What follows belongs to an exercise in optimizing a design on an open flow for small area, a short achievable clock period and few clock cycles per item; a production flow would make more cautious choices.
Where RTL was checked, it was by simulation tests only, not by an equivalence proof against the original.
Not every run is shown, and edits may drop behaviour that the tests do not exercise.
No functional check of the RTL was part of runs 8 to 11.
The clock cells of runs 3 to 8 and 10 to 12 come from the design's own scripts or RTL, not from TritonCTS.
The clock port is modelled as an ideal driver, which makes a skipped or thinned clock tree look cheaper than it is; a real chip needs a root buffer or a tree.

$ cat design/flow/config.mk
export PLATFORM = sky130hd
export DESIGN_NAME = boron_enc
export DESIGN_NICKNAME = boron_enc
export VERILOG_FILES = /design/flow/design.v
export SDC_FILE = /design/flow/constraint.sdc
export NUM_CORES = 4
export LEC_CHECK = 0
export CAP_MARGIN = 20
export CORE_MARGIN = 2
export CORE_UTILIZATION = 40
export SETUP_SLACK_MARGIN = 3.2
export SLEW_MARGIN = 20
$ cat design/flow/constraint.sdc
create_clock -name core_clock -period 5.0 [get_ports {clk}]
set_input_delay 1.0000 -clock core_clock [delete_from_list [all_inputs] [get_ports {clk}]]
set_output_delay 1.0000 -clock core_clock [all_outputs]
set_load 0.01 [all_outputs]
$ cat design/flow/design.v
module s_box (
    input [3:0] i_sb, output [3:0] o_sb
);
    assign o_sb[0] = (!i_sb[3]&!i_sb[2]&i_sb[1]) | (!i_sb[2]&i_sb[1]&i_sb[0]) 
    | (!i_sb[3]&i_sb[2]&!i_sb[1]) | (i_sb[2]&!i_sb[1]&i_sb[0]) | 
    (i_sb[3]&!i_sb[2]&!i_sb[1]&!i_sb[0]) | (i_sb[3]&i_sb[2]&i_sb[1]&!i_sb[0]);
    assign o_sb[1] = (!i_sb[3]&!i_sb[2]&!i_sb[0]) | (!i_sb[3]&!i_sb[1]&!i_sb[0]) | (i_sb[2]&i_sb[1]&i_sb[0]) 
| (i_sb[3]&!i_sb[2]&i_sb[0]) | (i_sb[3]&i_sb[2]&i_sb[1]);
    assign o_sb[2] = (!i_sb[3]&!i_sb[2]&!i_sb[1]) | (!i_sb[2]&!i_sb[1]&!i_sb[0]) | (!i_sb[3]&i_sb[2]&!i_sb[0]) 
| (i_sb[3]&i_sb[1]&i_sb[0]) | (i_sb[3]&i_sb[2]&i_sb[0]);
    assign o_sb[3] = (!i_sb[3]&!i_sb[2]&!i_sb[0]) | (!i_sb[3]&i_sb[1]&!i_sb[0]) | (!i_sb[3]&i_sb[2]&i_sb[0]) 
| (i_sb[3]&!i_sb[1]&!i_sb[0]) | (i_sb[3]&!i_sb[2]&i_sb[1]&i_sb[0]);
endmodule
module block_shuffle (
    input [15:0] i_bs, output [15:0] o_bs
);
    assign o_bs = {i_bs[7:4], i_bs[3:0], i_bs[15:12], i_bs[11:8]};
endmodule
module round_permutation #(
    parameter [5:0] shift = 5'b0000,
    parameter [7:0] data_length = 8'd16
)(
    input [data_length - 1:0] i_rp,  output [data_length - 1:0] o_rp
); 
assign o_rp = (i_rp << shift) | (i_rp >> (data_length - shift));
endmodule
module XOR_layer (
    input [63:0] i_xor, output [63:0] o_xor
);
    assign o_xor = {(i_xor[63:48]^i_xor[47:32]^i_xor[15:0]), (i_xor[47:32]^i_xor[15:0]),(i_xor[63:48]^i_xor[31:16]), (i_xor[63:48]^i_xor[31:16]^i_xor[15:0])};
endmodule
module permutation_layer (
    input [63:0] i_pl, output [63:0] o_pl
);
    wire [63:0] bs2rp;
    wire [63:0] rp2xor;
    genvar i;
    generate
        for (i = 0; i < 4; i = i +1 ) begin
            block_shuffle bs(.i_bs(i_pl[(16*i + 15):16*i]), .o_bs(bs2rp[(16*i + 15):16*i]));
        end
    endgenerate
            round_permutation #(.shift(1), .data_length(16)) rp0(.i_rp(bs2rp[(16*0 + 15):16*0]), .o_rp(rp2xor[15:0]));
            round_permutation #(.shift(4), .data_length(16)) rp1(.i_rp(bs2rp[(16*1 + 15):16*1]), .o_rp(rp2xor[(16 + 15):16*1]));
            round_permutation #(.shift(7), .data_length(16)) rp2(.i_rp(bs2rp[(16*2 + 15):16*2]), .o_rp(rp2xor[(16*2 + 15):16*2]));
            round_permutation #(.shift(9), .data_length(16)) rp3(.i_rp(bs2rp[(16*3 + 15):16*3]), .o_rp(rp2xor[(16*3 + 15):16*3]));
    XOR_layer xl(.i_xor(rp2xor), .o_xor(o_pl));
endmodule
module add_round_key (
    input [63:0] i_ark_msg, input [63:0] i_ark_key,
    output [63:0] o_ark_cipher
);
    wire [63:0] xor_msg_key;
    wire [63:0] sb2pl;
    assign xor_msg_key = i_ark_key ^ i_ark_msg;
    genvar j;
    generate    
    for(j=0; j < 16; j = j + 1) begin
            s_box sb(.i_sb(xor_msg_key[(4*j + 3):4*j]), .o_sb(sb2pl[(4*j + 3):4*j]));
        end
    endgenerate
    permutation_layer pl(.i_pl(sb2pl), .o_pl(o_ark_cipher));
endmodule
module key_scheduler (
    input clk, rst, input [4:0] round_counter, input [79:0] i_ks_oldkey, output [79:0] o_ks_newkey 
);
    wire [79:0] level_shift;
    wire [79:0] level_sbox;
    wire [4:0] xor_rc;
    round_permutation #(.shift(13), .data_length(80)) rp (.i_rp(i_ks_oldkey), .o_rp(level_shift));
    s_box sb(.i_sb(level_shift[3:0]), .o_sb(level_sbox[3:0]));
    assign level_sbox[79:4] = level_shift[79:4];
    assign xor_rc = level_sbox[63:59]^(round_counter -1);
    assign o_ks_newkey = {level_sbox[79:64], xor_rc, level_sbox[58:0]};
endmodule
module boron_enc (
    input  clk, rst, start, input [63:0] plain_text, input [79:0] master_key,
    output reg done, output [63:0] cipher_text
);
    reg        busy;
    reg [4:0]  rc;           
    reg [63:0] x;
    reg [79:0] k;
    wire [63:0] sp;
    wire [79:0] k_upd;
    add_round_key ark(.i_ark_msg(x), .i_ark_key(64'd0), .o_ark_cipher(sp));
    key_scheduler ks(.clk(clk), .rst(rst), .round_counter(rc + 5'd1), .i_ks_oldkey(k), .o_ks_newkey(k_upd));
    wire [79:0] k_next = busy ? k_upd : master_key;
    wire [63:0] x_next = (busy ? sp : plain_text) ^ k_next[63:0];
    always @(posedge clk) begin
        x <= x_next;
        k <= k_next;
        rc <= busy ? rc + 5'd1 : 5'd0;
    end
    always @(posedge clk) begin
        if (!rst) begin
            busy <= 1'b0;
            done <= 1'b0;
        end else begin
            done <= busy && rc == 5'd24;
            if (!busy)
                busy <= start;
            else if (rc == 5'd24)
                busy <= 1'b0;
        end
    end
    assign cipher_text = x;
endmodule
$ cat design/flow/flow/run.sh
#!/bin/bash
set -euo pipefail
here=$(pwd)
args=("PRE_GLOBAL_PLACE_TCL=$here/flow/ports.tcl")
if [[ -f flow/cts_args.txt ]]; then args+=("CTS_ARGS=$(cat flow/cts_args.txt)"); fi
if [[ -f flow/extra.txt ]]; then while read -r l; do [[ -n "$l" ]] && args+=("$l"); done < flow/extra.txt; fi
bash standard.sh "${args[@]}" finish > standard.log 2>&1
$ cat design/flow/flow/cts_args.txt
-sink_clustering_enable -repair_clock_nets -sink_clustering_size 40 -sink_clustering_max_diameter 200 -dont_use_dummy_load
$ cat design/flow/flow/ports.tcl
# Port buffers: buf_1 on the inputs, buf_2 on the outputs (which drive the
# output load), in place of the single buffer_ports call global placement makes.
rename buffer_ports std_buffer_ports
proc buffer_ports {args} {
  std_buffer_ports -inputs -buffer_cell sky130_fd_sc_hd__buf_1
  std_buffer_ports -outputs -buffer_cell sky130_fd_sc_hd__buf_2
}
$ cat design/flow/standard.sh
#!/bin/bash
# synth_recipe.tcl (not shown) runs the flow's synth.tcl, then flattens the netlist and writes it again
# the make line also repeats each setting of config.mk as NAME=value (left out here)
make -C /OpenROAD-flow-scripts/flow DESIGN_CONFIG=/design/flow/config.mk WORK_HOME=/design/flow/orfs CLKGATE_MAP_FILE= SYNTH_SCRIPT=/design/flow/synth_recipe.tcl "${@:-finish}"
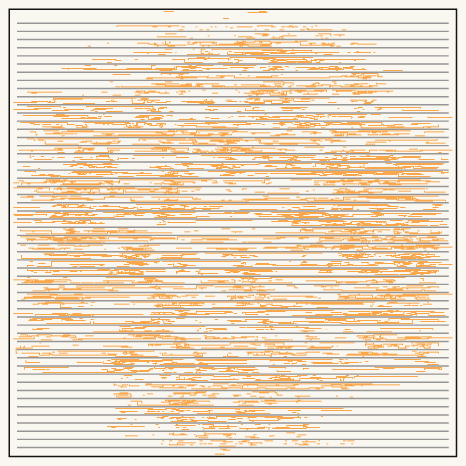
**Above:** run 1 (signal wires on met1).
Drawn at 3 px/µm. Supply wires on this layer in gray.
longest straight run: 83.7 µm
main direction: horizontal

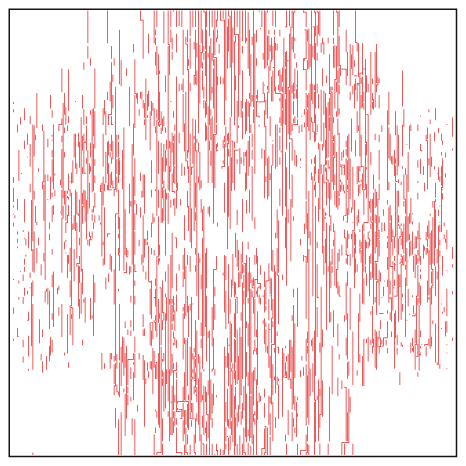
**Above:** run 1 (metal 2).
Drawn at 3 px/µm.
nets with wire on the layer: 1126
share of all routed wire: 47%
main direction: vertical

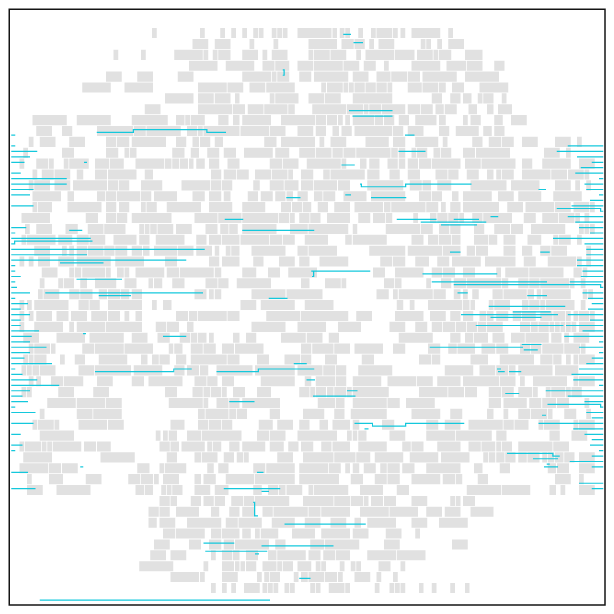
**Above:** run 1 (the metal 3 layer).
Drawn at 4 px/µm. Cells faint in the background.
wire length on this layer: 1440 µm
nets with wire on the layer: 167
share of all routed wire: 5.4%
main direction: horizontal
longest straight run: 57.3 µm

==> results.tsv, run 1 <==
stage	metric	value	unit
outcome	status	no timing/DRC/antenna violations	
floorplanning	Initial Util	41.1	%
placed_design	GPL Wtd Cong	0.853	
worst_setup_path	FF-to-FF Start	x[47]	
sta	max-slew violation count	0	
drt	ANT nets after route	0	
global_routing	vias in the first global route	7037	
run	number of max-cap violations	0	
hold_path	hold path startpoint	k[66]	
worst_setup_path	CP max-delay cell	dfxtp_4	
sta	Setup TNS Final	0	ps
synth	synthesized flop and latch total	151	
hold_path	worst-case hold path end point	k[79]	
sta	worst-margin pin slew	590	ps
final_layout	share of post-route cells with drive strength above 1	39.1	%
worst_setup_path	CP startpoint kind	flip-flop	
sta	Worst Slack Setup Final	3050	ps
clock_network	Clk Latency, worst-skew pair	420	ps
worst_setup_path	WP data arrival	950	ps
drt	TritonRoute pass-1 iters	5	
sta	Max Fclk	0.514	GHz
final_layout	final net count	1300	
drt	initial DRC count	411	
clock_network	CTS sink cnt	151	
worst_setup_path	CP top delay family	flip-flops	
drt	Residual DRC	0	
drt	wire per inst	18.8	µm
floorplanning	DIE HEIGHT	149	µm
clock_network	H-tree Lvls	4	
worst_setup_path	CP endpoint kind	output pin	
placed_design	IO Port Bufs	211	
synth	post-synth top area cell	dfxtp_1	
clock_network	CTS tree	built	
sta	Final min period	1950	ps
clock_network	Clk pin slew, worst setup/hold paths	60	ps
clock_network	cts hold-fix bufs	0	
sta	Tcrit/Tclk final	38.9	%
Testbench counts for the RTL of run 1, summed over its fixed seeds: cycles 9,992, items 384.
-- run 1: metrics by stage --
step                instances
floorplan                 881
global placement         1286
detailed placement       1286
CTS                      1396
global route             1418
finish                   1418
-- run 1: area by class of cell --
class	instances	area (µm²)	area share, %
clock buffers	17	425	3.55
inverters	18	68.8	0.574
multi-input cells	634	5580	46.5
flip-flops and latches	151	3270	27.2
well taps	270	338	2.82
repair buffers	328	2320	19.3
-- run 1: cell usage in the layout, fill, tap and decap left out, drive strengths merged, types with 3 or more instances in the layout --
| cell | count |
|---|---|
| dfxtp | 151 |
| o221ai | 7 |
| nand2b | 12 |
| o211a | 4 |
| ha | 3 |
| mux2i | 38 |
| a21o | 3 |
| inv | 17 |
| xnor2 | 118 |
| nor2 | 39 |
| nor2b | 18 |
| clkbuf | 17 |
| mux2 | 74 |
| a211o | 6 |
| a21oi | 35 |
| o21ai | 39 |
| a211oi | 19 |
| buf | 327 |
| and2 | 5 |
| nand3 | 10 |
| xor2 | 73 |
| or2 | 12 |
| a31oi | 8 |
| nand2 | 34 |
| o211ai | 36 |
| nor3b | 8 |
| and3 | 9 |
| or3 | 4 |
-- run 1: routing by layer --
metal,track usage [%],wire length (µm)
met1,31.8,12100
met2,38.6,12600
met3,4.39,1440
met4,7.67,569
met5,0,0
-- run 1: sequential cells by signal (all words and copies together), names as in the netlist --
register / cells
k: 80
done: 1
x: 64
rc: 5
busy: 1
-- run 1: worst max-delay path by stage --
stage | slack, ps | to | depth (start not counted) | from
finish | 3050 | cipher_text[63] | 1 | x[63]
global placement | 2910 | x[3] | 6 | x[48]
floorplan | 3170 | x[62] | 7 | x[46]
global route | 3000 | x[62] | 7 | x[4]
detailed placement | 2890 | x[3] | 6 | x[48]
CTS | 3050 | cipher_text[4] | 1 | x[4]
-- run 1: cells by family after synthesis --
kind of cell	count (synthesis)	share of synthesized area, %
AND/OR/NAND/NOR	160	10.0
XOR/XNOR	191	20.1
buffers and inverters	96	5.07
AO/OA/AOI/OAI	168	13.7
multiplexers	112	14.5
flip-flops	151	36.2
adder cells (fa/ha/maj)	3	0.449
-- run 1: repair_timing --
action                                  in CTS  in global routing
pin swaps                                   26                 52
resized for setup                          248                 94
endpoints found under the setup margin     106                113
gates cloned                                 1                  0
buffers inserted                            92                 22
-- run 1: cell usage after synthesis, types with 12 or more instances --
master and count:
xor2_1 72, nand2b_1 12, nor2b_1 18, dfxtp_1 151
xnor2_1 118, mux2i_1 38, o211ai_1 36, nor2_1 39
mux2_2 74, buf_2 31, a211oi_1 17, or2_2 12
inv_1 17, nand2_1 34, o21ai_0 37, clkbuf_1 38
a21oi_1 35
**Run 1: metal 4**

Drawn at 4 px/µm. Supply wires on this layer in gray. Cells faint in the background.
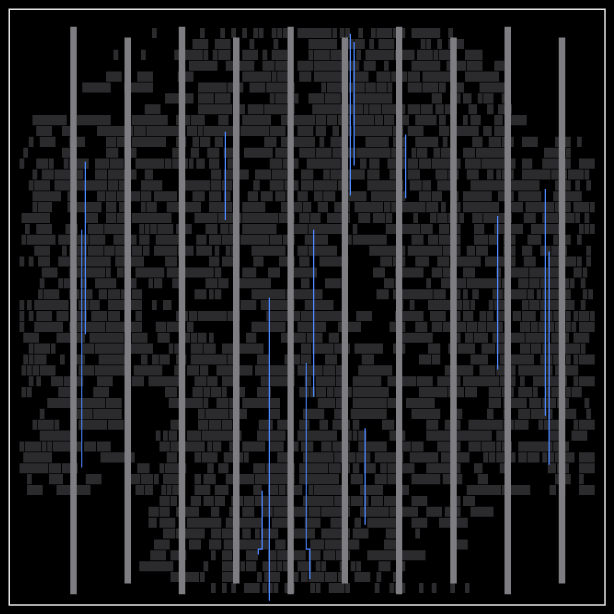

==> inputs of run 2 (changes only) <==
--- a/design/flow/config.mk
+++ b/design/flow/config.mk
@@ -8,5 +8,5 @@
 export CAP_MARGIN = 20
 export CORE_MARGIN = 2
 export CORE_UTILIZATION = 40
-export SETUP_SLACK_MARGIN = 3.2
+export SETUP_SLACK_MARGIN = 3.4
 export SLEW_MARGIN = 20
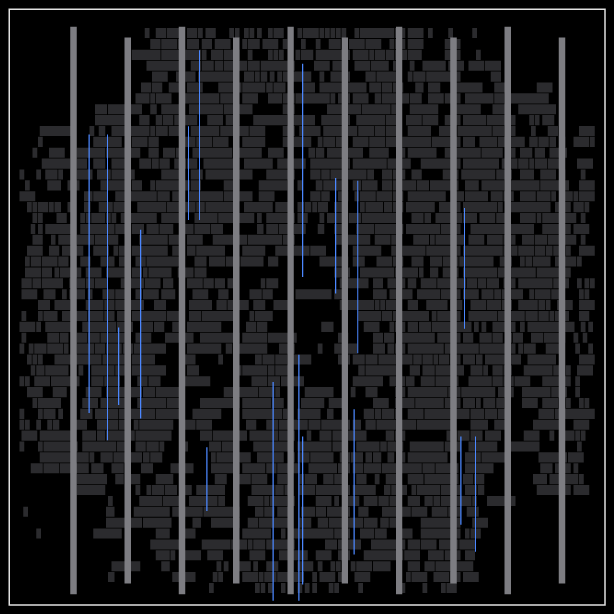
**Above:** run 2 (metal 4).
Drawn at 4 px/µm. Supply wires on this layer in gray. Cells faint in the background.
nets with wire on the layer: 15
longest straight run: 76.2 µm

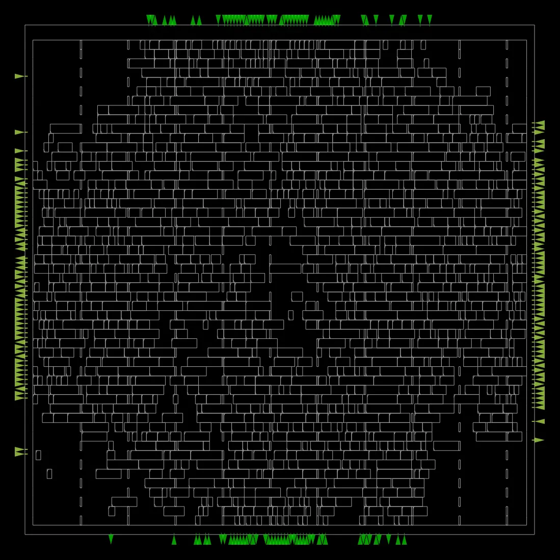
**Above:** run 2 (cell outlines without signal wires).
# fillers: 1542
core area: 20400 µm²
Util after Layout: 65.8%
post-route non-filler standard cell count: 1477

==> results.tsv, run 2 <==
stage	metric	value	unit	change
outcome	status	no timing/DRC/antenna violations		
clock_network	Clk pin slew, worst setup/hold paths	60	ps	about the same
sta	Tcrit/Tclk final	39.0	%	about the same
worst_setup_path	CP top delay family	flip-flops		
drt	WL met3	1870	µm	+29%
placed_design	IO Port Bufs	211		unchanged
drt	ANT nets after route	0		unchanged
final_layout	Biggest register	k		
run	number of max-cap violations	0		unchanged
drt	M1 WL	12300	µm	+1.9%
final_layout	share of post-route cells with drive strength above 1	48.6	%	+9.4 points
clock_network	CTS sink cnt	151		unchanged
final_layout	most frequent cells in the layout	buf_1 (146), buf_6 (128), buf_4 (100), dfxtp_1 (84), mux2_2 (72)		
worst_setup_path	WP data arrival	950	ps	about the same
placed_design	placed insts	1287		+0.078%
synth	synthesized flop and latch total	151		unchanged
worst_setup_path	CP max-delay cell	dfxtp_4		
synth	fraction of registers with async set or reset after synthesis	0	%	
final_layout	commonest non-fill, non-tap cell in the layout	buf_1		
worst_setup_path	Worst path max stage delay	410	ps	
worst_setup_path	FF-to-FF Start	x[24]		
hold_path	worst-case hold path end point	k[64]		
sta	Setup TNS Final	0	ps	unchanged
drt	met2 WL	13900	µm	+11%
synth	Post-Syn Nets	1031		
sta	Max Fclk	0.513	GHz	about the same
clock_network	H-tree Lvls	4		unchanged
clock_network	cts hold-fix bufs	0		unchanged
worst_setup_path	FF-to-FF End	x[5]		
sta	max-slew violation count	0		unchanged
placed_design	GPL Wtd Cong	0.834		-2.3%
drt	DR top layer	met4		
worst_setup_path	CP endpoint kind	output pin		
drt	Residual DRC	0		unchanged
synth	post-synth top area cell	dfxtp_1		
synth	top post-synthesis cells by count	dfxtp_1 (151), xnor2_1 (118), mux2_2 (74)		
hold_path	hold path startpoint	k[51]		
sta	Worst Slack Setup Final	3050	ps	-1.50 ps
global_routing	vias in the first global route	7481		+6.3%
drt	wire per inst	19.5	µm	+3.7%
floorplanning	DIE HEIGHT	149	µm	unchanged
synth	count leader, synth	dfxtp_1		
final_layout	final net count	1359		+4.5%
clock_network	CTS tree	built		
sta	worst-margin pin slew	441	ps	-149 ps
synth	most common flop cell mapped by yosys	dfxtp_1		
worst_setup_path	CP startpoint kind	flip-flop		
final_layout	Top Registers	k: 80 flops, x: 64 flops, rc: 5 flops		
sta	Final min period	1950	ps	+1.50 ps
drt	TritonRoute pass-1 iters	5		unchanged
drt	initial DRC count	444		+8.0%
floorplanning	Initial Util	41.1	%	unchanged
final_layout	max reg flops	80		unchanged
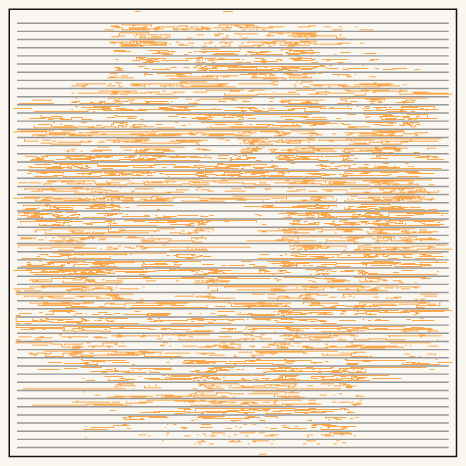
**Above:** run 2 (signal wires on met1).
Drawn at 3 px/µm. Supply wires on this layer in gray.
nets with wire on the layer: 1204
share of all routed wire: 43%
longest straight run: 54.7 µm
main direction: horizontal
wire length on this layer: 12300 µm

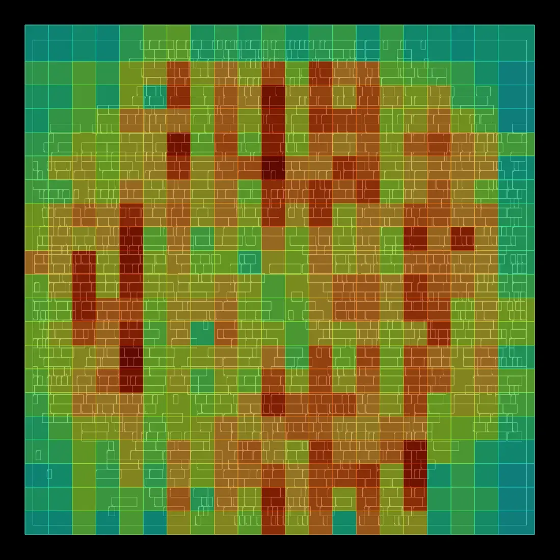
**Above:** run 2 (routing congestion map).
met2 Resource Use GR: 41.2%
GRT Total Usage: 24.9%

-- run 2: repair_timing --
| item | 4_1_cts | 5_1_grt |
|---|---|---|
| cloned | 1 | 0 |
| gates resized for setup | 376 | 129 |
| setup buffers | 135 | 37 |
| pin swaps | 96 | 125 |
| endpoints found under the setup margin | 191 | 130 |
-- run 2: cell families after synthesis --
group / Yosys count / synth area share [%]
compound gates: 168 / 13.7
simple gates: 160 / 10.0
xor+xnor: 191 / 20.1
buf+inv: 96 / 5.07
mux: 112 / 14.5
flops: 151 / 36.2
fa+ha+maj: 3 / 0.449
-- run 2: worst max-delay path by stage --
stage	start	to	slack (ps)	depth (start not counted)
floorplan	x[46]	x[62]	3170	7
global placement	busy	x[53]	2860	3
detailed placement	busy	x[53]	2810	4
CTS	x[51]	cipher_text[51]	3040	1
global route	x[24]	x[5]	2960	8
finish	x[51]	cipher_text[51]	3050	1
-- run 2: through the flow --
step                hold WS, ps  instance area [µm²]
global placement            437                 9380
floorplan                   433                 8640
detailed placement          440                 9380
CTS                         454                12400
global route                467                13400
finish                      450                13400
-- run 2: final cells by class --
class	count	area [µm²]
well taps	270	338
flip-flops and latches	151	3270
fillers	1542	6960
repair buffers	387	2980
inverters	18	71.3
clock buffers	17	425
multi-input cells	634	6320
-- run 2: routing by layer --
layer  GRT usage, %  vias up
li1               -     3651
met1           32.8     3656
met2           41.2      278
met3           5.12       35
met4           7.62        0
met5              0        -
**Run 2: metal 2**

Drawn at 3 px/µm.
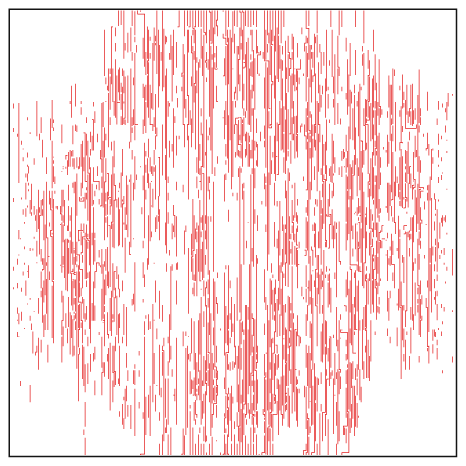

==> inputs of run 3 (changes only) <==
==> design/flow/flow/run.sh (replaced) <==
#!/bin/bash
# Standard layout with two changes: smaller port buffers (ports.tcl) and a
# one-level clock tree (cts.tcl).
set -euo pipefail
here=$(pwd)
args=("PRE_GLOBAL_PLACE_TCL=$here/flow/ports.tcl" "PRE_CTS_TCL=$here/flow/cts.tcl")
if [[ -f flow/extra.txt ]]; then while read -r l; do [[ -n "$l" ]] && args+=("$l"); done < flow/extra.txt; fi
bash standard.sh "${args[@]}" finish > standard.log 2>&1
==> design/flow/flow/cts.tcl (new file) <==
# Clock tree built here instead of by TritonCTS. The flip-flops are split into
# 2^LEAF_LEVELS groups of equal size (alternately by median x and median y);
# each group gets a clkbuf_16 leaf buffer at its centre. With ROOT_LEVELS > 0
# the leaf buffers are themselves split the same way into 2^ROOT_LEVELS groups,
# each driven by a clkbuf_16 root buffer; the clock port drives the roots (or
# the leaves). Every register sees the same number of buffers from the port.
set ::cts_leaf_levels [expr {[info exists ::env(CTS_LEAF_LEVELS)] ? $::env(CTS_LEAF_LEVELS) : 2}]
set ::cts_root_levels [expr {[info exists ::env(CTS_ROOT_LEVELS)] ? $::env(CTS_ROOT_LEVELS) : 0}]
rename clock_tree_synthesis std_clock_tree_synthesis
proc split_sinks {sinks axis levels} {
  if {$levels == 0} { return [list $sinks] }
  set sorted [lsort -integer -index $axis $sinks]
  set half [expr {[llength $sorted] / 2}]
  set out {}
  foreach part [list [lrange $sorted 0 [expr {$half - 1}]] [lrange $sorted $half end]] {
    lappend out {*}[split_sinks $part [expr {1 - $axis}] [expr {$levels - 1}]]
  }
  return $out
}
proc drive_group {block master net_in g name} {
  set sx 0; set sy 0
  foreach s $g { incr sx [lindex $s 0]; incr sy [lindex $s 1] }
  set cnt [llength $g]
  set x [expr {$sx / $cnt}]
  set y [expr {$sy / $cnt}]
  set net [odb::dbNet_create $block "clknet_$name"]
  $net setSigType CLOCK
  set buf [odb::dbInst_create $block $master "clkbuf_$name"]
  $buf setLocation $x $y
  $buf setPlacementStatus PLACED
  [$buf findITerm A] connect $net_in
  [$buf findITerm X] connect $net
  foreach s $g {
    set it [lindex $s 2]
    $it disconnect
    $it connect $net
  }
  puts "clock buffer $name: $cnt sinks"
  return [list $x $y [$buf findITerm A]]
}
proc clock_tree_synthesis {args} {
  set block [ord::get_db_block]
  set master [[ord::get_db] findMaster sky130_fd_sc_hd__clkbuf_16]
  set clk_net [$block findNet clk]
  set sinks {}
  foreach it [$clk_net getITerms] {
    set loc [[$it getInst] getLocation]
    lappend sinks [list [lindex $loc 0] [lindex $loc 1] $it]
  }
  set leaves {}
  set n 0
  foreach g [split_sinks $sinks 0 $::cts_leaf_levels] {
    lappend leaves [drive_group $block $master $clk_net $g "leaf_$n"]
    incr n
  }
  if {$::cts_root_levels > 0} {
    set n 0
    foreach g [split_sinks $leaves 0 $::cts_root_levels] {
      drive_group $block $master $clk_net $g "root_$n"
      incr n
    }
  }
  set_propagated_clock [all_clocks]
}
==> design/flow/flow/extra.txt (new file) <==
CTS_LEAF_LEVELS=3
CTS_ROOT_LEVELS=1
--- a/design/flow/config.mk
+++ b/design/flow/config.mk
@@ -8,5 +8,5 @@
 export CAP_MARGIN = 20
 export CORE_MARGIN = 2
 export CORE_UTILIZATION = 40
-export SETUP_SLACK_MARGIN = 3.4
+export SETUP_SLACK_MARGIN = 3.0
 export SLEW_MARGIN = 20
removed: design/flow/flow/cts_args.txt
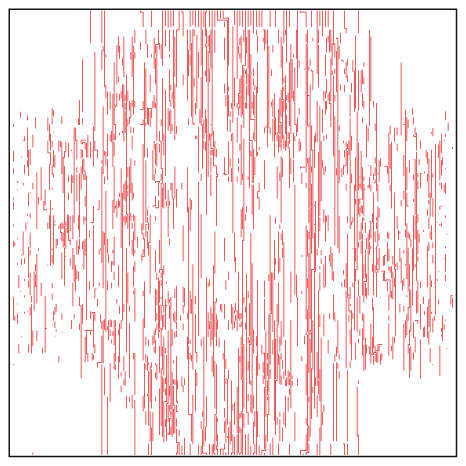
**Above:** run 3 (metal 2).
Drawn at 3 px/µm.
share of all routed wire: 45%
longest straight run: 69.9 µm
wire length on this layer: 10700 µm
nets with wire on the layer: 978
main direction: vertical

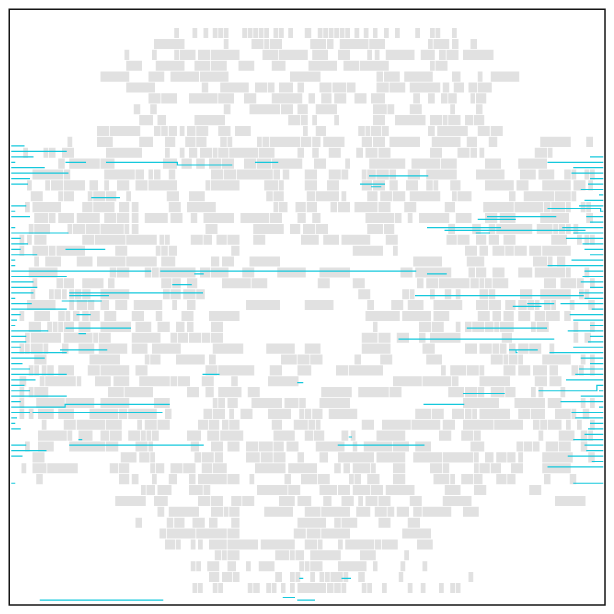
**Above:** run 3 (the metal 3 layer).
Drawn at 4 px/µm. Cells faint in the background.
main direction: horizontal
nets with wire on the layer: 143

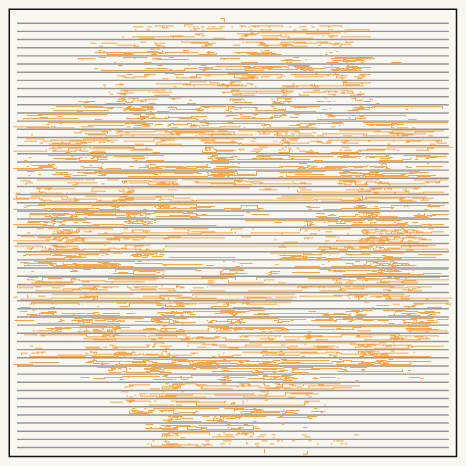
**Above:** run 3 (signal wires on met1).
Drawn at 3 px/µm. Supply wires on this layer in gray.
share of all routed wire: 47%
nets with wire on the layer: 1040
longest straight run: 64.9 µm
wire length on this layer: 11200 µm
met1 Track Usage GR: 29.8%
DR vias: 6558
overall routed net length: 23600 µm

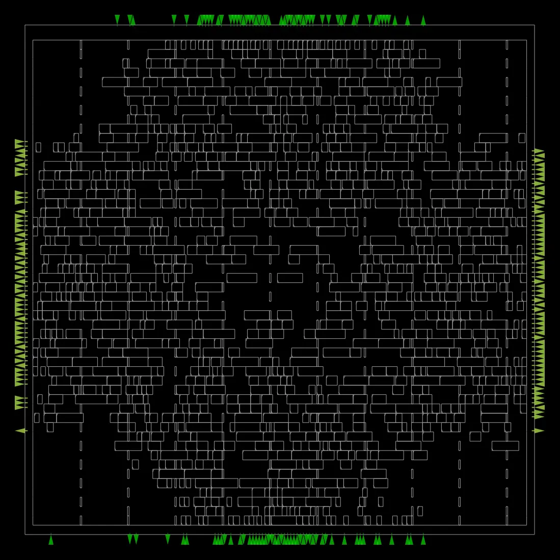
**Above:** run 3 (cell outlines without signal wires).
n_taps: 270
Seq area share: 32.1%

==> results.tsv, run 3 <==
stage	metric	value	unit	change
final_layout	Util after Layout	47.7	%	-18 points
sta	Tcrit/Tclk final	38.8	%	-0.11 points
worst_setup_path	Worst path max stage delay	400	ps	about the same
synth	Synth Area in Adders	0.449	%	unchanged
final_layout	max reg flops	80		unchanged
synth	fraction of registers with async set or reset after synthesis	0	%	unchanged
final_layout	# fillers	1978		+28%
final_layout	Multi-input gate area	5000	µm²	-21%
global_routing	vias in the first global route	6093		-19%
clock_network	Clk pin slew, worst setup/hold paths	80	ps	+20 ps
placed_design	IO Port Bufs	211		unchanged
sta	max-slew violation count	0		unchanged
drt	Residual DRC	0		unchanged
outcome	status	no timing/DRC/antenna violations		
drt	initial DRC count	350		-21%
drt	wire per inst	18.2	µm	-6.8%
floorplanning	core area	20400	µm²	unchanged
final_layout	commonest non-fill, non-tap cell in the layout	buf_1		
global_routing	GRT Total Usage	20.5	%	-4.4 points
drt	ANT nets after route	0		unchanged
synth	most common flop cell mapped by yosys	dfxtp_1		
synth	Post-Synth XOR/XNOR Area	20.1	%	unchanged
synth	compound-gate portion of the synthesized area	13.7	%	unchanged
synth	main combinational cell family by area after synthesis	XOR/XNOR gates		
worst_setup_path	CP max-delay cell	or3_4		
sta	Setup TNS Final	0	ps	unchanged
sta	worst-margin pin slew	842	ps	+401 ps
sta	Final min period	1940	ps	-5.27 ps
synth	Synth Area in Simple Gates	10.0	%	unchanged
synth	Post-Syn Nets	1031		unchanged
synth	count leader, synth	dfxtp_1		
final_layout	Seq. cell area	3110	µm²	-4.8%
final_layout	Top Registers	k: 80 flops, x: 64 flops, rc: 5 flops		
synth	multiplexer area fraction after synthesis	14.5	%	unchanged
final_layout	Biggest register	k		
synth	synthesized flop and latch total	151		unchanged
## run 3: metal layers
metal,track usage [%],share of wire [%],wire (µm)
met1,29.8,47,11200
met2,33.6,45,10700
met3,2.24,5.5,1300
met4,2.90,1.7,394
met5,0,0,0
## run 3: worst paths after layout
check / from / end / slack (ps) / depth (start not counted)
min reg2reg: k[59] / k[72] / 460 / 1
max: x[48] / x[3] / 3060 / 6
min: k[59] / k[72] / 460 / 1
max reg2reg: x[48] / x[3] / 3060 / 6
## run 3: per-stage QoR
| stage | worst slack [ps] | instance area, µm² | hold WS (ps) | std cells |
|---|---|---|---|---|
| after floorplan | 3090 | 8360 | 433 | 881 |
| after global placement | 2870 | 9250 | 434 | 1288 |
| after detailed placement | 2840 | 9250 | 441 | 1288 |
| after CTS | 2960 | 9580 | 461 | 1299 |
| after global routing | 2930 | 9710 | 476 | 1300 |
| final | 3060 | 9710 | 461 | 1300 |
## run 3: worst max-delay path: cells and delay by family, from the launching register on
| kind | cells | cell delay, ps |
|---|---|---|
| xor+xnor | 1 | 150 |
| compound gates | 4 | 930 |
| flops | 1 | 390 |
| simple gates | 1 | 400 |
## run 3: cell type report
type | instances | area share (%)
multi-input combinational | 634 | 51.5
sequential | 151 | 32.1
timing repair buffer | 217 | 9.67
tap | 270 | 3.48
buffer | 10 | 2.58
inverter | 18 | 0.696
## run 3: cell families (layout without fill, tap and decap cells)
logic type                 after synthesis  in the layout
and+or+nand+nor                        160            160
adders and majority gates                3              3
xor gates and xnor gates               191            191
buffers and inverters                   96            245
muxes                                  112            112
AOI/OAI and AO/OA                      168            168
DFF                                    151            151
## run 3: repair_timing
action                                  CTS  global route
endpoints found under the setup margin   87            36
pin swaps                                 1             2
setup buffers                             1             1
hold buffers                              0             0
resized for setup                        47            38
endpoints found under the hold margin     0             0
cloned                                    0             0
**Run 3: routing congestion map**

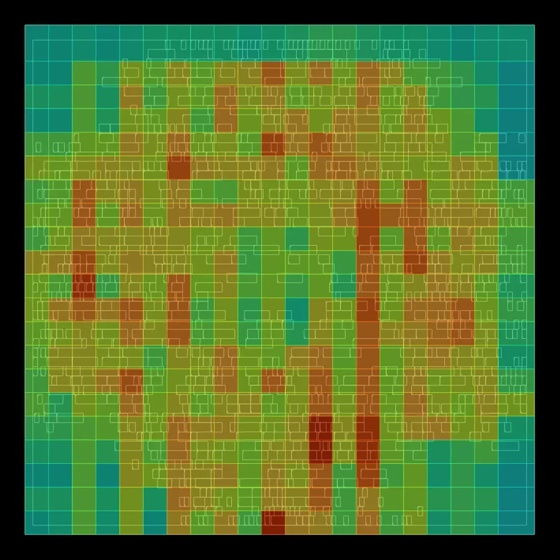

==> inputs of run 4 (changes only) <==
--- a/design/flow/config.mk
+++ b/design/flow/config.mk
@@ -7,6 +7,6 @@
 export LEC_CHECK = 0
 export CAP_MARGIN = 20
 export CORE_MARGIN = 2
-export CORE_UTILIZATION = 40
+export CORE_UTILIZATION = 80
 export SETUP_SLACK_MARGIN = 3.0
 export SLEW_MARGIN = 20
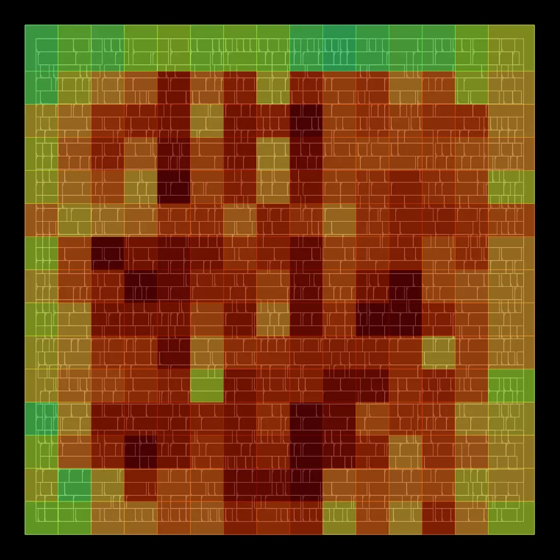
**Above:** run 4 (routing congestion map).
gr busiest metal: met2
Util after Layout: 93.9%
met2 Resource Use GR: 75.0%

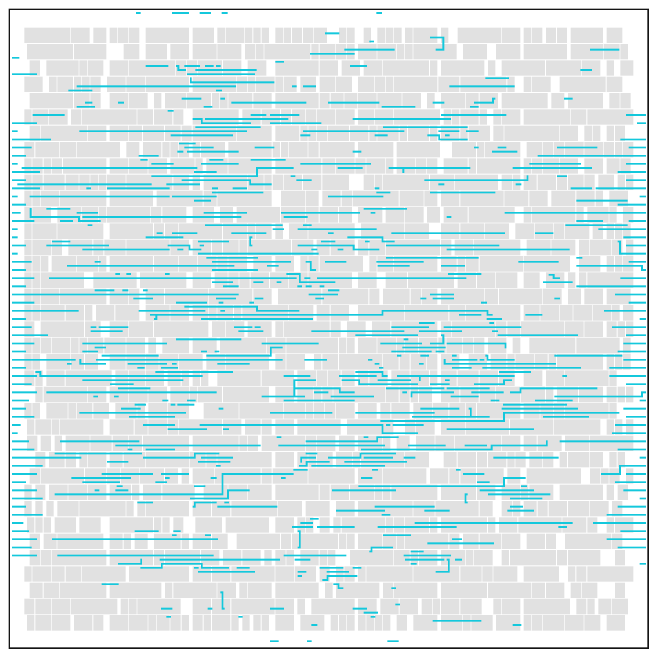
**Above:** run 4 (the metal 3 layer).
Drawn at 6 px/µm. Cells faint in the background.
nets with wire on the layer: 374
share of all routed wire: 11%
longest straight run: 40.9 µm

==> results.tsv, run 4 <==
stage	metric	value	unit	change
outcome	status	no timing/DRC/antenna violations		
placed_design	IO Port Bufs	211		unchanged
sta	Final min period	2090	ps	+148 ps
drt	initial DRC count	1104		+220%
final_layout	Biggest register	k		
synth	count leader, synth	dfxtp_1		
clock_network	Clk pin slew, worst setup/hold paths	80	ps	about the same
synth	synthesized flop and latch total	151		unchanged
hold_path	hold depth	1		unchanged
synth	Post-Syn Nets	1031		unchanged
sta	worst-margin pin slew	747	ps	-95.5 ps
drt	ANT nets after route	0		unchanged
final_layout	post-route non-filler standard cell count	1170		-10%
worst_setup_path	FF-to-FF path depth	6		unchanged
global_routing	GRT Total Usage	42.3	%	+22 points
global_routing	vias in the first global route	7098		+16%
placed_design	placed insts	1154		-10%
floorplanning	core area	10200	µm²	-50%
drt	wire per inst	24.3	µm	+33%
final_layout	max reg flops	80		unchanged
sta	max-slew violation count	0		unchanged
final_layout	Top Registers	k: 80 flops, x: 64 flops, rc: 5 flops		
placed_design	worst slack, placed	2780	ps	-53.7 ps
sta	Setup TNS Final	0	ps	unchanged
drt	Residual DRC	0		unchanged
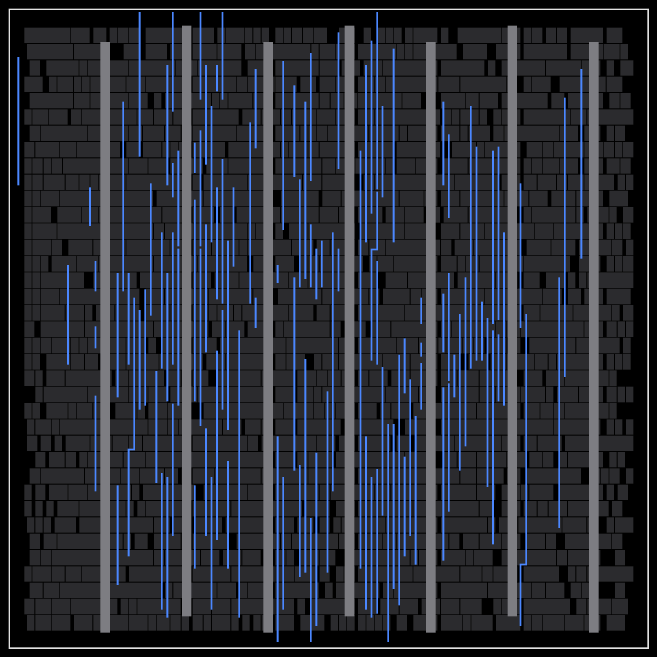
**Above:** run 4 (metal 4).
Drawn at 6 px/µm. Supply wires on this layer in gray. Cells faint in the background.
DR vias: 7943
overall routed net length: 28400 µm

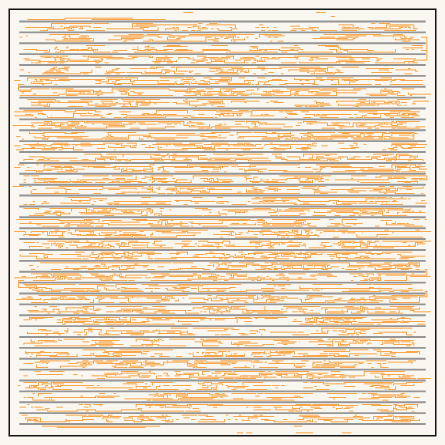
**Above:** run 4 (signal wires on met1).
Drawn at 4 px/µm. Supply wires on this layer in gray.
share of all routed wire: 34%
wire length on this layer: 9640 µm
met1 Track Usage GR: 52.0%

-- run 4: cell counts after synthesis --
No cell type changed its count.
-- run 4: cells by family after synthesis --
group	after synthesis	synth area share, %
xor gates and xnor gates	191	20.1
AOI/OAI and AO/OA	168	13.7
and+or+nand+nor	160	10.0
DFF	151	36.2
muxes	112	14.5
buffers and inverters	96	5.07
adders and majority gates	3	0.449
-- run 4: repair_timing --
action	CTS	global route
resized for setup	44	46
setup buffers	2	4
pin swaps	0	2
endpoints found under the setup margin	97	44
hold endpoints to repair	0	0
-- run 4: worst paths after layout --
kind,slack (ps),endpoint,startpoint
min reg2reg,460,k[73],k[60]
min,460,k[73],k[60]
max,2910,x[14],x[60]
max reg2reg,2910,x[14],x[60]
-- run 4: critical path, stage by stage, from the launching register on --
cell,delay (ps)
dfxtp_2,370
xor2_1,180
o211ai_1,470
xnor2_1,250
xnor2_1,340
mux2i_1,210
xnor2_1,160
-- run 4: layout make-up --
type / instances / area [µm²]
Buffer: 10 / 250
Fill cell: 337 / 628
Inverter: 18 / 67.6
Multi-Input combinational cell: 634 / 5030
Sequential cell: 151 / 3110
Tap cell: 136 / 170
Timing Repair Buffer: 221 / 978
-- run 4: through the flow --
stage	hold slack [ps]	util, %
final	462	93.9
after global routing	474	93.9
after CTS	463	92.2
after detailed placement	443	88.8
after global placement	435	88.8
after floorplan	433	-
-- run 4: routing by layer --
metal	vias to the layer above	GRT usage [%]	wire length, µm
met5	-	0	0
met4	0	17.4	2570
met3	242	5.03	3260
met2	797	75.0	12900
met1	3593	52.0	9640
li1	3311	-	-
**Run 4: metal 2**

Drawn at 4 px/µm.
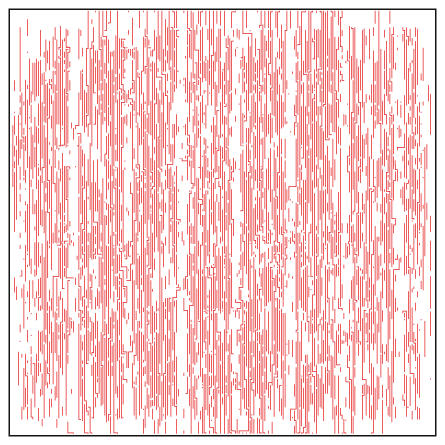

==> inputs of run 5 (changes only) <==
--- a/design/flow/config.mk
+++ b/design/flow/config.mk
@@ -7,6 +7,6 @@
 export LEC_CHECK = 0
 export CAP_MARGIN = 20
 export CORE_MARGIN = 2
-export CORE_UTILIZATION = 80
-export SETUP_SLACK_MARGIN = 3.0
+export CORE_UTILIZATION = 65
+export SETUP_SLACK_MARGIN = 3.15
 export SLEW_MARGIN = 20
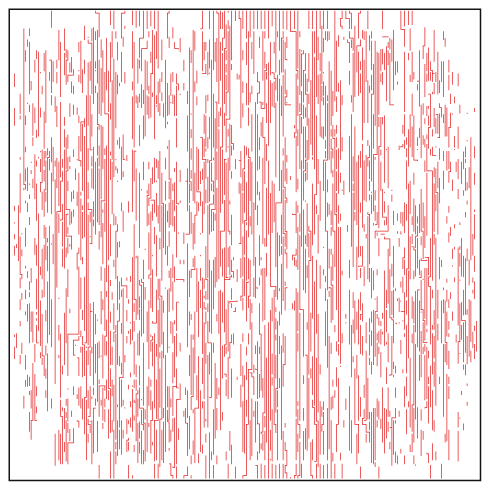
**Above:** run 5 (metal 2).
Drawn at 4 px/µm.
wire length on this layer: 11800 µm
share of all routed wire: 47%
nets with wire on the layer: 1152
main direction: vertical
longest straight run: 61.9 µm
DR vias: 7406
met2 Resource Use GR: 49.6%

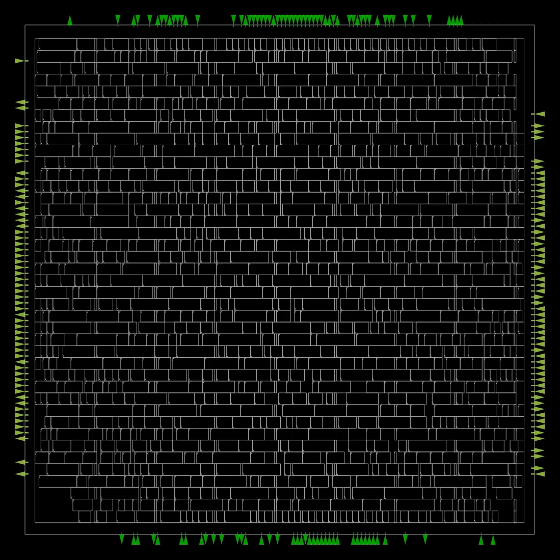
**Above:** run 5 (cell outlines without signal wires).
Util after Layout: 86.7%
seq_cells: 151
n_taps: 172
Seq area share: 30.0%

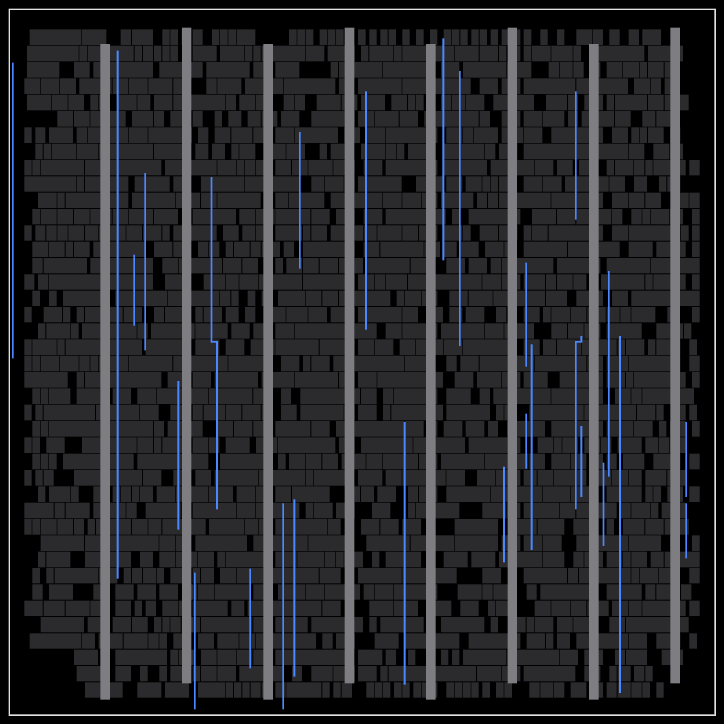
**Above:** run 5 (metal 4).
Drawn at 6 px/µm. Supply wires on this layer in gray. Cells faint in the background.
nets with wire on the layer: 25
longest straight run: 87.7 µm
wire length on this layer: 813 µm
main direction: vertical
share of all routed wire: 3.2%
overall routed net length: 25100 µm

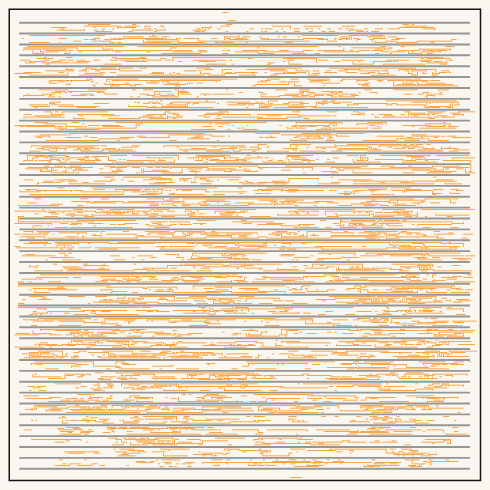
**Above:** run 5 (signal wires on met1).
Drawn at 4 px/µm. Supply wires on this layer in gray.
met1 Track Usage GR: 42.7%

==> results.tsv, run 5 <==
stage	metric	value	unit	change
synth	number of cells produced by synthesis	881		
synth	Post-synth EDFFs	0		
final_layout	post-route non-filler standard cell count	1306		+12%
sta	Setup TNS Final	0	ps	unchanged
synth	count leader, synth	dfxtp_1		
final_layout	Top Registers	k: 80 flops, x: 64 flops, rc: 5 flops		
outcome	status	no timing/DRC/antenna violations		
global_routing	GRT Total Usage	30.5	%	-12 points
sta	Tcrit/Tclk final	37.5	%	
synth	synthesized flop and latch total	151		unchanged
final_layout	max reg flops	80		unchanged
placed_design	worst slack, placed	2820	ps	+37.4 ps
sta	Final min period	1880	ps	-214 ps
worst_setup_path	CP startpoint kind	flip-flop		
final_layout	Antenna Cells	0		
global_routing	largest net degree at the start of global routing	66		
final_layout	share of post-route cells with drive strength above 1	35.0	%	
synth	post-synthesis sequential area ratio	36.2	%	
floorplanning	core area	12600	µm²	+23%
drt	Residual DRC	0		unchanged
global_routing	first-pass GRT wire length	33900	µm	
synth	post-synth top area cell	dfxtp_1		
sta	worst-margin pin slew	631	ps	-115 ps
placed_design	Area after DPL	9120	µm²	
placed_design	IO Port Bufs	211		unchanged
drt	initial DRC count	522		-53%
synth	Synth area leaders	dfxtp_1 (36%), xnor2_1 (12%), mux2_2 (10%)		
sta	setup violators final	0		
final_layout	commonest non-fill, non-tap cell in the layout	buf_1		
synth	Post-Syn Nets	1031		unchanged
floorplanning	total die area	13800	µm²	
final_layout	Biggest register	k		
drt	ANT nets after route	0		unchanged
placed_design	DP Wirelength	16200	µm	
placed_design	placed insts	1189		+3.0%
drt	wire per inst	19.2	µm	-21%
global_routing	vias in the first global route	6497		-8.5%
sta	max-slew violation count	0		unchanged
clock_network	Clk pin slew, worst setup/hold paths	80	ps	about the same
-- run 5: cell types whose count changed in the layout (fill, tap and decap cells not counted), sizes merged --
cell,change
buf,+100
dlymetal6s2s,+1
clkbuf,-1
-- run 5: cell families after synthesis --
logic type,synth area share [%]
AOI/OAI and AO/OA,13.7
xor gates and xnor gates,20.1
adders and majority gates,0.449
buffers and inverters,5.07
DFF,36.2
muxes,14.5
and+or+nand+nor,10.0
-- run 5: final timing paths --
kind / slack [ps] / endpoint / depth (start not counted) / startpoint
worst max-delay path: 3120 / x[5] / 7 / x[24]
worst min-delay path: 460 / k[64] / 1 / k[51]
worst max register to register: 3120 / x[5] / 7 / x[24]
worst min register to register: 460 / k[64] / 1 / k[51]
-- run 5: critical path, stage by stage (launching register included) --
cell,delay (ps)
dfxtp_4,380
or2_2,320
o221ai_2,200
xor2_1,90
buf_4,160
xnor2_1,280
a21oi_2,160
xor2_1,170
-- run 5: what timing repair did --
item                       4_1_cts  5_1_grt
setup endpoints to repair      186      101
hold buffers                     0        0
gates cloned                     0        0
buffers inserted                48       59
pin swaps                        4       20
resized for setup              153       75
-- run 5: final cells by class --
cell class                 instances  area, µm²
multi-input combinational        634       5240
sequential                       151       3270
timing repair buffer             321       1850
fill                             683       1670
buffer                            10        250
tap                              172        215
inverter                          18       68.8
-- run 5: per-layer routing --
layer  GRT usage [%]  up-vias  wire length (µm)  share of wire, %
met2            49.6      351             11800                47
met3            4.52       57              1920               7.7
li1                -     3505                 -                 -
met5               0        -                 0                 0
met1            42.7     3493             10500                42
met4            7.98        0               813               3.2
-- run 5: per-stage QoR --
| step | utilization, % | hold WS [ps] |
|---|---|---|
| CTS | 80.3 | 462 |
| global placement | 72.6 | 439 |
| global route | 86.7 | 479 |
| detailed placement | 72.6 | 443 |
| floorplan | - | 433 |
| finish | 86.7 | 461 |
**Run 5: routing congestion map**

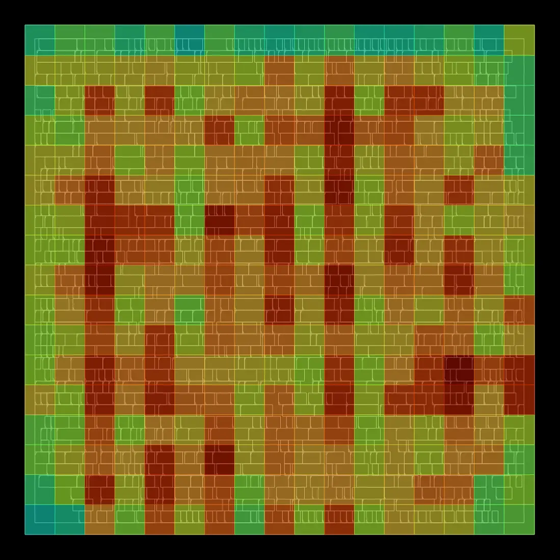

==> inputs of run 6 (changes only) <==
--- a/design/flow/config.mk
+++ b/design/flow/config.mk
@@ -8,5 +8,5 @@
 export CAP_MARGIN = 20
 export CORE_MARGIN = 2
 export CORE_UTILIZATION = 65
-export SETUP_SLACK_MARGIN = 3.15
+export SETUP_SLACK_MARGIN = 3.07
 export SLEW_MARGIN = 20
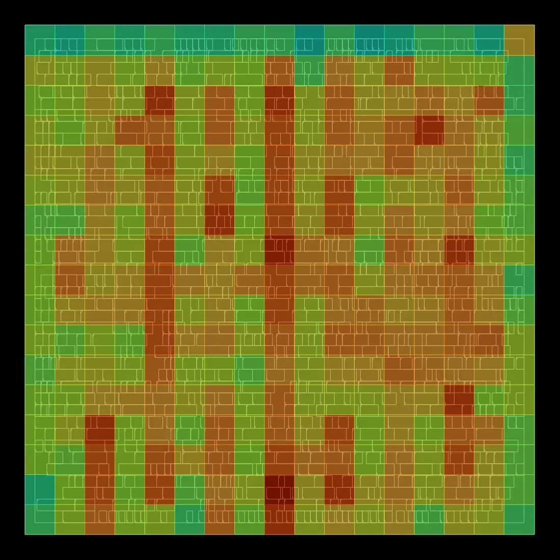
**Above:** run 6 (routing congestion map).
met2 Resource Use GR: 49.3%
Util after Layout: 77.0%
GRT Total Usage: 29.6%
wire per inst: 18.2 µm
met3 Resource Use GR: 3.60%

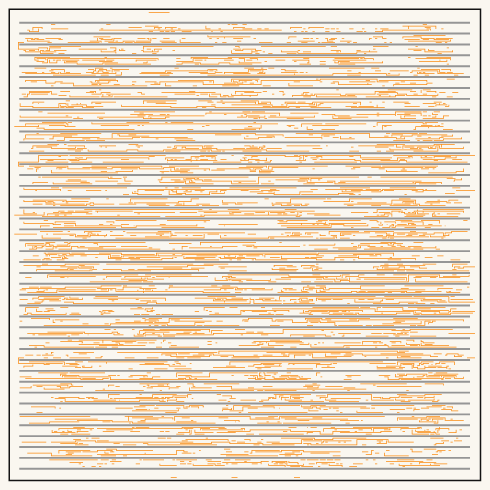
**Above:** run 6 (signal wires on met1).
Drawn at 4 px/µm. Supply wires on this layer in gray.
longest straight run: 46.5 µm
nets with wire on the layer: 1024
share of all routed wire: 46%
main direction: horizontal
wire length on this layer: 9950 µm

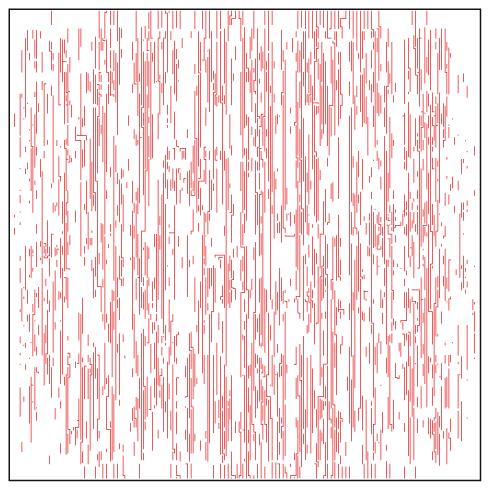
**Above:** run 6 (metal 2).
Drawn at 4 px/µm.
DR vias: 6685
overall routed net length: 21800 µm

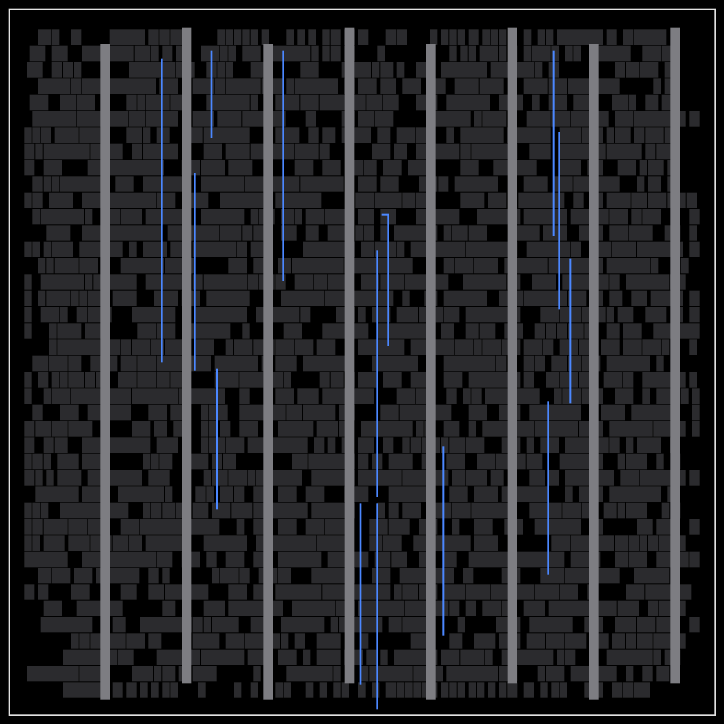
**Above:** run 6 (metal 4).
Drawn at 6 px/µm. Supply wires on this layer in gray. Cells faint in the background.
nets with wire on the layer: 12
main direction: vertical
share of all routed wire: 2.0%
longest straight run: 50.3 µm
wire length on this layer: 429 µm

==> results.tsv, run 6 <==
stage	metric	value	unit	change
hold_path	hold path startpoint	k[59]		
final_layout	# fillers	958		+40%
synth	Post-synth EDFFs	0		unchanged
hold_path	worst-case hold path end point	k[72]		
worst_setup_path	CP startpoint kind	flip-flop		
final_layout	max reg flops	80		unchanged
final_layout	Biggest register	k		
final_layout	post-route non-filler standard cell count	1201		-8.0%
synth	Synth area leaders	dfxtp_1 (36%), xnor2_1 (12%), mux2_2 (10%)		
outcome	status	no timing/DRC/antenna violations		
worst_setup_path	CP max-delay cell	dfxtp_2		
synth	post-synthesis sequential area ratio	36.2	%	unchanged
global_routing	vias in the first global route	6202		-4.5%
placed_design	Area after DPL	9120	µm²	about the same
final_layout	share of post-route cells with drive strength above 1	25.4	%	-9.6 points
final_layout	commonest non-fill, non-tap cell in the layout	buf_1		
synth	count leader, synth	dfxtp_1		
placed_design	IO Port Bufs	211		unchanged
worst_setup_path	FF-to-FF setup slack	3110	ps	about the same
global_routing	largest net degree at the start of global routing	101		+53%
sta	worst-margin pin slew	770	ps	+139 ps
worst_setup_path	FF-to-FF End	x[62]		
sta	max-slew violation count	0		unchanged
sta	Final min period	1920	ps	+38.8 ps
worst_setup_path	FF-to-FF path depth	6		-1
drt	Residual DRC	0		unchanged
synth	Post-Syn Nets	1031		unchanged
sta	Tcrit/Tclk final	38.3	%	+0.78 points
worst_setup_path	Worst path depth	1		-6
global_routing	met1 Track Usage GR	42.0	%	-0.67 points
floorplanning	total die area	13800	µm²	unchanged
worst_setup_path	Worst path max stage delay	440	ps	+60 ps
final_layout	Antenna Cells	0		unchanged
global_routing	first-pass GRT wire length	32900	µm	-2.9%
synth	synthesized flop and latch total	151		unchanged
sta	setup violators final	0		unchanged
worst_setup_path	CP top delay family	flip-flops		
worst_setup_path	worst path cell trace	buf_2		
hold_path	hold depth	1		unchanged
final_layout	Top Registers	k: 80 flops, x: 64 flops, rc: 5 flops		
run 6: how the worst max path moves through the flow:
stage | to | slack, ps | start
finish | cipher_text[46] | 3080 | x[46]
global route | x[62] | 2990 | x[7]
CTS | cipher_text[4] | 3070 | x[4]
detailed placement | x[53] | 2860 | busy
global placement | x[53] | 2910 | busy
floorplan | x[62] | 3090 | x[4]
run 6: what timing repair did:
action	4_1_cts	5_1_grt
setup buffers	2	0
pin swaps	2	2
endpoints found under the hold margin	0	0
setup endpoints to repair	113	49
resized for setup	79	34
cloned	0	1
run 6: area by class of cell:
type                            instances  area, µm²  share of cell area (%)
Sequential cell                       151       3170                    32.7
Multi-Input combinational cell        634       5020                    51.9
Buffer                                 10        250                    2.59
Timing Repair Buffer                  216        961                    9.93
Tap cell                              172        215                    2.22
Inverter                               18       67.6                   0.698
run 6: per-layer routing:
layer  vias to the layer above  routed length [µm]
met5                         -                   0
met4                         0                 429
met3                        30                1450
met2                       223                9970
met1                      3130                9950
li1                       3302                   -
run 6: worst reg2reg max path, stage by stage, from the launching register on:
cell      delay [ps]
dfxtp_4          390
o211ai_1         220
o221ai_2         160
or3_1            410
and2_4           150
a221o_1          300
xor2_1           150
run 6: cells by family after synthesis:
kind of cell	count (synthesis)	synth area share, %
and+or+nand+nor	160	10.0
DFF	151	36.2
muxes	112	14.5
buffers and inverters	96	5.07
adders and majority gates	3	0.449
AOI/OAI and AO/OA	168	13.7
xor gates and xnor gates	191	20.1
run 6: metrics by stage:
step / hold WS [ps] / util [%]
floorplan: 433 / -
global placement: 437 / 72.6
detailed placement: 441 / 72.6
CTS: 459 / 75.9
global route: 474 / 77.0
finish: 458 / 77.0
**Run 6: cell outlines without signal wires**

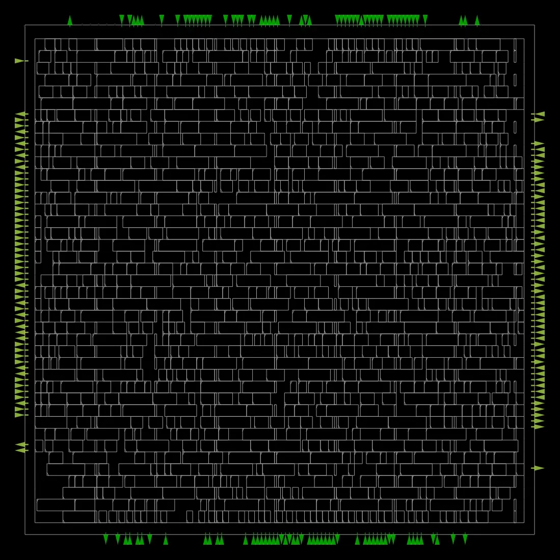

==> inputs of run 7 (changes only) <==
--- a/design/flow/config.mk
+++ b/design/flow/config.mk
@@ -8,5 +8,5 @@
 export CAP_MARGIN = 20
 export CORE_MARGIN = 2
 export CORE_UTILIZATION = 65
-export SETUP_SLACK_MARGIN = 3.07
+export SETUP_SLACK_MARGIN = 3.0
 export SLEW_MARGIN = 20
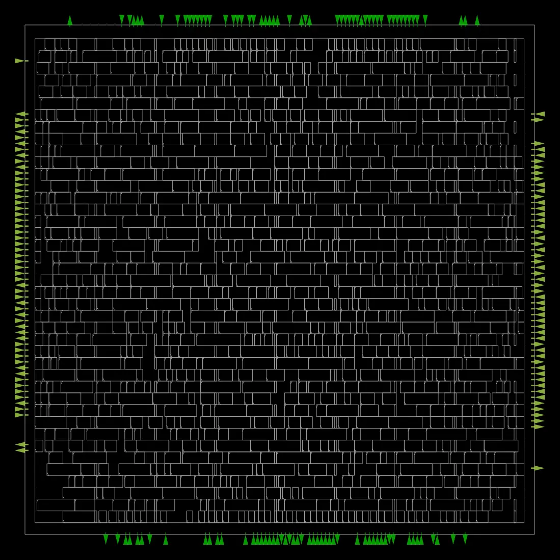
**Above:** run 7 (cell outlines without signal wires).
post-route non-filler standard cell count: 1200
core area: 12600 µm²
Seq area share: 32.4%
Util after Layout: 76.4%
FP Rows: 41

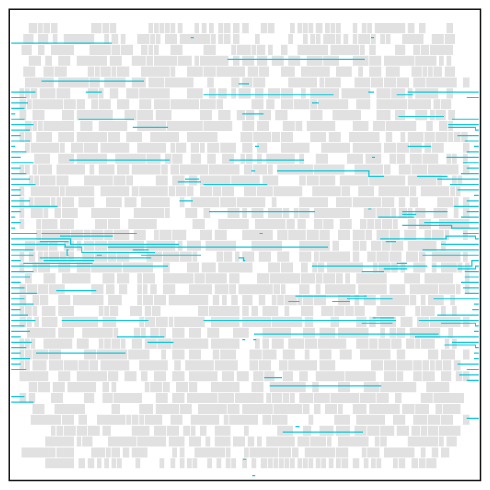
**Above:** run 7 (the metal 3 layer).
Drawn at 4 px/µm. Cells faint in the background.
DR vias: 6675
overall routed net length: 21500 µm

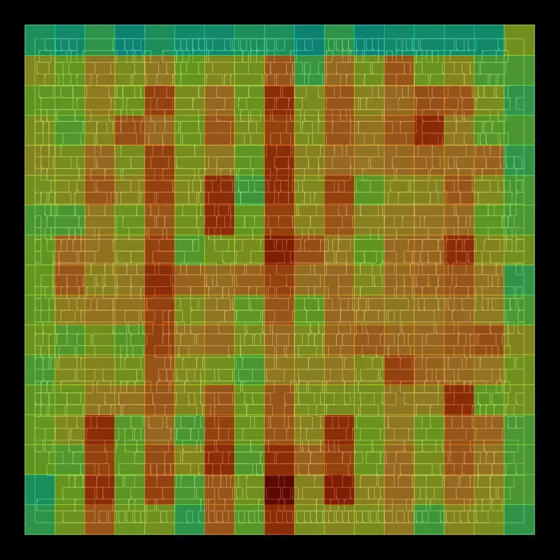
**Above:** run 7 (routing congestion map).
GRT Total Usage: 29.5%
met1 Track Usage GR: 42.0%
wire per inst: 17.9 µm

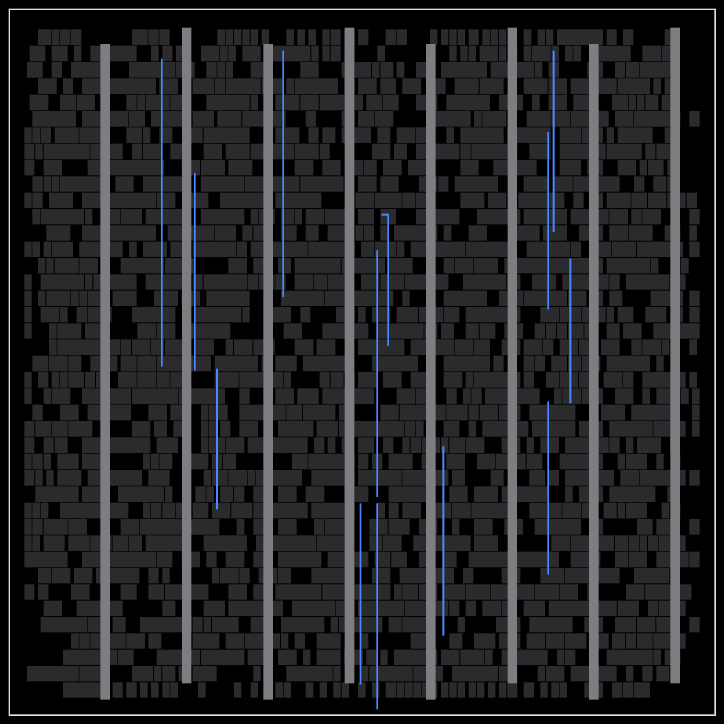
**Above:** run 7 (metal 4).
Drawn at 6 px/µm. Supply wires on this layer in gray. Cells faint in the background.
main direction: vertical
longest straight run: 51.0 µm
wire length on this layer: 418 µm
share of all routed wire: 1.9%

==> results.tsv, run 7 <==
stage	metric	value	unit	change
hold_path	hold path startpoint	k[51]		
outcome	status	no timing/DRC/antenna violations		
final_layout	Top Registers	k: 80 flops, x: 64 flops, rc: 5 flops		
synth	Synth Area in Simple Gates	10.0	%	unchanged
synth	main combinational cell family by area after synthesis	XOR/XNOR gates		
final_layout	max reg flops	80		unchanged
drt	met2 WL	9830	µm	-1.4%
sta	worst-margin pin slew	751	ps	-19.2 ps
final_layout	Biggest register	k		
drt	M1 WL	9780	µm	-1.7%
global_routing	largest net degree at the start of global routing	101		unchanged
worst_setup_path	worst path cell trace	buf_2		
final_layout	# fillers	983		+2.6%
drt	DR top layer	met4		
final_layout	Seq. cell area	3110	µm²	-1.7%
worst_setup_path	CP max-delay cell	dfxtp_1		
sta	worst hold slack	457	ps	-1.72 ps
worst_setup_path	CP startpoint kind	flip-flop		
sta	max-slew violation count	0		unchanged
synth	multiplexer area fraction after synthesis	14.5	%	unchanged
sta	Final min period	1950	ps	+33.7 ps
synth	Post-Synth XOR/XNOR Area	20.1	%	unchanged
synth	compound-gate portion of the synthesized area	13.7	%	unchanged
placed_design	Area after DPL	9120	µm²	unchanged
floorplanning	total die area	13800	µm²	unchanged
worst_setup_path	FF-to-FF End	x[9]		
synth	Post-Syn Nets	1031		unchanged
run 7: cell counts after synthesis:
No cell type changed its count.
run 7: how the worst max path moves through the flow:
stage / start / slack (ps) / endpoint / cells after the start
floorplan: x[4] / 3090 / x[62] / 7
global placement: busy / 2910 / x[53] / 4
detailed placement: busy / 2860 / x[53] / 4
CTS: x[48] / 3000 / x[2] / 6
global route: x[7] / 2990 / x[62] / 6
finish: x[41] / 3050 / cipher_text[41] / 1
run 7: final cells by class:
type	count	area share, %
buffer	10	2.61
sequential	151	32.4
inverter	18	0.704
tap	172	2.24
multi-input combinational	634	52.1
timing repair buffer	215	9.93
run 7: per-layer routing:
metal / vias to the layer above / track usage [%]
met5: - / 0
met4: 0 / 4.97
met3: 28 / 3.60
met2: 228 / 49.0
met1: 3116 / 42.0
li1: 3303 / -
run 7: cells by family after synthesis:
logic type	after synthesis
xor gates and xnor gates	191
AOI/OAI and AO/OA	168
and+or+nand+nor	160
DFF	151
muxes	112
buffers and inverters	96
adders and majority gates	3
run 7: per-stage QoR:
stage	worst slack, ps	utilization, %	cells
3_3_place_gp	2910	72.6	1188
3_5_place_dp	2860	72.6	1188
4_1_cts	3000	75.2	1199
5_1_grt	2990	76.4	1200
6_report	3050	76.4	1200
2_1_floorplan	3090	-	881
run 7: timing repair:
item | CTS | global route
pin swaps | 1 | 3
buffers inserted | 1 | 0
resized for setup | 34 | 52
endpoints found under the setup margin | 66 | 55
gates cloned | 0 | 1
**Run 7: signal wires on met1**

Drawn at 4 px/µm. Supply wires on this layer in gray.
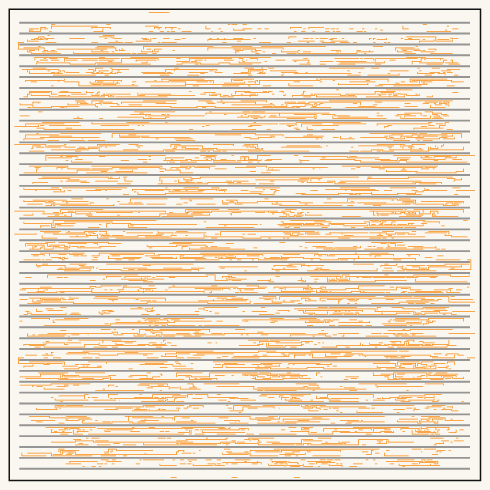

==> run 8: too many edits to list; what changed since run 7 <==
design/flow/design.v: 108 -> 121 lines; modules unchanged: 7
  boron_enc: edited, 33 -> 31 lines
  boron_dp2: new, 15 lines
==> module boron_dp2 as of run 8 <==
module boron_dp2 (
    input busy, input [4:0] rc0, input [4:0] rc1, input [63:0] x, input [79:0] k,
    input [63:0] pt, input [79:0] mk,
    output [63:0] x_next, output [79:0] k_next
);
    wire [63:0] sp0, sp1, y;
    wire [79:0] k_upd, k1;
    add_round_key ark0(.i_ark_msg(x), .i_ark_key(64'd0), .o_ark_cipher(sp0));
    key_scheduler ks0(.clk(1'b0), .rst(1'b0), .round_counter(rc0 + 5'd1), .i_ks_oldkey(k), .o_ks_newkey(k_upd));
    assign k1 = busy ? k_upd : mk;
    assign y  = (busy ? sp0 : pt) ^ k1[63:0];
    add_round_key ark1(.i_ark_msg(y), .i_ark_key(64'd0), .o_ark_cipher(sp1));
    key_scheduler ks1(.clk(1'b0), .rst(1'b0), .round_counter(rc1 + 5'd1), .i_ks_oldkey(k1), .o_ks_newkey(k_next));
    assign x_next = sp1 ^ k_next[63:0];
endmodule
==> module boron_enc as of run 8 <==
module boron_enc (
    input  clk, rst, start, input [63:0] plain_text, input [79:0] master_key,
    output reg done, output [63:0] cipher_text
);
    reg        busy;
    reg [4:0]  c;            
    reg [63:0] x;
    reg [79:0] k;
    wire [63:0] x_next;
    wire [79:0] k_next;
    boron_dp2 dp(.busy(busy), .rc0(c), .rc1(busy ? c + 5'd1 : 5'd0), .x(x), .k(k),
                 .pt(plain_text), .mk(master_key), .x_next(x_next), .k_next(k_next));
    always @(posedge clk) begin
        x <= x_next;
        k <= k_next;
        c <= busy ? c + 5'd2 : 5'd1;
    end
    always @(posedge clk) begin
        if (!rst) begin
            busy <= 1'b0;
            done <= 1'b0;
        end else begin
            done <= busy && c == 5'd23;
            if (!busy)
                busy <= start;
            else if (c == 5'd23)
                busy <= 1'b0;
        end
    end
    assign cipher_text = x;
endmodule
changed, not shown: design/flow/flow/run.sh
new, not shown: design/flow/flow/dp_mapped.v
new, not shown: design/flow/flow/subst.py
--- a/design/flow/config.mk
+++ b/design/flow/config.mk
@@ -9,4 +9,3 @@
 export CORE_MARGIN = 2
 export CORE_UTILIZATION = 65
-export SETUP_SLACK_MARGIN = 3.0
 export SLEW_MARGIN = 20
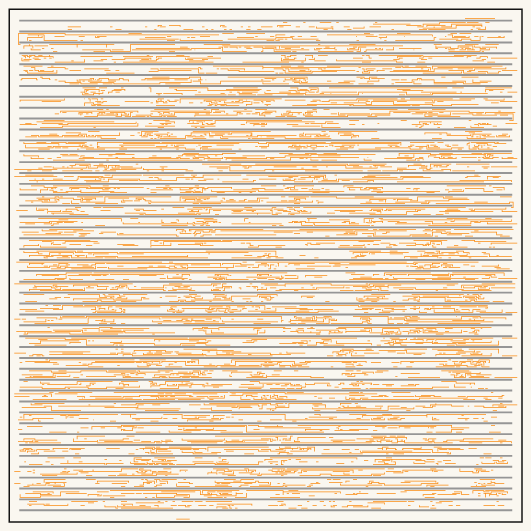
**Above:** run 8 (signal wires on met1).
Drawn at 4 px/µm. Supply wires on this layer in gray.
share of all routed wire: 42%
wire length on this layer: 12400 µm
overall routed net length: 29700 µm
met1 Track Usage GR: 46.9%
DR vias: 8989

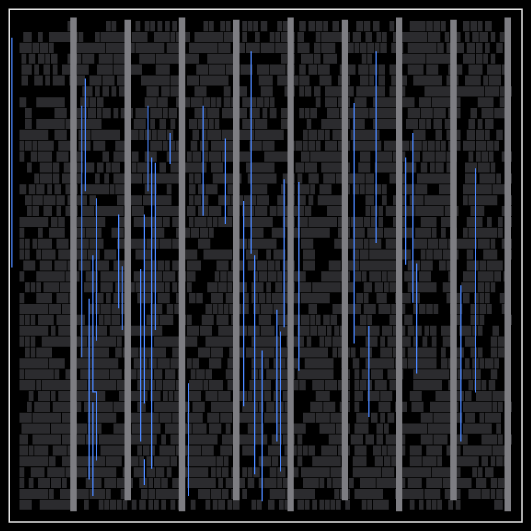
**Above:** run 8 (metal 4).
Drawn at 4 px/µm. Supply wires on this layer in gray. Cells faint in the background.
main direction: vertical
share of all routed wire: 4.5%
nets with wire on the layer: 30

==> results.tsv, run 8 <==
stage	metric	value	unit	change
floorplanning	total die area	16300	µm²	+18%
sta	worst hold slack	456	ps	-0.876 ps
sta	Final min period	3520	ps	+1570 ps
worst_setup_path	CP max-delay cell	dfxtp_1		
drt	wire per inst	18.9	µm	+5.3%
floorplanning	Initial Util	66.0	%	
worst_setup_path	worst path cell trace	nand2b_1, o21ai_1, o22a_1, xor2_1, xor2_1, mux2i_1, xnor2_1, nand2b_1, o21ai_1, o22a_1, xor2_1, xor2_1		
worst_setup_path	Worst path max stage delay	470	ps	
global_routing	GRT overflow	0		
worst_setup_path	CP startpoint kind	flip-flop		
clock_network	Clk Latency, worst-skew pair	310	ps	
final_layout	Top Registers	k: 80 flops, x: 64 flops, c: 4 flops		
sta	setup violators final	0		
clock_network	quantity of gates resized following cts	0		-100%
sta	Setup Skew	13.0	ps	
synth	Yosys Warn Count	1		
outcome	status	no timing/DRC/antenna violations		
sta	max-slew violation count	0		unchanged
global_routing	GRT Total Usage	35.1	%	+5.5 points
placed_design	IO Port Bufs	211		
clock_network	post-CTS setup buffers	0		-1
final_layout	max reg flops	80		unchanged
final_layout	Area growth, synth to finish	14.2	%	
sta	Fin. Hold Viols	0		
global_routing	largest net degree at the start of global routing	49		-51%
final_layout	# fillers	1257		+28%
synth	Post-Syn Nets	1308		+27%
final_layout	Biggest register	k		
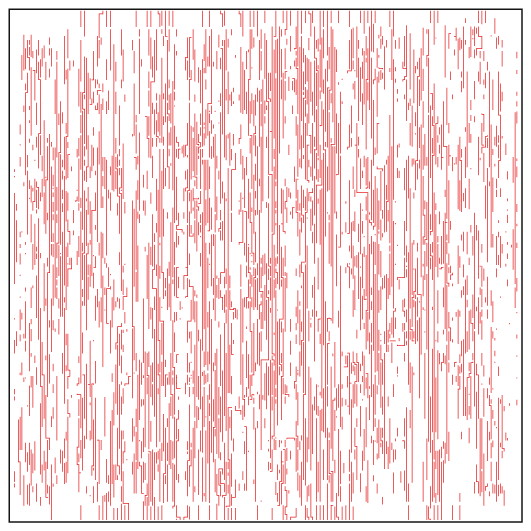
**Above:** run 8 (metal 2).
Drawn at 4 px/µm.
main direction: vertical
share of all routed wire: 45%
wire length on this layer: 13400 µm

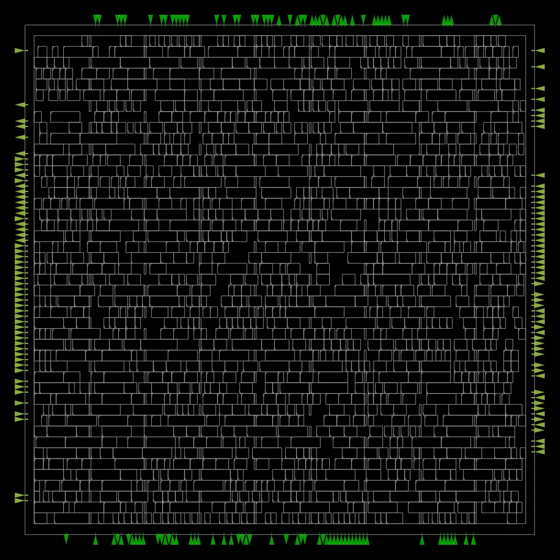
**Above:** run 8 (cell outlines without signal wires).
core area: 15100 µm²
FP Rows: 45
Util after Layout: 75.3%

run 8: logic make-up (layout without fill, tap and decap cells):
family          count (synthesis)  count (layout)  synth area share (%)
compound gates                206             206                  12.6
xor+xnor                      267             267                  23.5
fa+ha+maj                       1               1                 0.126
buf+inv                        36             260                  1.39
flops                         150             150                  30.2
mux                           146             146                  15.7
other cells                     2               2                0.0754
simple gates                  352             352                  16.5
run 8: worst max-delay path by stage:
stage	startpoint	to	slack [ps]	cells past startpoint
after detailed placement	x[49]	x[42]	1660	13
after CTS	x[14]	x[5]	1600	14
after floorplan	busy	x[20]	980	7
after global routing	x[14]	x[22]	1320	14
final	x[3]	x[16]	1480	12
after global placement	x[9]	x[2]	1590	12
run 8: worst register-to-register path, cell delays in order, from the launching register on:
cell      delay (ps)
dfxtp_1          470
nand2b_1         150
o21ai_1          150
o22a_1           280
xor2_1           240
xor2_1           340
mux2i_1          150
xnor2_1          430
nand2b_1         220
o21ai_1          120
o22a_1           290
xor2_1           390
xor2_1           220
run 8: area by class of cell:
class / instances / area [µm²] / area share, %
Timing Repair Buffer: 215 / 928 / 8.17
Multi-Input combinational cell: 974 / 6820 / 60.0
Inverter: 35 / 131 / 1.16
Sequential cell: 150 / 3010 / 26.4
Tap cell: 188 / 235 / 2.07
Buffer: 10 / 250 / 2.20
run 8: per-layer routing:
metal  GRT usage, %  up-vias  wire [µm]
met1           46.9     4073      12400
met3           4.30       71       2530
met4           13.7        0       1330
met5              0        -          0
li1               -     4427          -
met2           58.1      418      13400
run 8: stage by stage:
stage | instance area, µm² | setup WS (ps) | instances
4_1_cts | 11400 | 1600 | 1572
3_5_place_dp | 11100 | 1660 | 1562
3_3_place_gp | 11100 | 1590 | 1562
2_1_floorplan | 9960 | 980 | 1160
6_report | 11400 | 1480 | 1572
5_1_grt | 11400 | 1320 | 1572
==> inputs of run 9 (changes only) <==
--- a/design/flow/config.mk
+++ b/design/flow/config.mk
@@ -8,4 +8,5 @@
 export CAP_MARGIN = 20
 export CORE_MARGIN = 2
 export CORE_UTILIZATION = 65
+export SETUP_SLACK_MARGIN = 2.2
 export SLEW_MARGIN = 20
==> results.tsv, run 9 <==
stage	metric	value	unit	change
floorplanning	Die W	128	µm	
placed_design	GPL Wtd Cong	0.965		
synth	count of unique library cells instantiated by Yosys	24		
synth	number of cells produced by synthesis	1160		
synth	post-synthesis sequential area ratio	30.2	%	
synth	Syn Area/Cell	8.59	µm²	
outcome	Run Error	[ERROR DPL-0038] Utilization greater than 100%, impossible to legalize		
synth	Synth area leaders	dfxtp_1 (30%), xor2_1 (18%), mux2_1 (9.0%)		
outcome	status	aborted with a tool error		
placed_design	DP Wirelength	24900	µm	
global_routing	largest net degree at the start of global routing	31		
placed_design	worst slack, placed	1630	ps	-20.9 ps
synth	fraction of registers with async set or reset after synthesis	0	%	
floorplanning	I/O pin cnt	212		
clock_network	cts hold-fix bufs	0		
synth	Post-Syn Nets	1308		unchanged
synth	top post-synthesis cells by count	xor2_1 (203), dfxtp_1 (150), nor2_1 (137)		
synth	Yosys Warn Count	1		unchanged
floorplanning	DIE HEIGHT	128	µm	
placed_design	placed insts	1564		+0.13%
synth	post-synth top area cell	dfxtp_1		
synth	mapped cell area	9960	µm²	
outcome	Failed at	5_1_grt		
sta	kind of pin the worst path terminates on	register data pin		
placed_design	IO Port Bufs	211		unchanged
floorplanning	FP Rows	45		unchanged
synth	synthesized flop and latch total	150		
floorplanning	Initial Util	66.0	%	unchanged
-- run 9: cell counts after synthesis --
Identical to the previous run, type by type.
-- run 9: logic make-up after synthesis --
| group | share of synthesized area [%] |
|---|---|
| and+or+nand+nor | 16.5 |
| AOI/OAI and AO/OA | 12.6 |
| buffers and inverters | 1.39 |
| muxes | 15.7 |
| xor gates and xnor gates | 23.5 |
| adders and majority gates | 0.126 |
| other | 0.0754 |
| DFF | 30.2 |
-- run 9: worst max-delay path by stage --
| stage | cells past startpoint | endpoint | start |
|---|---|---|---|
| after detailed placement | 9 | x[5] | busy |
| after CTS | 13 | x[62] | x[54] |
| after floorplan | 7 | x[32] | busy |
| after global placement | 9 | x[5] | busy |
-- run 9: through the flow --
step                area [µm²]
CTS                      13900
detailed placement       11700
floorplan                10500
global placement         11700
-- run 9: what timing repair did --
action	CTS
buffers inserted	87
pin swaps	151
endpoints found under the setup margin	64
gates resized for setup	302
==> inputs of run 10 (changes only) <==
--- a/design/flow/config.mk
+++ b/design/flow/config.mk
@@ -7,6 +7,6 @@
 export LEC_CHECK = 0
 export CAP_MARGIN = 20
 export CORE_MARGIN = 2
-export CORE_UTILIZATION = 65
-export SETUP_SLACK_MARGIN = 2.2
+export CORE_UTILIZATION = 50
+export SETUP_SLACK_MARGIN = 2.15
 export SLEW_MARGIN = 20
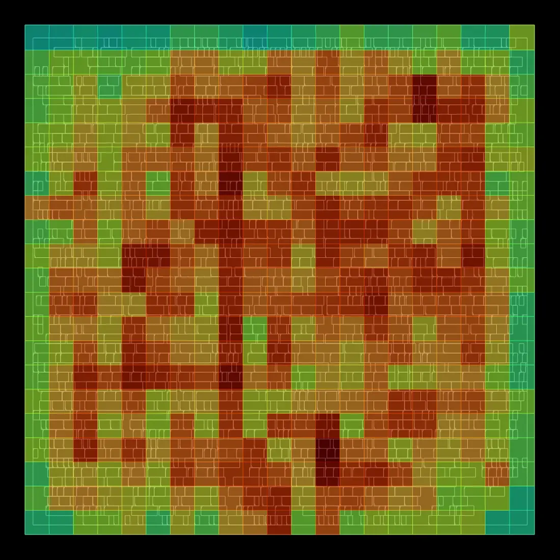
**Above:** run 10 (routing congestion map).
met1 Track Usage GR: 41.1%
met3 Resource Use GR: 4.12%
wire per inst: 22.2 µm
met2 Resource Use GR: 53.3%
Util after Layout: 81.7%

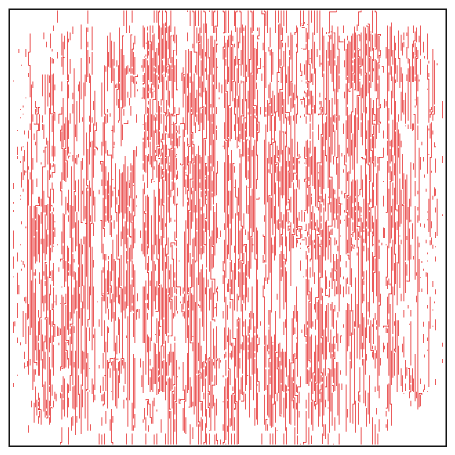
**Above:** run 10 (metal 2).
Drawn at 3 px/µm.
share of all routed wire: 49%
wire length on this layer: 19300 µm
nets with wire on the layer: 1521
DR vias: 10200
overall routed net length: 39700 µm

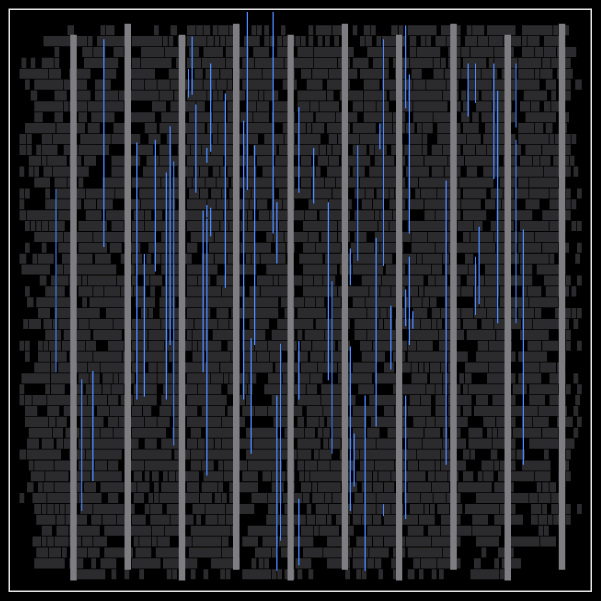
**Above:** run 10 (metal 4).
Drawn at 4 px/µm. Supply wires on this layer in gray. Cells faint in the background.
main direction: vertical
wire length on this layer: 1930 µm

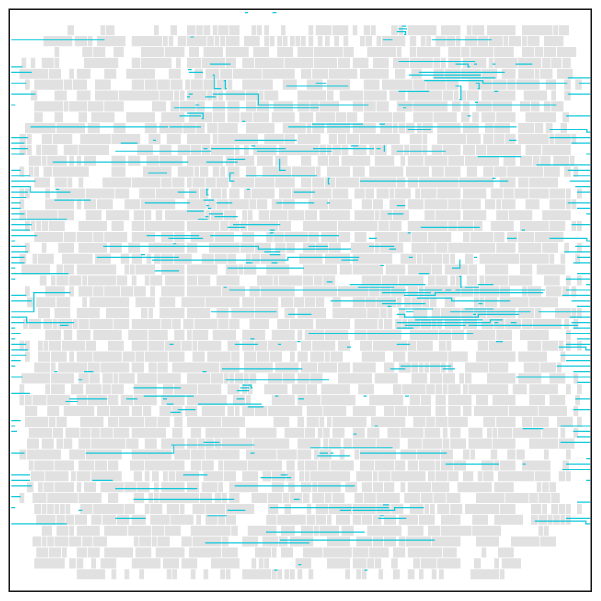
**Above:** run 10 (the metal 3 layer).
Drawn at 4 px/µm. Cells faint in the background.
wire length on this layer: 2570 µm
longest straight run: 56.8 µm
share of all routed wire: 6.5%
main direction: horizontal
nets with wire on the layer: 268

==> results.tsv, run 10 <==
stage	metric	value	unit	change
sta	worst hold slack	444	ps	
synth	number of cells produced by synthesis	1160		unchanged
floorplanning	Die W	145	µm	+14%
clock_network	cts hold-fix bufs	0		unchanged
global_routing	first-pass GRT wire length	50900	µm	
worst_setup_path	FF-to-FF setup slack	1900	ps	
synth	synthesized flop and latch total	150		unchanged
sta	Setup TNS Final	0	ps	
drt	ANT nets after route	0		
hold_path	hold depth	1		
worst_setup_path	WP data arrival	3340	ps	
synth	Post-Syn Nets	1308		unchanged
placed_design	DP Wirelength	25900	µm	+4.1%
synth	fraction of registers with async set or reset after synthesis	0	%	unchanged
global_routing	GRT Total Usage	31.2	%	
floorplanning	FP Rows	51		+13%
final_layout	Biggest register	k		
global_routing	gr busiest metal	met2		
synth	post-synthesis sequential area ratio	30.2	%	unchanged
floorplanning	DIE HEIGHT	145	µm	+14%
floorplanning	Initial Util	51.0	%	-15 points
sta	Setup Skew	9.25	ps	
global_routing	largest net degree at the start of global routing	36		
outcome	status	no timing/DRC/antenna violations		
placed_design	Area after DPL	11800	µm²	+0.57%
placed_design	worst slack, placed	1660	ps	+27.2 ps
sta	RSZ-0062 raised after global routing	yes		
sta	Tcrit/Tclk final	62.1	%	
worst_setup_path	CP Class	flip-flop to flip-flop		
global_routing	initial antenna violation count	1		
final_layout	commonest non-fill, non-tap cell in the layout	buf_1		
worst_setup_path	worst-path maximum fanout	4		
clock_network	Clk Latency, worst-skew pair	320	ps	
placed_design	IO Port Bufs	211		unchanged
drt	initial DRC count	722		
synth	count of unique library cells instantiated by Yosys	24		unchanged
synth	mapped cell area	9960	µm²	unchanged
synth	Post-synth EDFFs	0		
synth	post-synth top area cell	dfxtp_1		
placed_design	GPL Wtd Cong	0.946		-2.1%
synth	Syn Area/Cell	8.59	µm²	unchanged
sta	Final min period	3100	ps	
worst_setup_path	CP startpoint kind	flip-flop		
floorplanning	I/O pin cnt	212		unchanged
synth	Yosys Warn Count	1		unchanged
synth	top post-synthesis cells by count	xor2_1 (203), dfxtp_1 (150), nor2_1 (137)		
drt	Residual DRC	0		
synth	Synth area leaders	dfxtp_1 (30%), xor2_1 (18%), mux2_1 (9.0%)		
synth	top-area cell type share of the netlist area	30.2	%	
placed_design	placed insts	1637		+4.7%
run 10: cell counts after synthesis:
No cell type changed its count.
run 10: through the flow:
stage	utilization [%]
final	81.7
after global routing	81.7
after CTS	69.6
after detailed placement	60.3
after global placement	60.3
after floorplan	-
run 10: cell families (layout without fill, tap and decap cells):
kind of cell	after synthesis	after routing	synth area share, %
flops	150	150	30.2
mux	146	146	15.7
other cells	2	2	0.0754
buf+inv	36	400	1.39
simple gates	352	352	16.5
xor+xnor	267	267	23.5
fa+ha+maj	1	1	0.126
compound gates	206	206	12.6
run 10: final cells by class:
| type | instances | area [µm²] | share of cell area [%] |
|---|---|---|---|
| Multi-Input combinational cell | 974 | 9910 | 62.1 |
| Sequential cell | 150 | 3180 | 19.9 |
| Timing Repair Buffer | 355 | 2110 | 13.2 |
| Tap cell | 265 | 332 | 2.08 |
| Buffer | 10 | 250 | 1.57 |
| Inverter | 35 | 171 | 1.07 |
run 10: critical path, stage by stage, from the launching register on:
cell and delay (ps):
dfxtp_4 380, inv_4 50, nor2_2 110, o21ai_2 100, o22a_2 280, xor2_2 210, xor2_2 200, mux2i_2 290
xnor2_2 180, buf_4 160, buf_4 120, a22oi_1 220, o22a_2 310, xor2_4 240, xor2_1 170
run 10: layer usage:
metal	vias to the layer above	wire (µm)
met5	-	0
met4	0	1930
met3	125	2570
met2	475	19300
met1	4908	15900
li1	4666	-
run 10: how the worst max path moves through the flow:
stage,slack [ps],endpoint,cells past startpoint,startpoint
2_1_floorplan,1940,x[32],7,busy
3_3_place_gp,1670,x[37],12,x[61]
3_5_place_dp,1660,x[53],12,x[61]
4_1_cts,2120,x[5],12,x[13]
5_1_grt,1810,x[60],14,x[62]
6_report,1900,x[60],14,x[62]
run 10: timing repair:
action | CTS | global route
pin swaps | 113 | 178
setup buffers | 68 | 72
gates resized for setup | 240 | 408
endpoints found under the setup margin | 64 | 64
cloned | 2 | 0
**Run 10: cell outlines without signal wires**

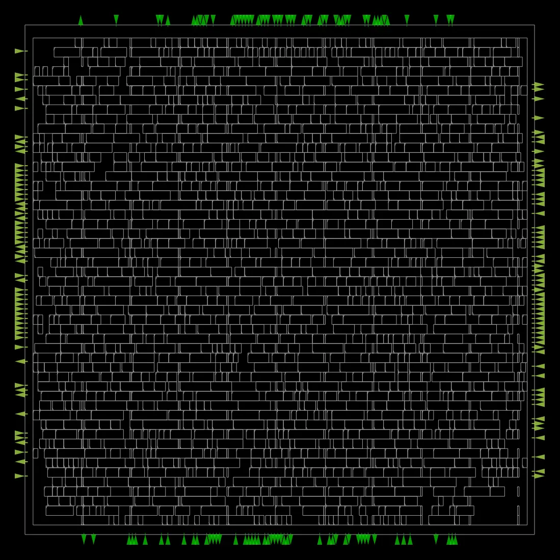

==> inputs of run 11 (changes only) <==
--- a/design/flow/config.mk
+++ b/design/flow/config.mk
@@ -8,5 +8,5 @@
 export CAP_MARGIN = 20
 export CORE_MARGIN = 2
 export CORE_UTILIZATION = 50
-export SETUP_SLACK_MARGIN = 2.15
+export SETUP_SLACK_MARGIN = 1.9
 export SLEW_MARGIN = 20
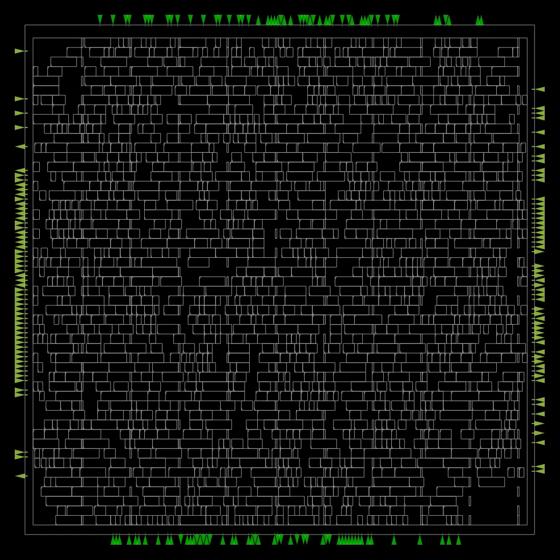
**Above:** run 11 (cell outlines without signal wires).
post-route non-filler standard cell count: 1693
core area: 19500 µm²
FP Rows: 51
Util after Layout: 66.9%

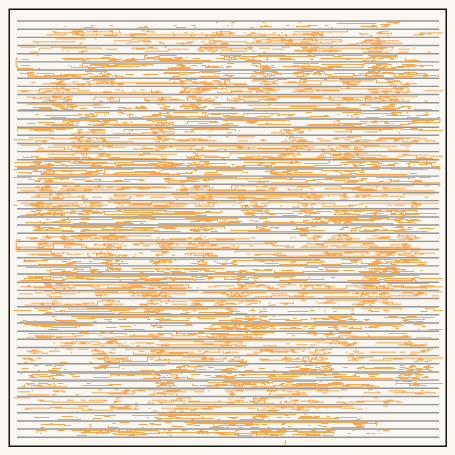
**Above:** run 11 (signal wires on met1).
Drawn at 3 px/µm. Supply wires on this layer in gray.
wire length on this layer: 14800 µm
share of all routed wire: 44%
nets with wire on the layer: 1437
main direction: horizontal
longest straight run: 109 µm

==> results.tsv, run 11 <==
stage	metric	value	unit	change
final_layout	Biggest register	k		
sta	Setup Skew	14.1	ps	+4.84 ps
worst_setup_path	CP Class	flip-flop to flip-flop		
worst_setup_path	worst-path maximum fanout	5		+1
worst_setup_path	WP data arrival	3300	ps	-40 ps
final_layout	commonest non-fill, non-tap cell in the layout	buf_1		
synth	number of cells produced by synthesis	1160		unchanged
placed_design	DP Wirelength	26500	µm	+2.2%
drt	Residual DRC	0		unchanged
sta	max-slew violation count	0		
floorplanning	DIE HEIGHT	145	µm	unchanged
outcome	status	no timing/DRC/antenna violations		
floorplanning	I/O pin cnt	212		unchanged
synth	fraction of registers with async set or reset after synthesis	0	%	unchanged
sta	Tcrit/Tclk final	61.9	%	-0.23 points
floorplanning	Initial Util	51.0	%	unchanged
synth	synthesized flop and latch total	150		unchanged
synth	Post-Syn Nets	1308		unchanged
placed_design	placed insts	1644		+0.43%
global_routing	vias in the first global route	8338		
synth	post-synthesis sequential area ratio	30.2	%	unchanged
sta	Final min period	3090	ps	-11.4 ps
global_routing	largest net degree at the start of global routing	31		-14%
floorplanning	Die W	145	µm	unchanged
final_layout	most frequent cells in the layout	buf_1 (146), xor2_1 (144), nor2_1 (133), dfxtp_1 (123), mux2_1 (76)		
synth	count leader, synth	xor2_1		
synth	top-area cell type share of the netlist area	30.2	%	unchanged
worst_setup_path	CP startpoint kind	flip-flop		
synth	mapped cell area	9960	µm²	unchanged
synth	post-synth top area cell	dfxtp_1		
synth	count of unique library cells instantiated by Yosys	24		unchanged
synth	Syn Area/Cell	8.59	µm²	unchanged
synth	Post-synth EDFFs	0		unchanged
synth	Synth area leaders	dfxtp_1 (30%), xor2_1 (18%), mux2_1 (9.0%)		
placed_design	IO Port Bufs	211		unchanged
final_layout	Top Registers	k: 80 flops, x: 64 flops, c: 4 flops		
run	number of max-cap violations	0		
global_routing	first-pass GRT wire length	47600	µm	-6.5%
sta	RSZ-0062 raised after global routing	yes		
drt	initial DRC count	656		-9.1%
sta	Setup TNS Final	0	ps	unchanged
worst_setup_path	CP endpoint kind	flip-flop		
final_layout	max reg flops	80		
global_routing	initial antenna violation count	1		unchanged
placed_design	GPL Wtd Cong	0.974		+3.0%
synth	Yosys Warn Count	1		unchanged
synth	top post-synthesis cells by count	xor2_1 (203), dfxtp_1 (150), nor2_1 (137)		
drt	ANT nets after route	0		unchanged
sta	worst hold slack	449	ps	+5.38 ps
clock_network	Clk Latency, worst-skew pair	320	ps	about the same
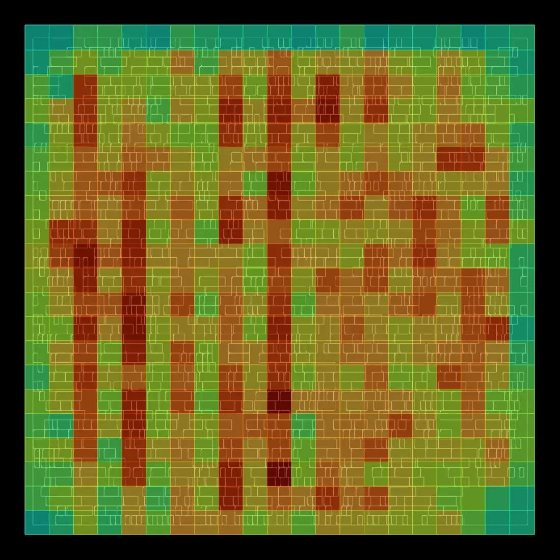
**Above:** run 11 (routing congestion map).
met1 Track Usage GR: 40.0%
met3 Resource Use GR: 3.55%
wire per inst: 19.9 µm
GRT Total Usage: 29.3%
met2 Resource Use GR: 49.2%

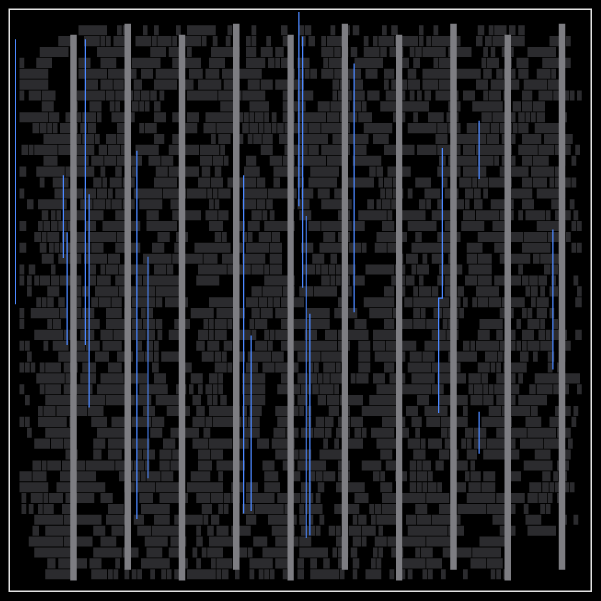
**Above:** run 11 (metal 4).
Drawn at 4 px/µm. Supply wires on this layer in gray. Cells faint in the background.
overall routed net length: 33800 µm
DR vias: 9181

==> run 11: kinds of logic (layout without fill, tap and decap cells) <==
| family | count (synthesis) | after routing | share of synthesized area [%] |
|---|---|---|---|
| muxes | 146 | 146 | 15.7 |
| AOI/OAI and AO/OA | 206 | 206 | 12.6 |
| adders and majority gates | 1 | 1 | 0.126 |
| xor gates and xnor gates | 267 | 267 | 23.5 |
| DFF | 150 | 150 | 30.2 |
| other | 2 | 2 | 0.0754 |
| buffers and inverters | 36 | 304 | 1.39 |
| and+or+nand+nor | 352 | 352 | 16.5 |
==> run 11: timing repair <==
item                       CTS  global route
hold buffers                 0             0
resized for setup           65           164
setup buffers               12            27
setup endpoints to repair   59            64
pin swaps                   27            61
==> run 11: area by class of cell <==
type,instances,area (µm²)
Multi-Input combinational cell,974,8020
Sequential cell,150,3040
Tap cell,265,332
Timing Repair Buffer,259,1290
Buffer,10,250
Fill cell,1700,6460
Inverter,35,131
==> run 11: per-layer routing <==
layer / global-route usage, % / vias up / wire length, µm
li1: - / 4470 / -
met1: 40.0 / 4356 / 14800
met2: 49.2 / 317 / 15900
met3: 3.55 / 38 / 2130
met4: 8.14 / 0 / 952
met5: 0 / - / 0
==> run 11: worst paths after layout <==
path / start / end / slack, ps / depth (start not counted)
worst max-delay path: x[49] / x[9] / 1910 / 15
worst min-delay path: k[51] / k[77] / 450 / 1
worst max register to register: x[49] / x[9] / 1910 / 15
worst min register to register: k[51] / k[77] / 450 / 1
==> run 11: critical path: stages, from the launching register on <==
cell and delay (ps):
dfxtp_1 420, nor2b_2 260, nor3_1 100, a21oi_2 200, xor2_1 250, xor2_1 130, mux2i_1 330, xnor2_1 150
buf_4 150, nor2_1 180, nor2_1 110, nand2_1 100, o21ai_2 50, buf_4 160, xor2_2 190, xor2_2 200
==> run 11: per-stage QoR <==
step / cell area [µm²] / setup WS [ps]
2_1_floorplan: 10100 / 1900
3_3_place_gp: 11400 / 1430
3_5_place_dp: 11400 / 1440
4_1_cts: 12100 / 1830
5_1_grt: 13100 / 1800
6_report: 13100 / 1910
**Run 11: metal 2**

Drawn at 3 px/µm.
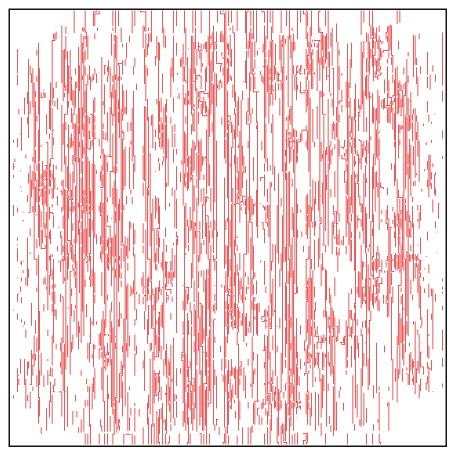

## Run 12: large edit since run 11, in outline
design/flow/design.v: 121 -> 118 lines; modules unchanged: 7
  boron_enc: edited, 31 -> 31 lines
  boron_dp: new, 12 lines
  removed: boron_dp2
==> module boron_dp as of run 12 <==
module boron_dp (
    input busy, input [4:0] rc, input [63:0] x, input [79:0] k,
    input [63:0] pt, input [79:0] mk,
    output [63:0] x_next, output [79:0] k_next
);
    wire [63:0] sp;
    wire [79:0] k_upd;
    add_round_key ark(.i_ark_msg(x), .i_ark_key(64'd0), .o_ark_cipher(sp));
    key_scheduler ks(.clk(1'b0), .rst(1'b0), .round_counter(rc + 5'd1), .i_ks_oldkey(k), .o_ks_newkey(k_upd));
    assign k_next = busy ? k_upd : mk;
    assign x_next = (busy ? sp : pt) ^ k_next[63:0];
endmodule
==> module boron_enc as of run 12 <==
module boron_enc (
    input  clk, rst, start, input [63:0] plain_text, input [79:0] master_key,
    output reg done, output [63:0] cipher_text
);
    reg        busy;
    reg [4:0]  rc;           
    reg [63:0] x;
    reg [79:0] k;
    wire [63:0] x_next;
    wire [79:0] k_next;
    boron_dp dp(.busy(busy), .rc(rc), .x(x), .k(k), .pt(plain_text), .mk(master_key),
                .x_next(x_next), .k_next(k_next));
    always @(posedge clk) begin
        x <= x_next;
        k <= k_next;
        rc <= busy ? rc + 5'd1 : 5'd0;
    end
    always @(posedge clk) begin
        if (!rst) begin
            busy <= 1'b0;
            done <= 1'b0;
        end else begin
            done <= busy && rc == 5'd24;
            if (!busy)
                busy <= start;
            else if (rc == 5'd24)
                busy <= 1'b0;
        end
    end
    assign cipher_text = x;
endmodule
changed, not shown: design/flow/flow/run.sh
changed, not shown: design/flow/flow/dp_mapped.v
changed, not shown: design/flow/flow/subst.py
--- a/design/flow/config.mk
+++ b/design/flow/config.mk
@@ -8,5 +8,5 @@
 export CAP_MARGIN = 20
 export CORE_MARGIN = 2
-export CORE_UTILIZATION = 50
-export SETUP_SLACK_MARGIN = 1.9
+export CORE_UTILIZATION = 65
+export SETUP_SLACK_MARGIN = 3.1
 export SLEW_MARGIN = 20
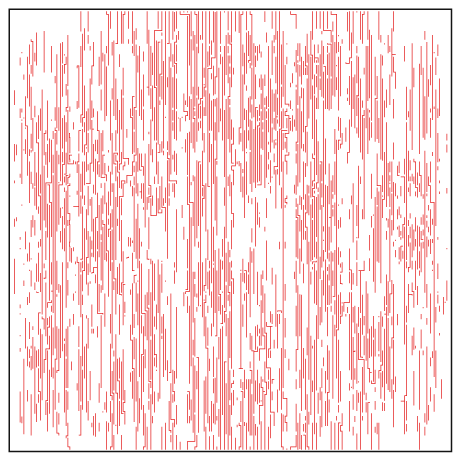
**Above:** run 12 (metal 2).
Drawn at 4 px/µm.
longest straight run: 56.4 µm
wire length on this layer: 10700 µm
met2 Resource Use GR: 58.4%
overall routed net length: 21800 µm
DR vias: 6418

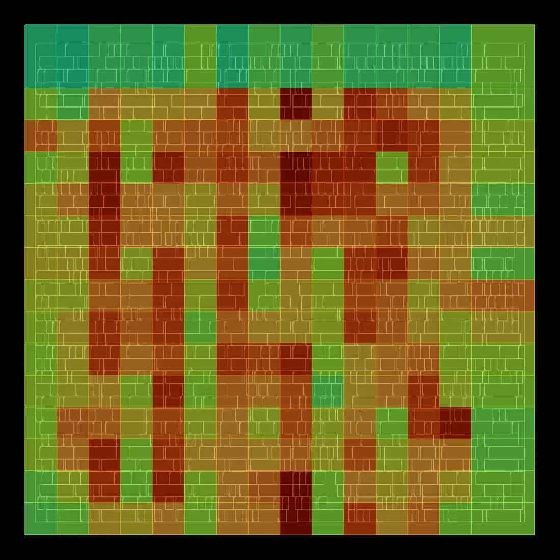
**Above:** run 12 (routing congestion map).
GRT Total Usage: 32.5%
wire per inst: 19.5 µm
met3 Resource Use GR: 4.88%
met1 Track Usage GR: 40.2%
Util after Layout: 85.2%

==> results.tsv, run 12 <==
stage	metric	value	unit	change
global_routing	largest net degree at the start of global routing	97		+210%
drt	met2 WL	10700	µm	-33%
placed_design	GPL Wtd Cong	0.889		-8.8%
synth	Yosys Warn Count	1		unchanged
final_layout	# fillers	623		-63%
outcome	status	no timing/DRC/antenna violations		
worst_setup_path	worst path buffer plus inverter count	1		-1
sta	Setup TNS Final	0	ps	unchanged
worst_setup_path	FF-to-FF End	x[54]		
synth	top post-synthesis cells by count	dfxtp_1 (151), mux2_1 (80), xor2_1 (70)		
worst_setup_path	worst-path maximum fanout	6		+1
global_routing	initial antenna violation count	1		unchanged
sta	Final min period	1930	ps	-1160 ps
worst_setup_path	FF-to-FF Start	x[14]		
drt	initial DRC count	544		-17%
hold_path	hold path startpoint	k[61]		
run	number of max-cap violations	0		unchanged
drt	DR top layer	met5		
final_layout	max reg flops	80		unchanged
floorplanning	DIE HEIGHT	110	µm	-24%
global_routing	vias in the first global route	6093		-27%
worst_setup_path	WP data arrival	930	ps	-2370 ps
synth	fraction of registers with async set or reset after synthesis	0	%	unchanged
final_layout	Final Instance Area	9310	µm²	-29%
synth	synthesized flop and latch total	151		+0.67%
floorplanning	Initial Util	67.1	%	+16 points
final_layout	most frequent cells in the layout	buf_1 (146), dfxtp_1 (102), mux2_1 (80), buf_2 (65), xnor2_1 (64)		
synth	Post-Syn Nets	886		-32%
synth	count leader, synth	dfxtp_1		
synth	number of cells produced by synthesis	737		-36%
synth	Syn Area/Cell	9.95	µm²	+16%
synth	count of unique library cells instantiated by Yosys	21		-13%
worst_setup_path	CP Class	flip-flop to output pin		
Testbench counts for the RTL of run 12, summed over its fixed seeds: cycles 9,992, items 384.
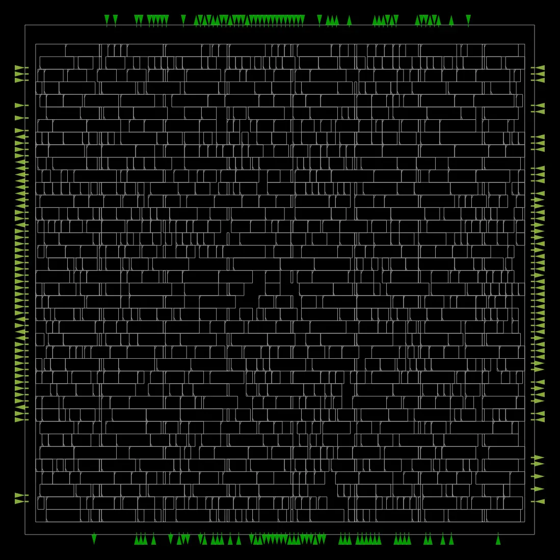
**Above:** run 12 (cell outlines without signal wires).
post-route non-filler standard cell count: 1117
n_taps: 140
core area: 10900 µm²
FP Rows: 38
Seq area share: 33.2%

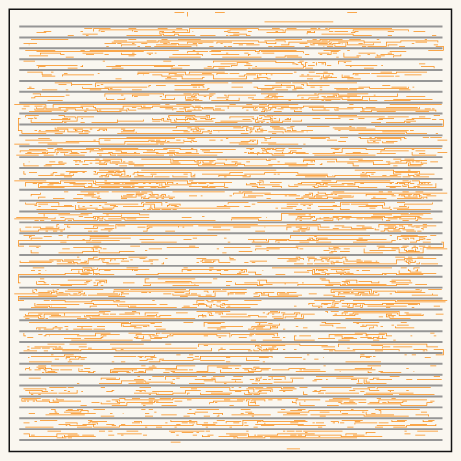
**Above:** run 12 (signal wires on met1).
Drawn at 4 px/µm. Supply wires on this layer in gray.
share of all routed wire: 39%
main direction: horizontal

[run 12: how the worst max path moves through the flow]
| stage | from | to | slack, ps |
|---|---|---|---|
| after floorplan | busy | x[10] | 2850 |
| after global placement | busy | x[17] | 2880 |
| after detailed placement | busy | x[55] | 2820 |
| after CTS | x[58] | x[9] | 3040 |
| after global routing | x[14] | x[54] | 2960 |
| final | x[59] | cipher_text[59] | 3070 |
[run 12: metal layers]
layer	vias up	track usage, %
li1	3007	-
met1	2999	40.2
met2	341	58.4
met3	69	4.88
met4	2	9.82
met5	-	0
[run 12: area by class of cell]
type	instances	area, µm²	share of cell area, %
repair buffers	230	1070	11.4
multi-input cells	567	4660	50.0
plain buffers	10	250	2.69
inverters	19	71.3	0.766
well taps	140	175	1.88
flip-flops and latches	151	3090	33.2
[run 12: logic make-up after synthesis]
| family | Yosys count | share of synthesized area [%] |
|---|---|---|
| buf+inv | 19 | 0.973 |
| flops | 151 | 41.2 |
| xor+xnor | 134 | 16.0 |
| compound gates | 104 | 8.55 |
| fa+ha+maj | 2 | 0.341 |
| simple gates | 181 | 11.6 |
| mux | 146 | 21.3 |
[run 12: timing repair]
| action | in CTS | in global routing |
|---|---|---|
| buffers inserted | 4 | 13 |
| resized for setup | 39 | 107 |
| gates cloned | 0 | 1 |
| setup endpoints to repair | 118 | 76 |
| pin swaps | 7 | 26 |
[run 12: stage by stage]
stage	setup WS, ps	cells	hold slack [ps]
CTS	3040	1103	444
detailed placement	2820	1089	425
global placement	2880	1089	420
finish	3070	1117	443
global route	2960	1117	464
floorplan	2850	737	417

==> screenshots <==
The metal 3 layer.
Drawn at 4 px/µm. Cells faint in the background.
Plate I
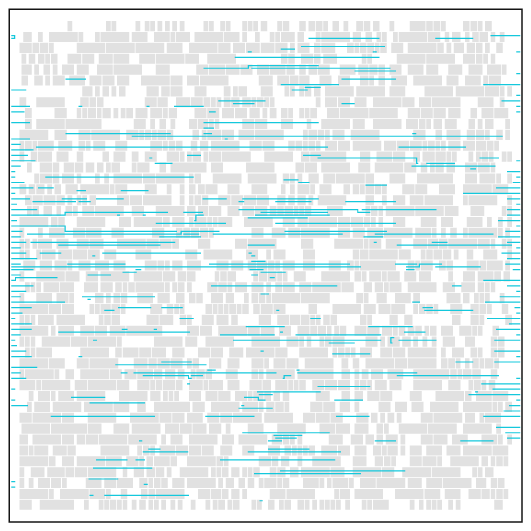
Plate II
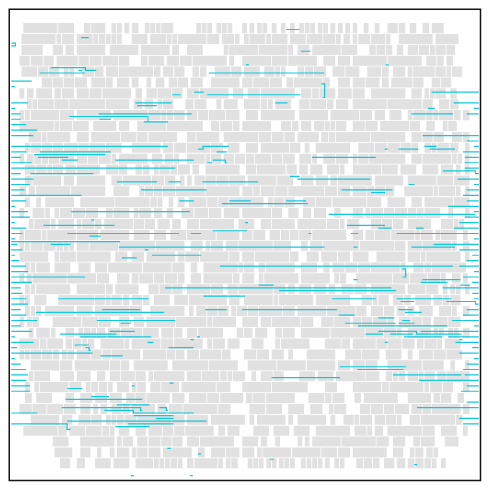
Plate III
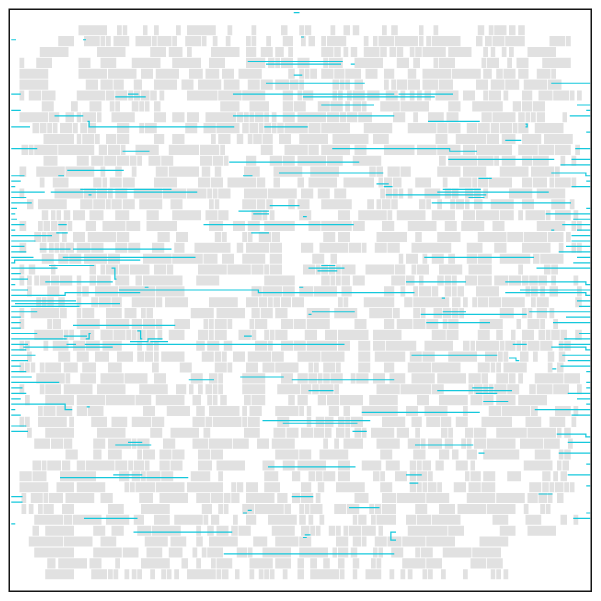
Plate IV
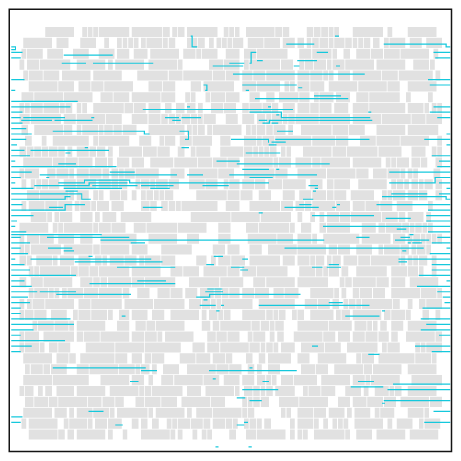
Plate V
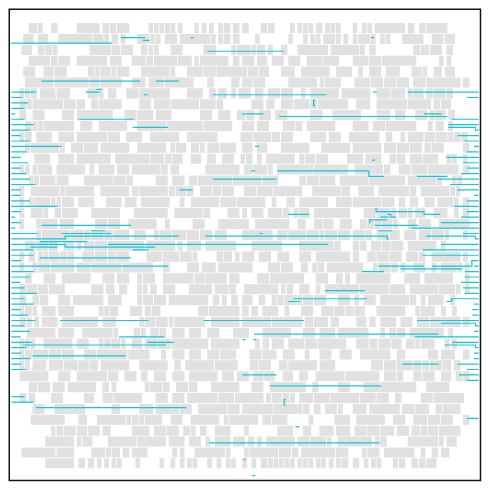
Plate VI
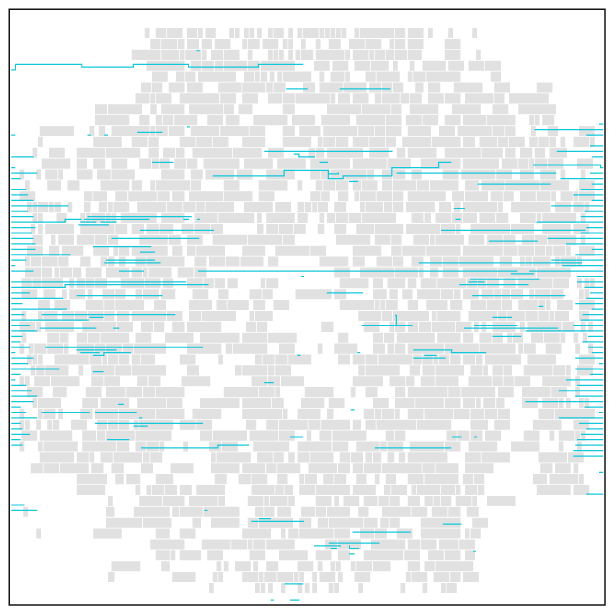
Run 8 is Plate I.
Run 12 is Plate IV.
Run 2 is Plate VI.
Run 6 is Plate V.
Run 5 is Plate II.
Run 11 is Plate III.

[afterwards: timing with drivers on the ports]
No port has a modelled driver above. Below, the same layouts with a new extraction and two added sets of constraints.
Step 1 sets driving cells, clkbuf_16 on the clock port and buf_2 on the other inputs (assumed; they add their load-dependent delay and slew).
Step 2 adds t to the input delays and takes it off the output delays; t is the mean of the earliest and latest rising clock arrival at the registers after step 1. Input paths then give back, and output paths get back, about the clock's delay inside the block.
a / b / c = ideal ports / drivers / drivers and shift; a / b = the first two.
| run | t (ns) | setup WS [ns] | pins driven straight from the clock port |
|---|---|---|---|
| run 1 | 0.460 | 3.054 / 3.008 / 3.063 | 1 |
| run 2 | 0.462 | 3.052 / 3.006 / 3.104 | 1 |
| run 3 | 0.368 | 3.058 / 3.000 / 3.058 | 2 |
| run 4 | 0.369 | 2.909 / 2.909 / 2.909 | 2 |
| run 5 | 0.359 | 3.123 / 3.077 / 3.088 | 2 |
| run 6 | 0.360 | 3.084 / 3.027 / 3.107 | 2 |
| run 7 | 0.361 | 3.051 / 2.992 / 3.077 | 2 |
| run 8 | 0.373 | 1.479 / 1.479 / 1.479 | 2 |
| run 10 | 0.378 | 1.895 / 1.895 / 1.895 | 2 |
| run 11 | 0.374 | 1.907 / 1.907 / 1.907 | 2 |
| run 12 | 0.360 | 3.068 / 3.014 / 3.099 | 2 |
After both steps every run listed still meets setup and hold. The setup slack of run 5, which loses most, moves by -0.046 ns with the drivers and by -0.035 ns with both steps.
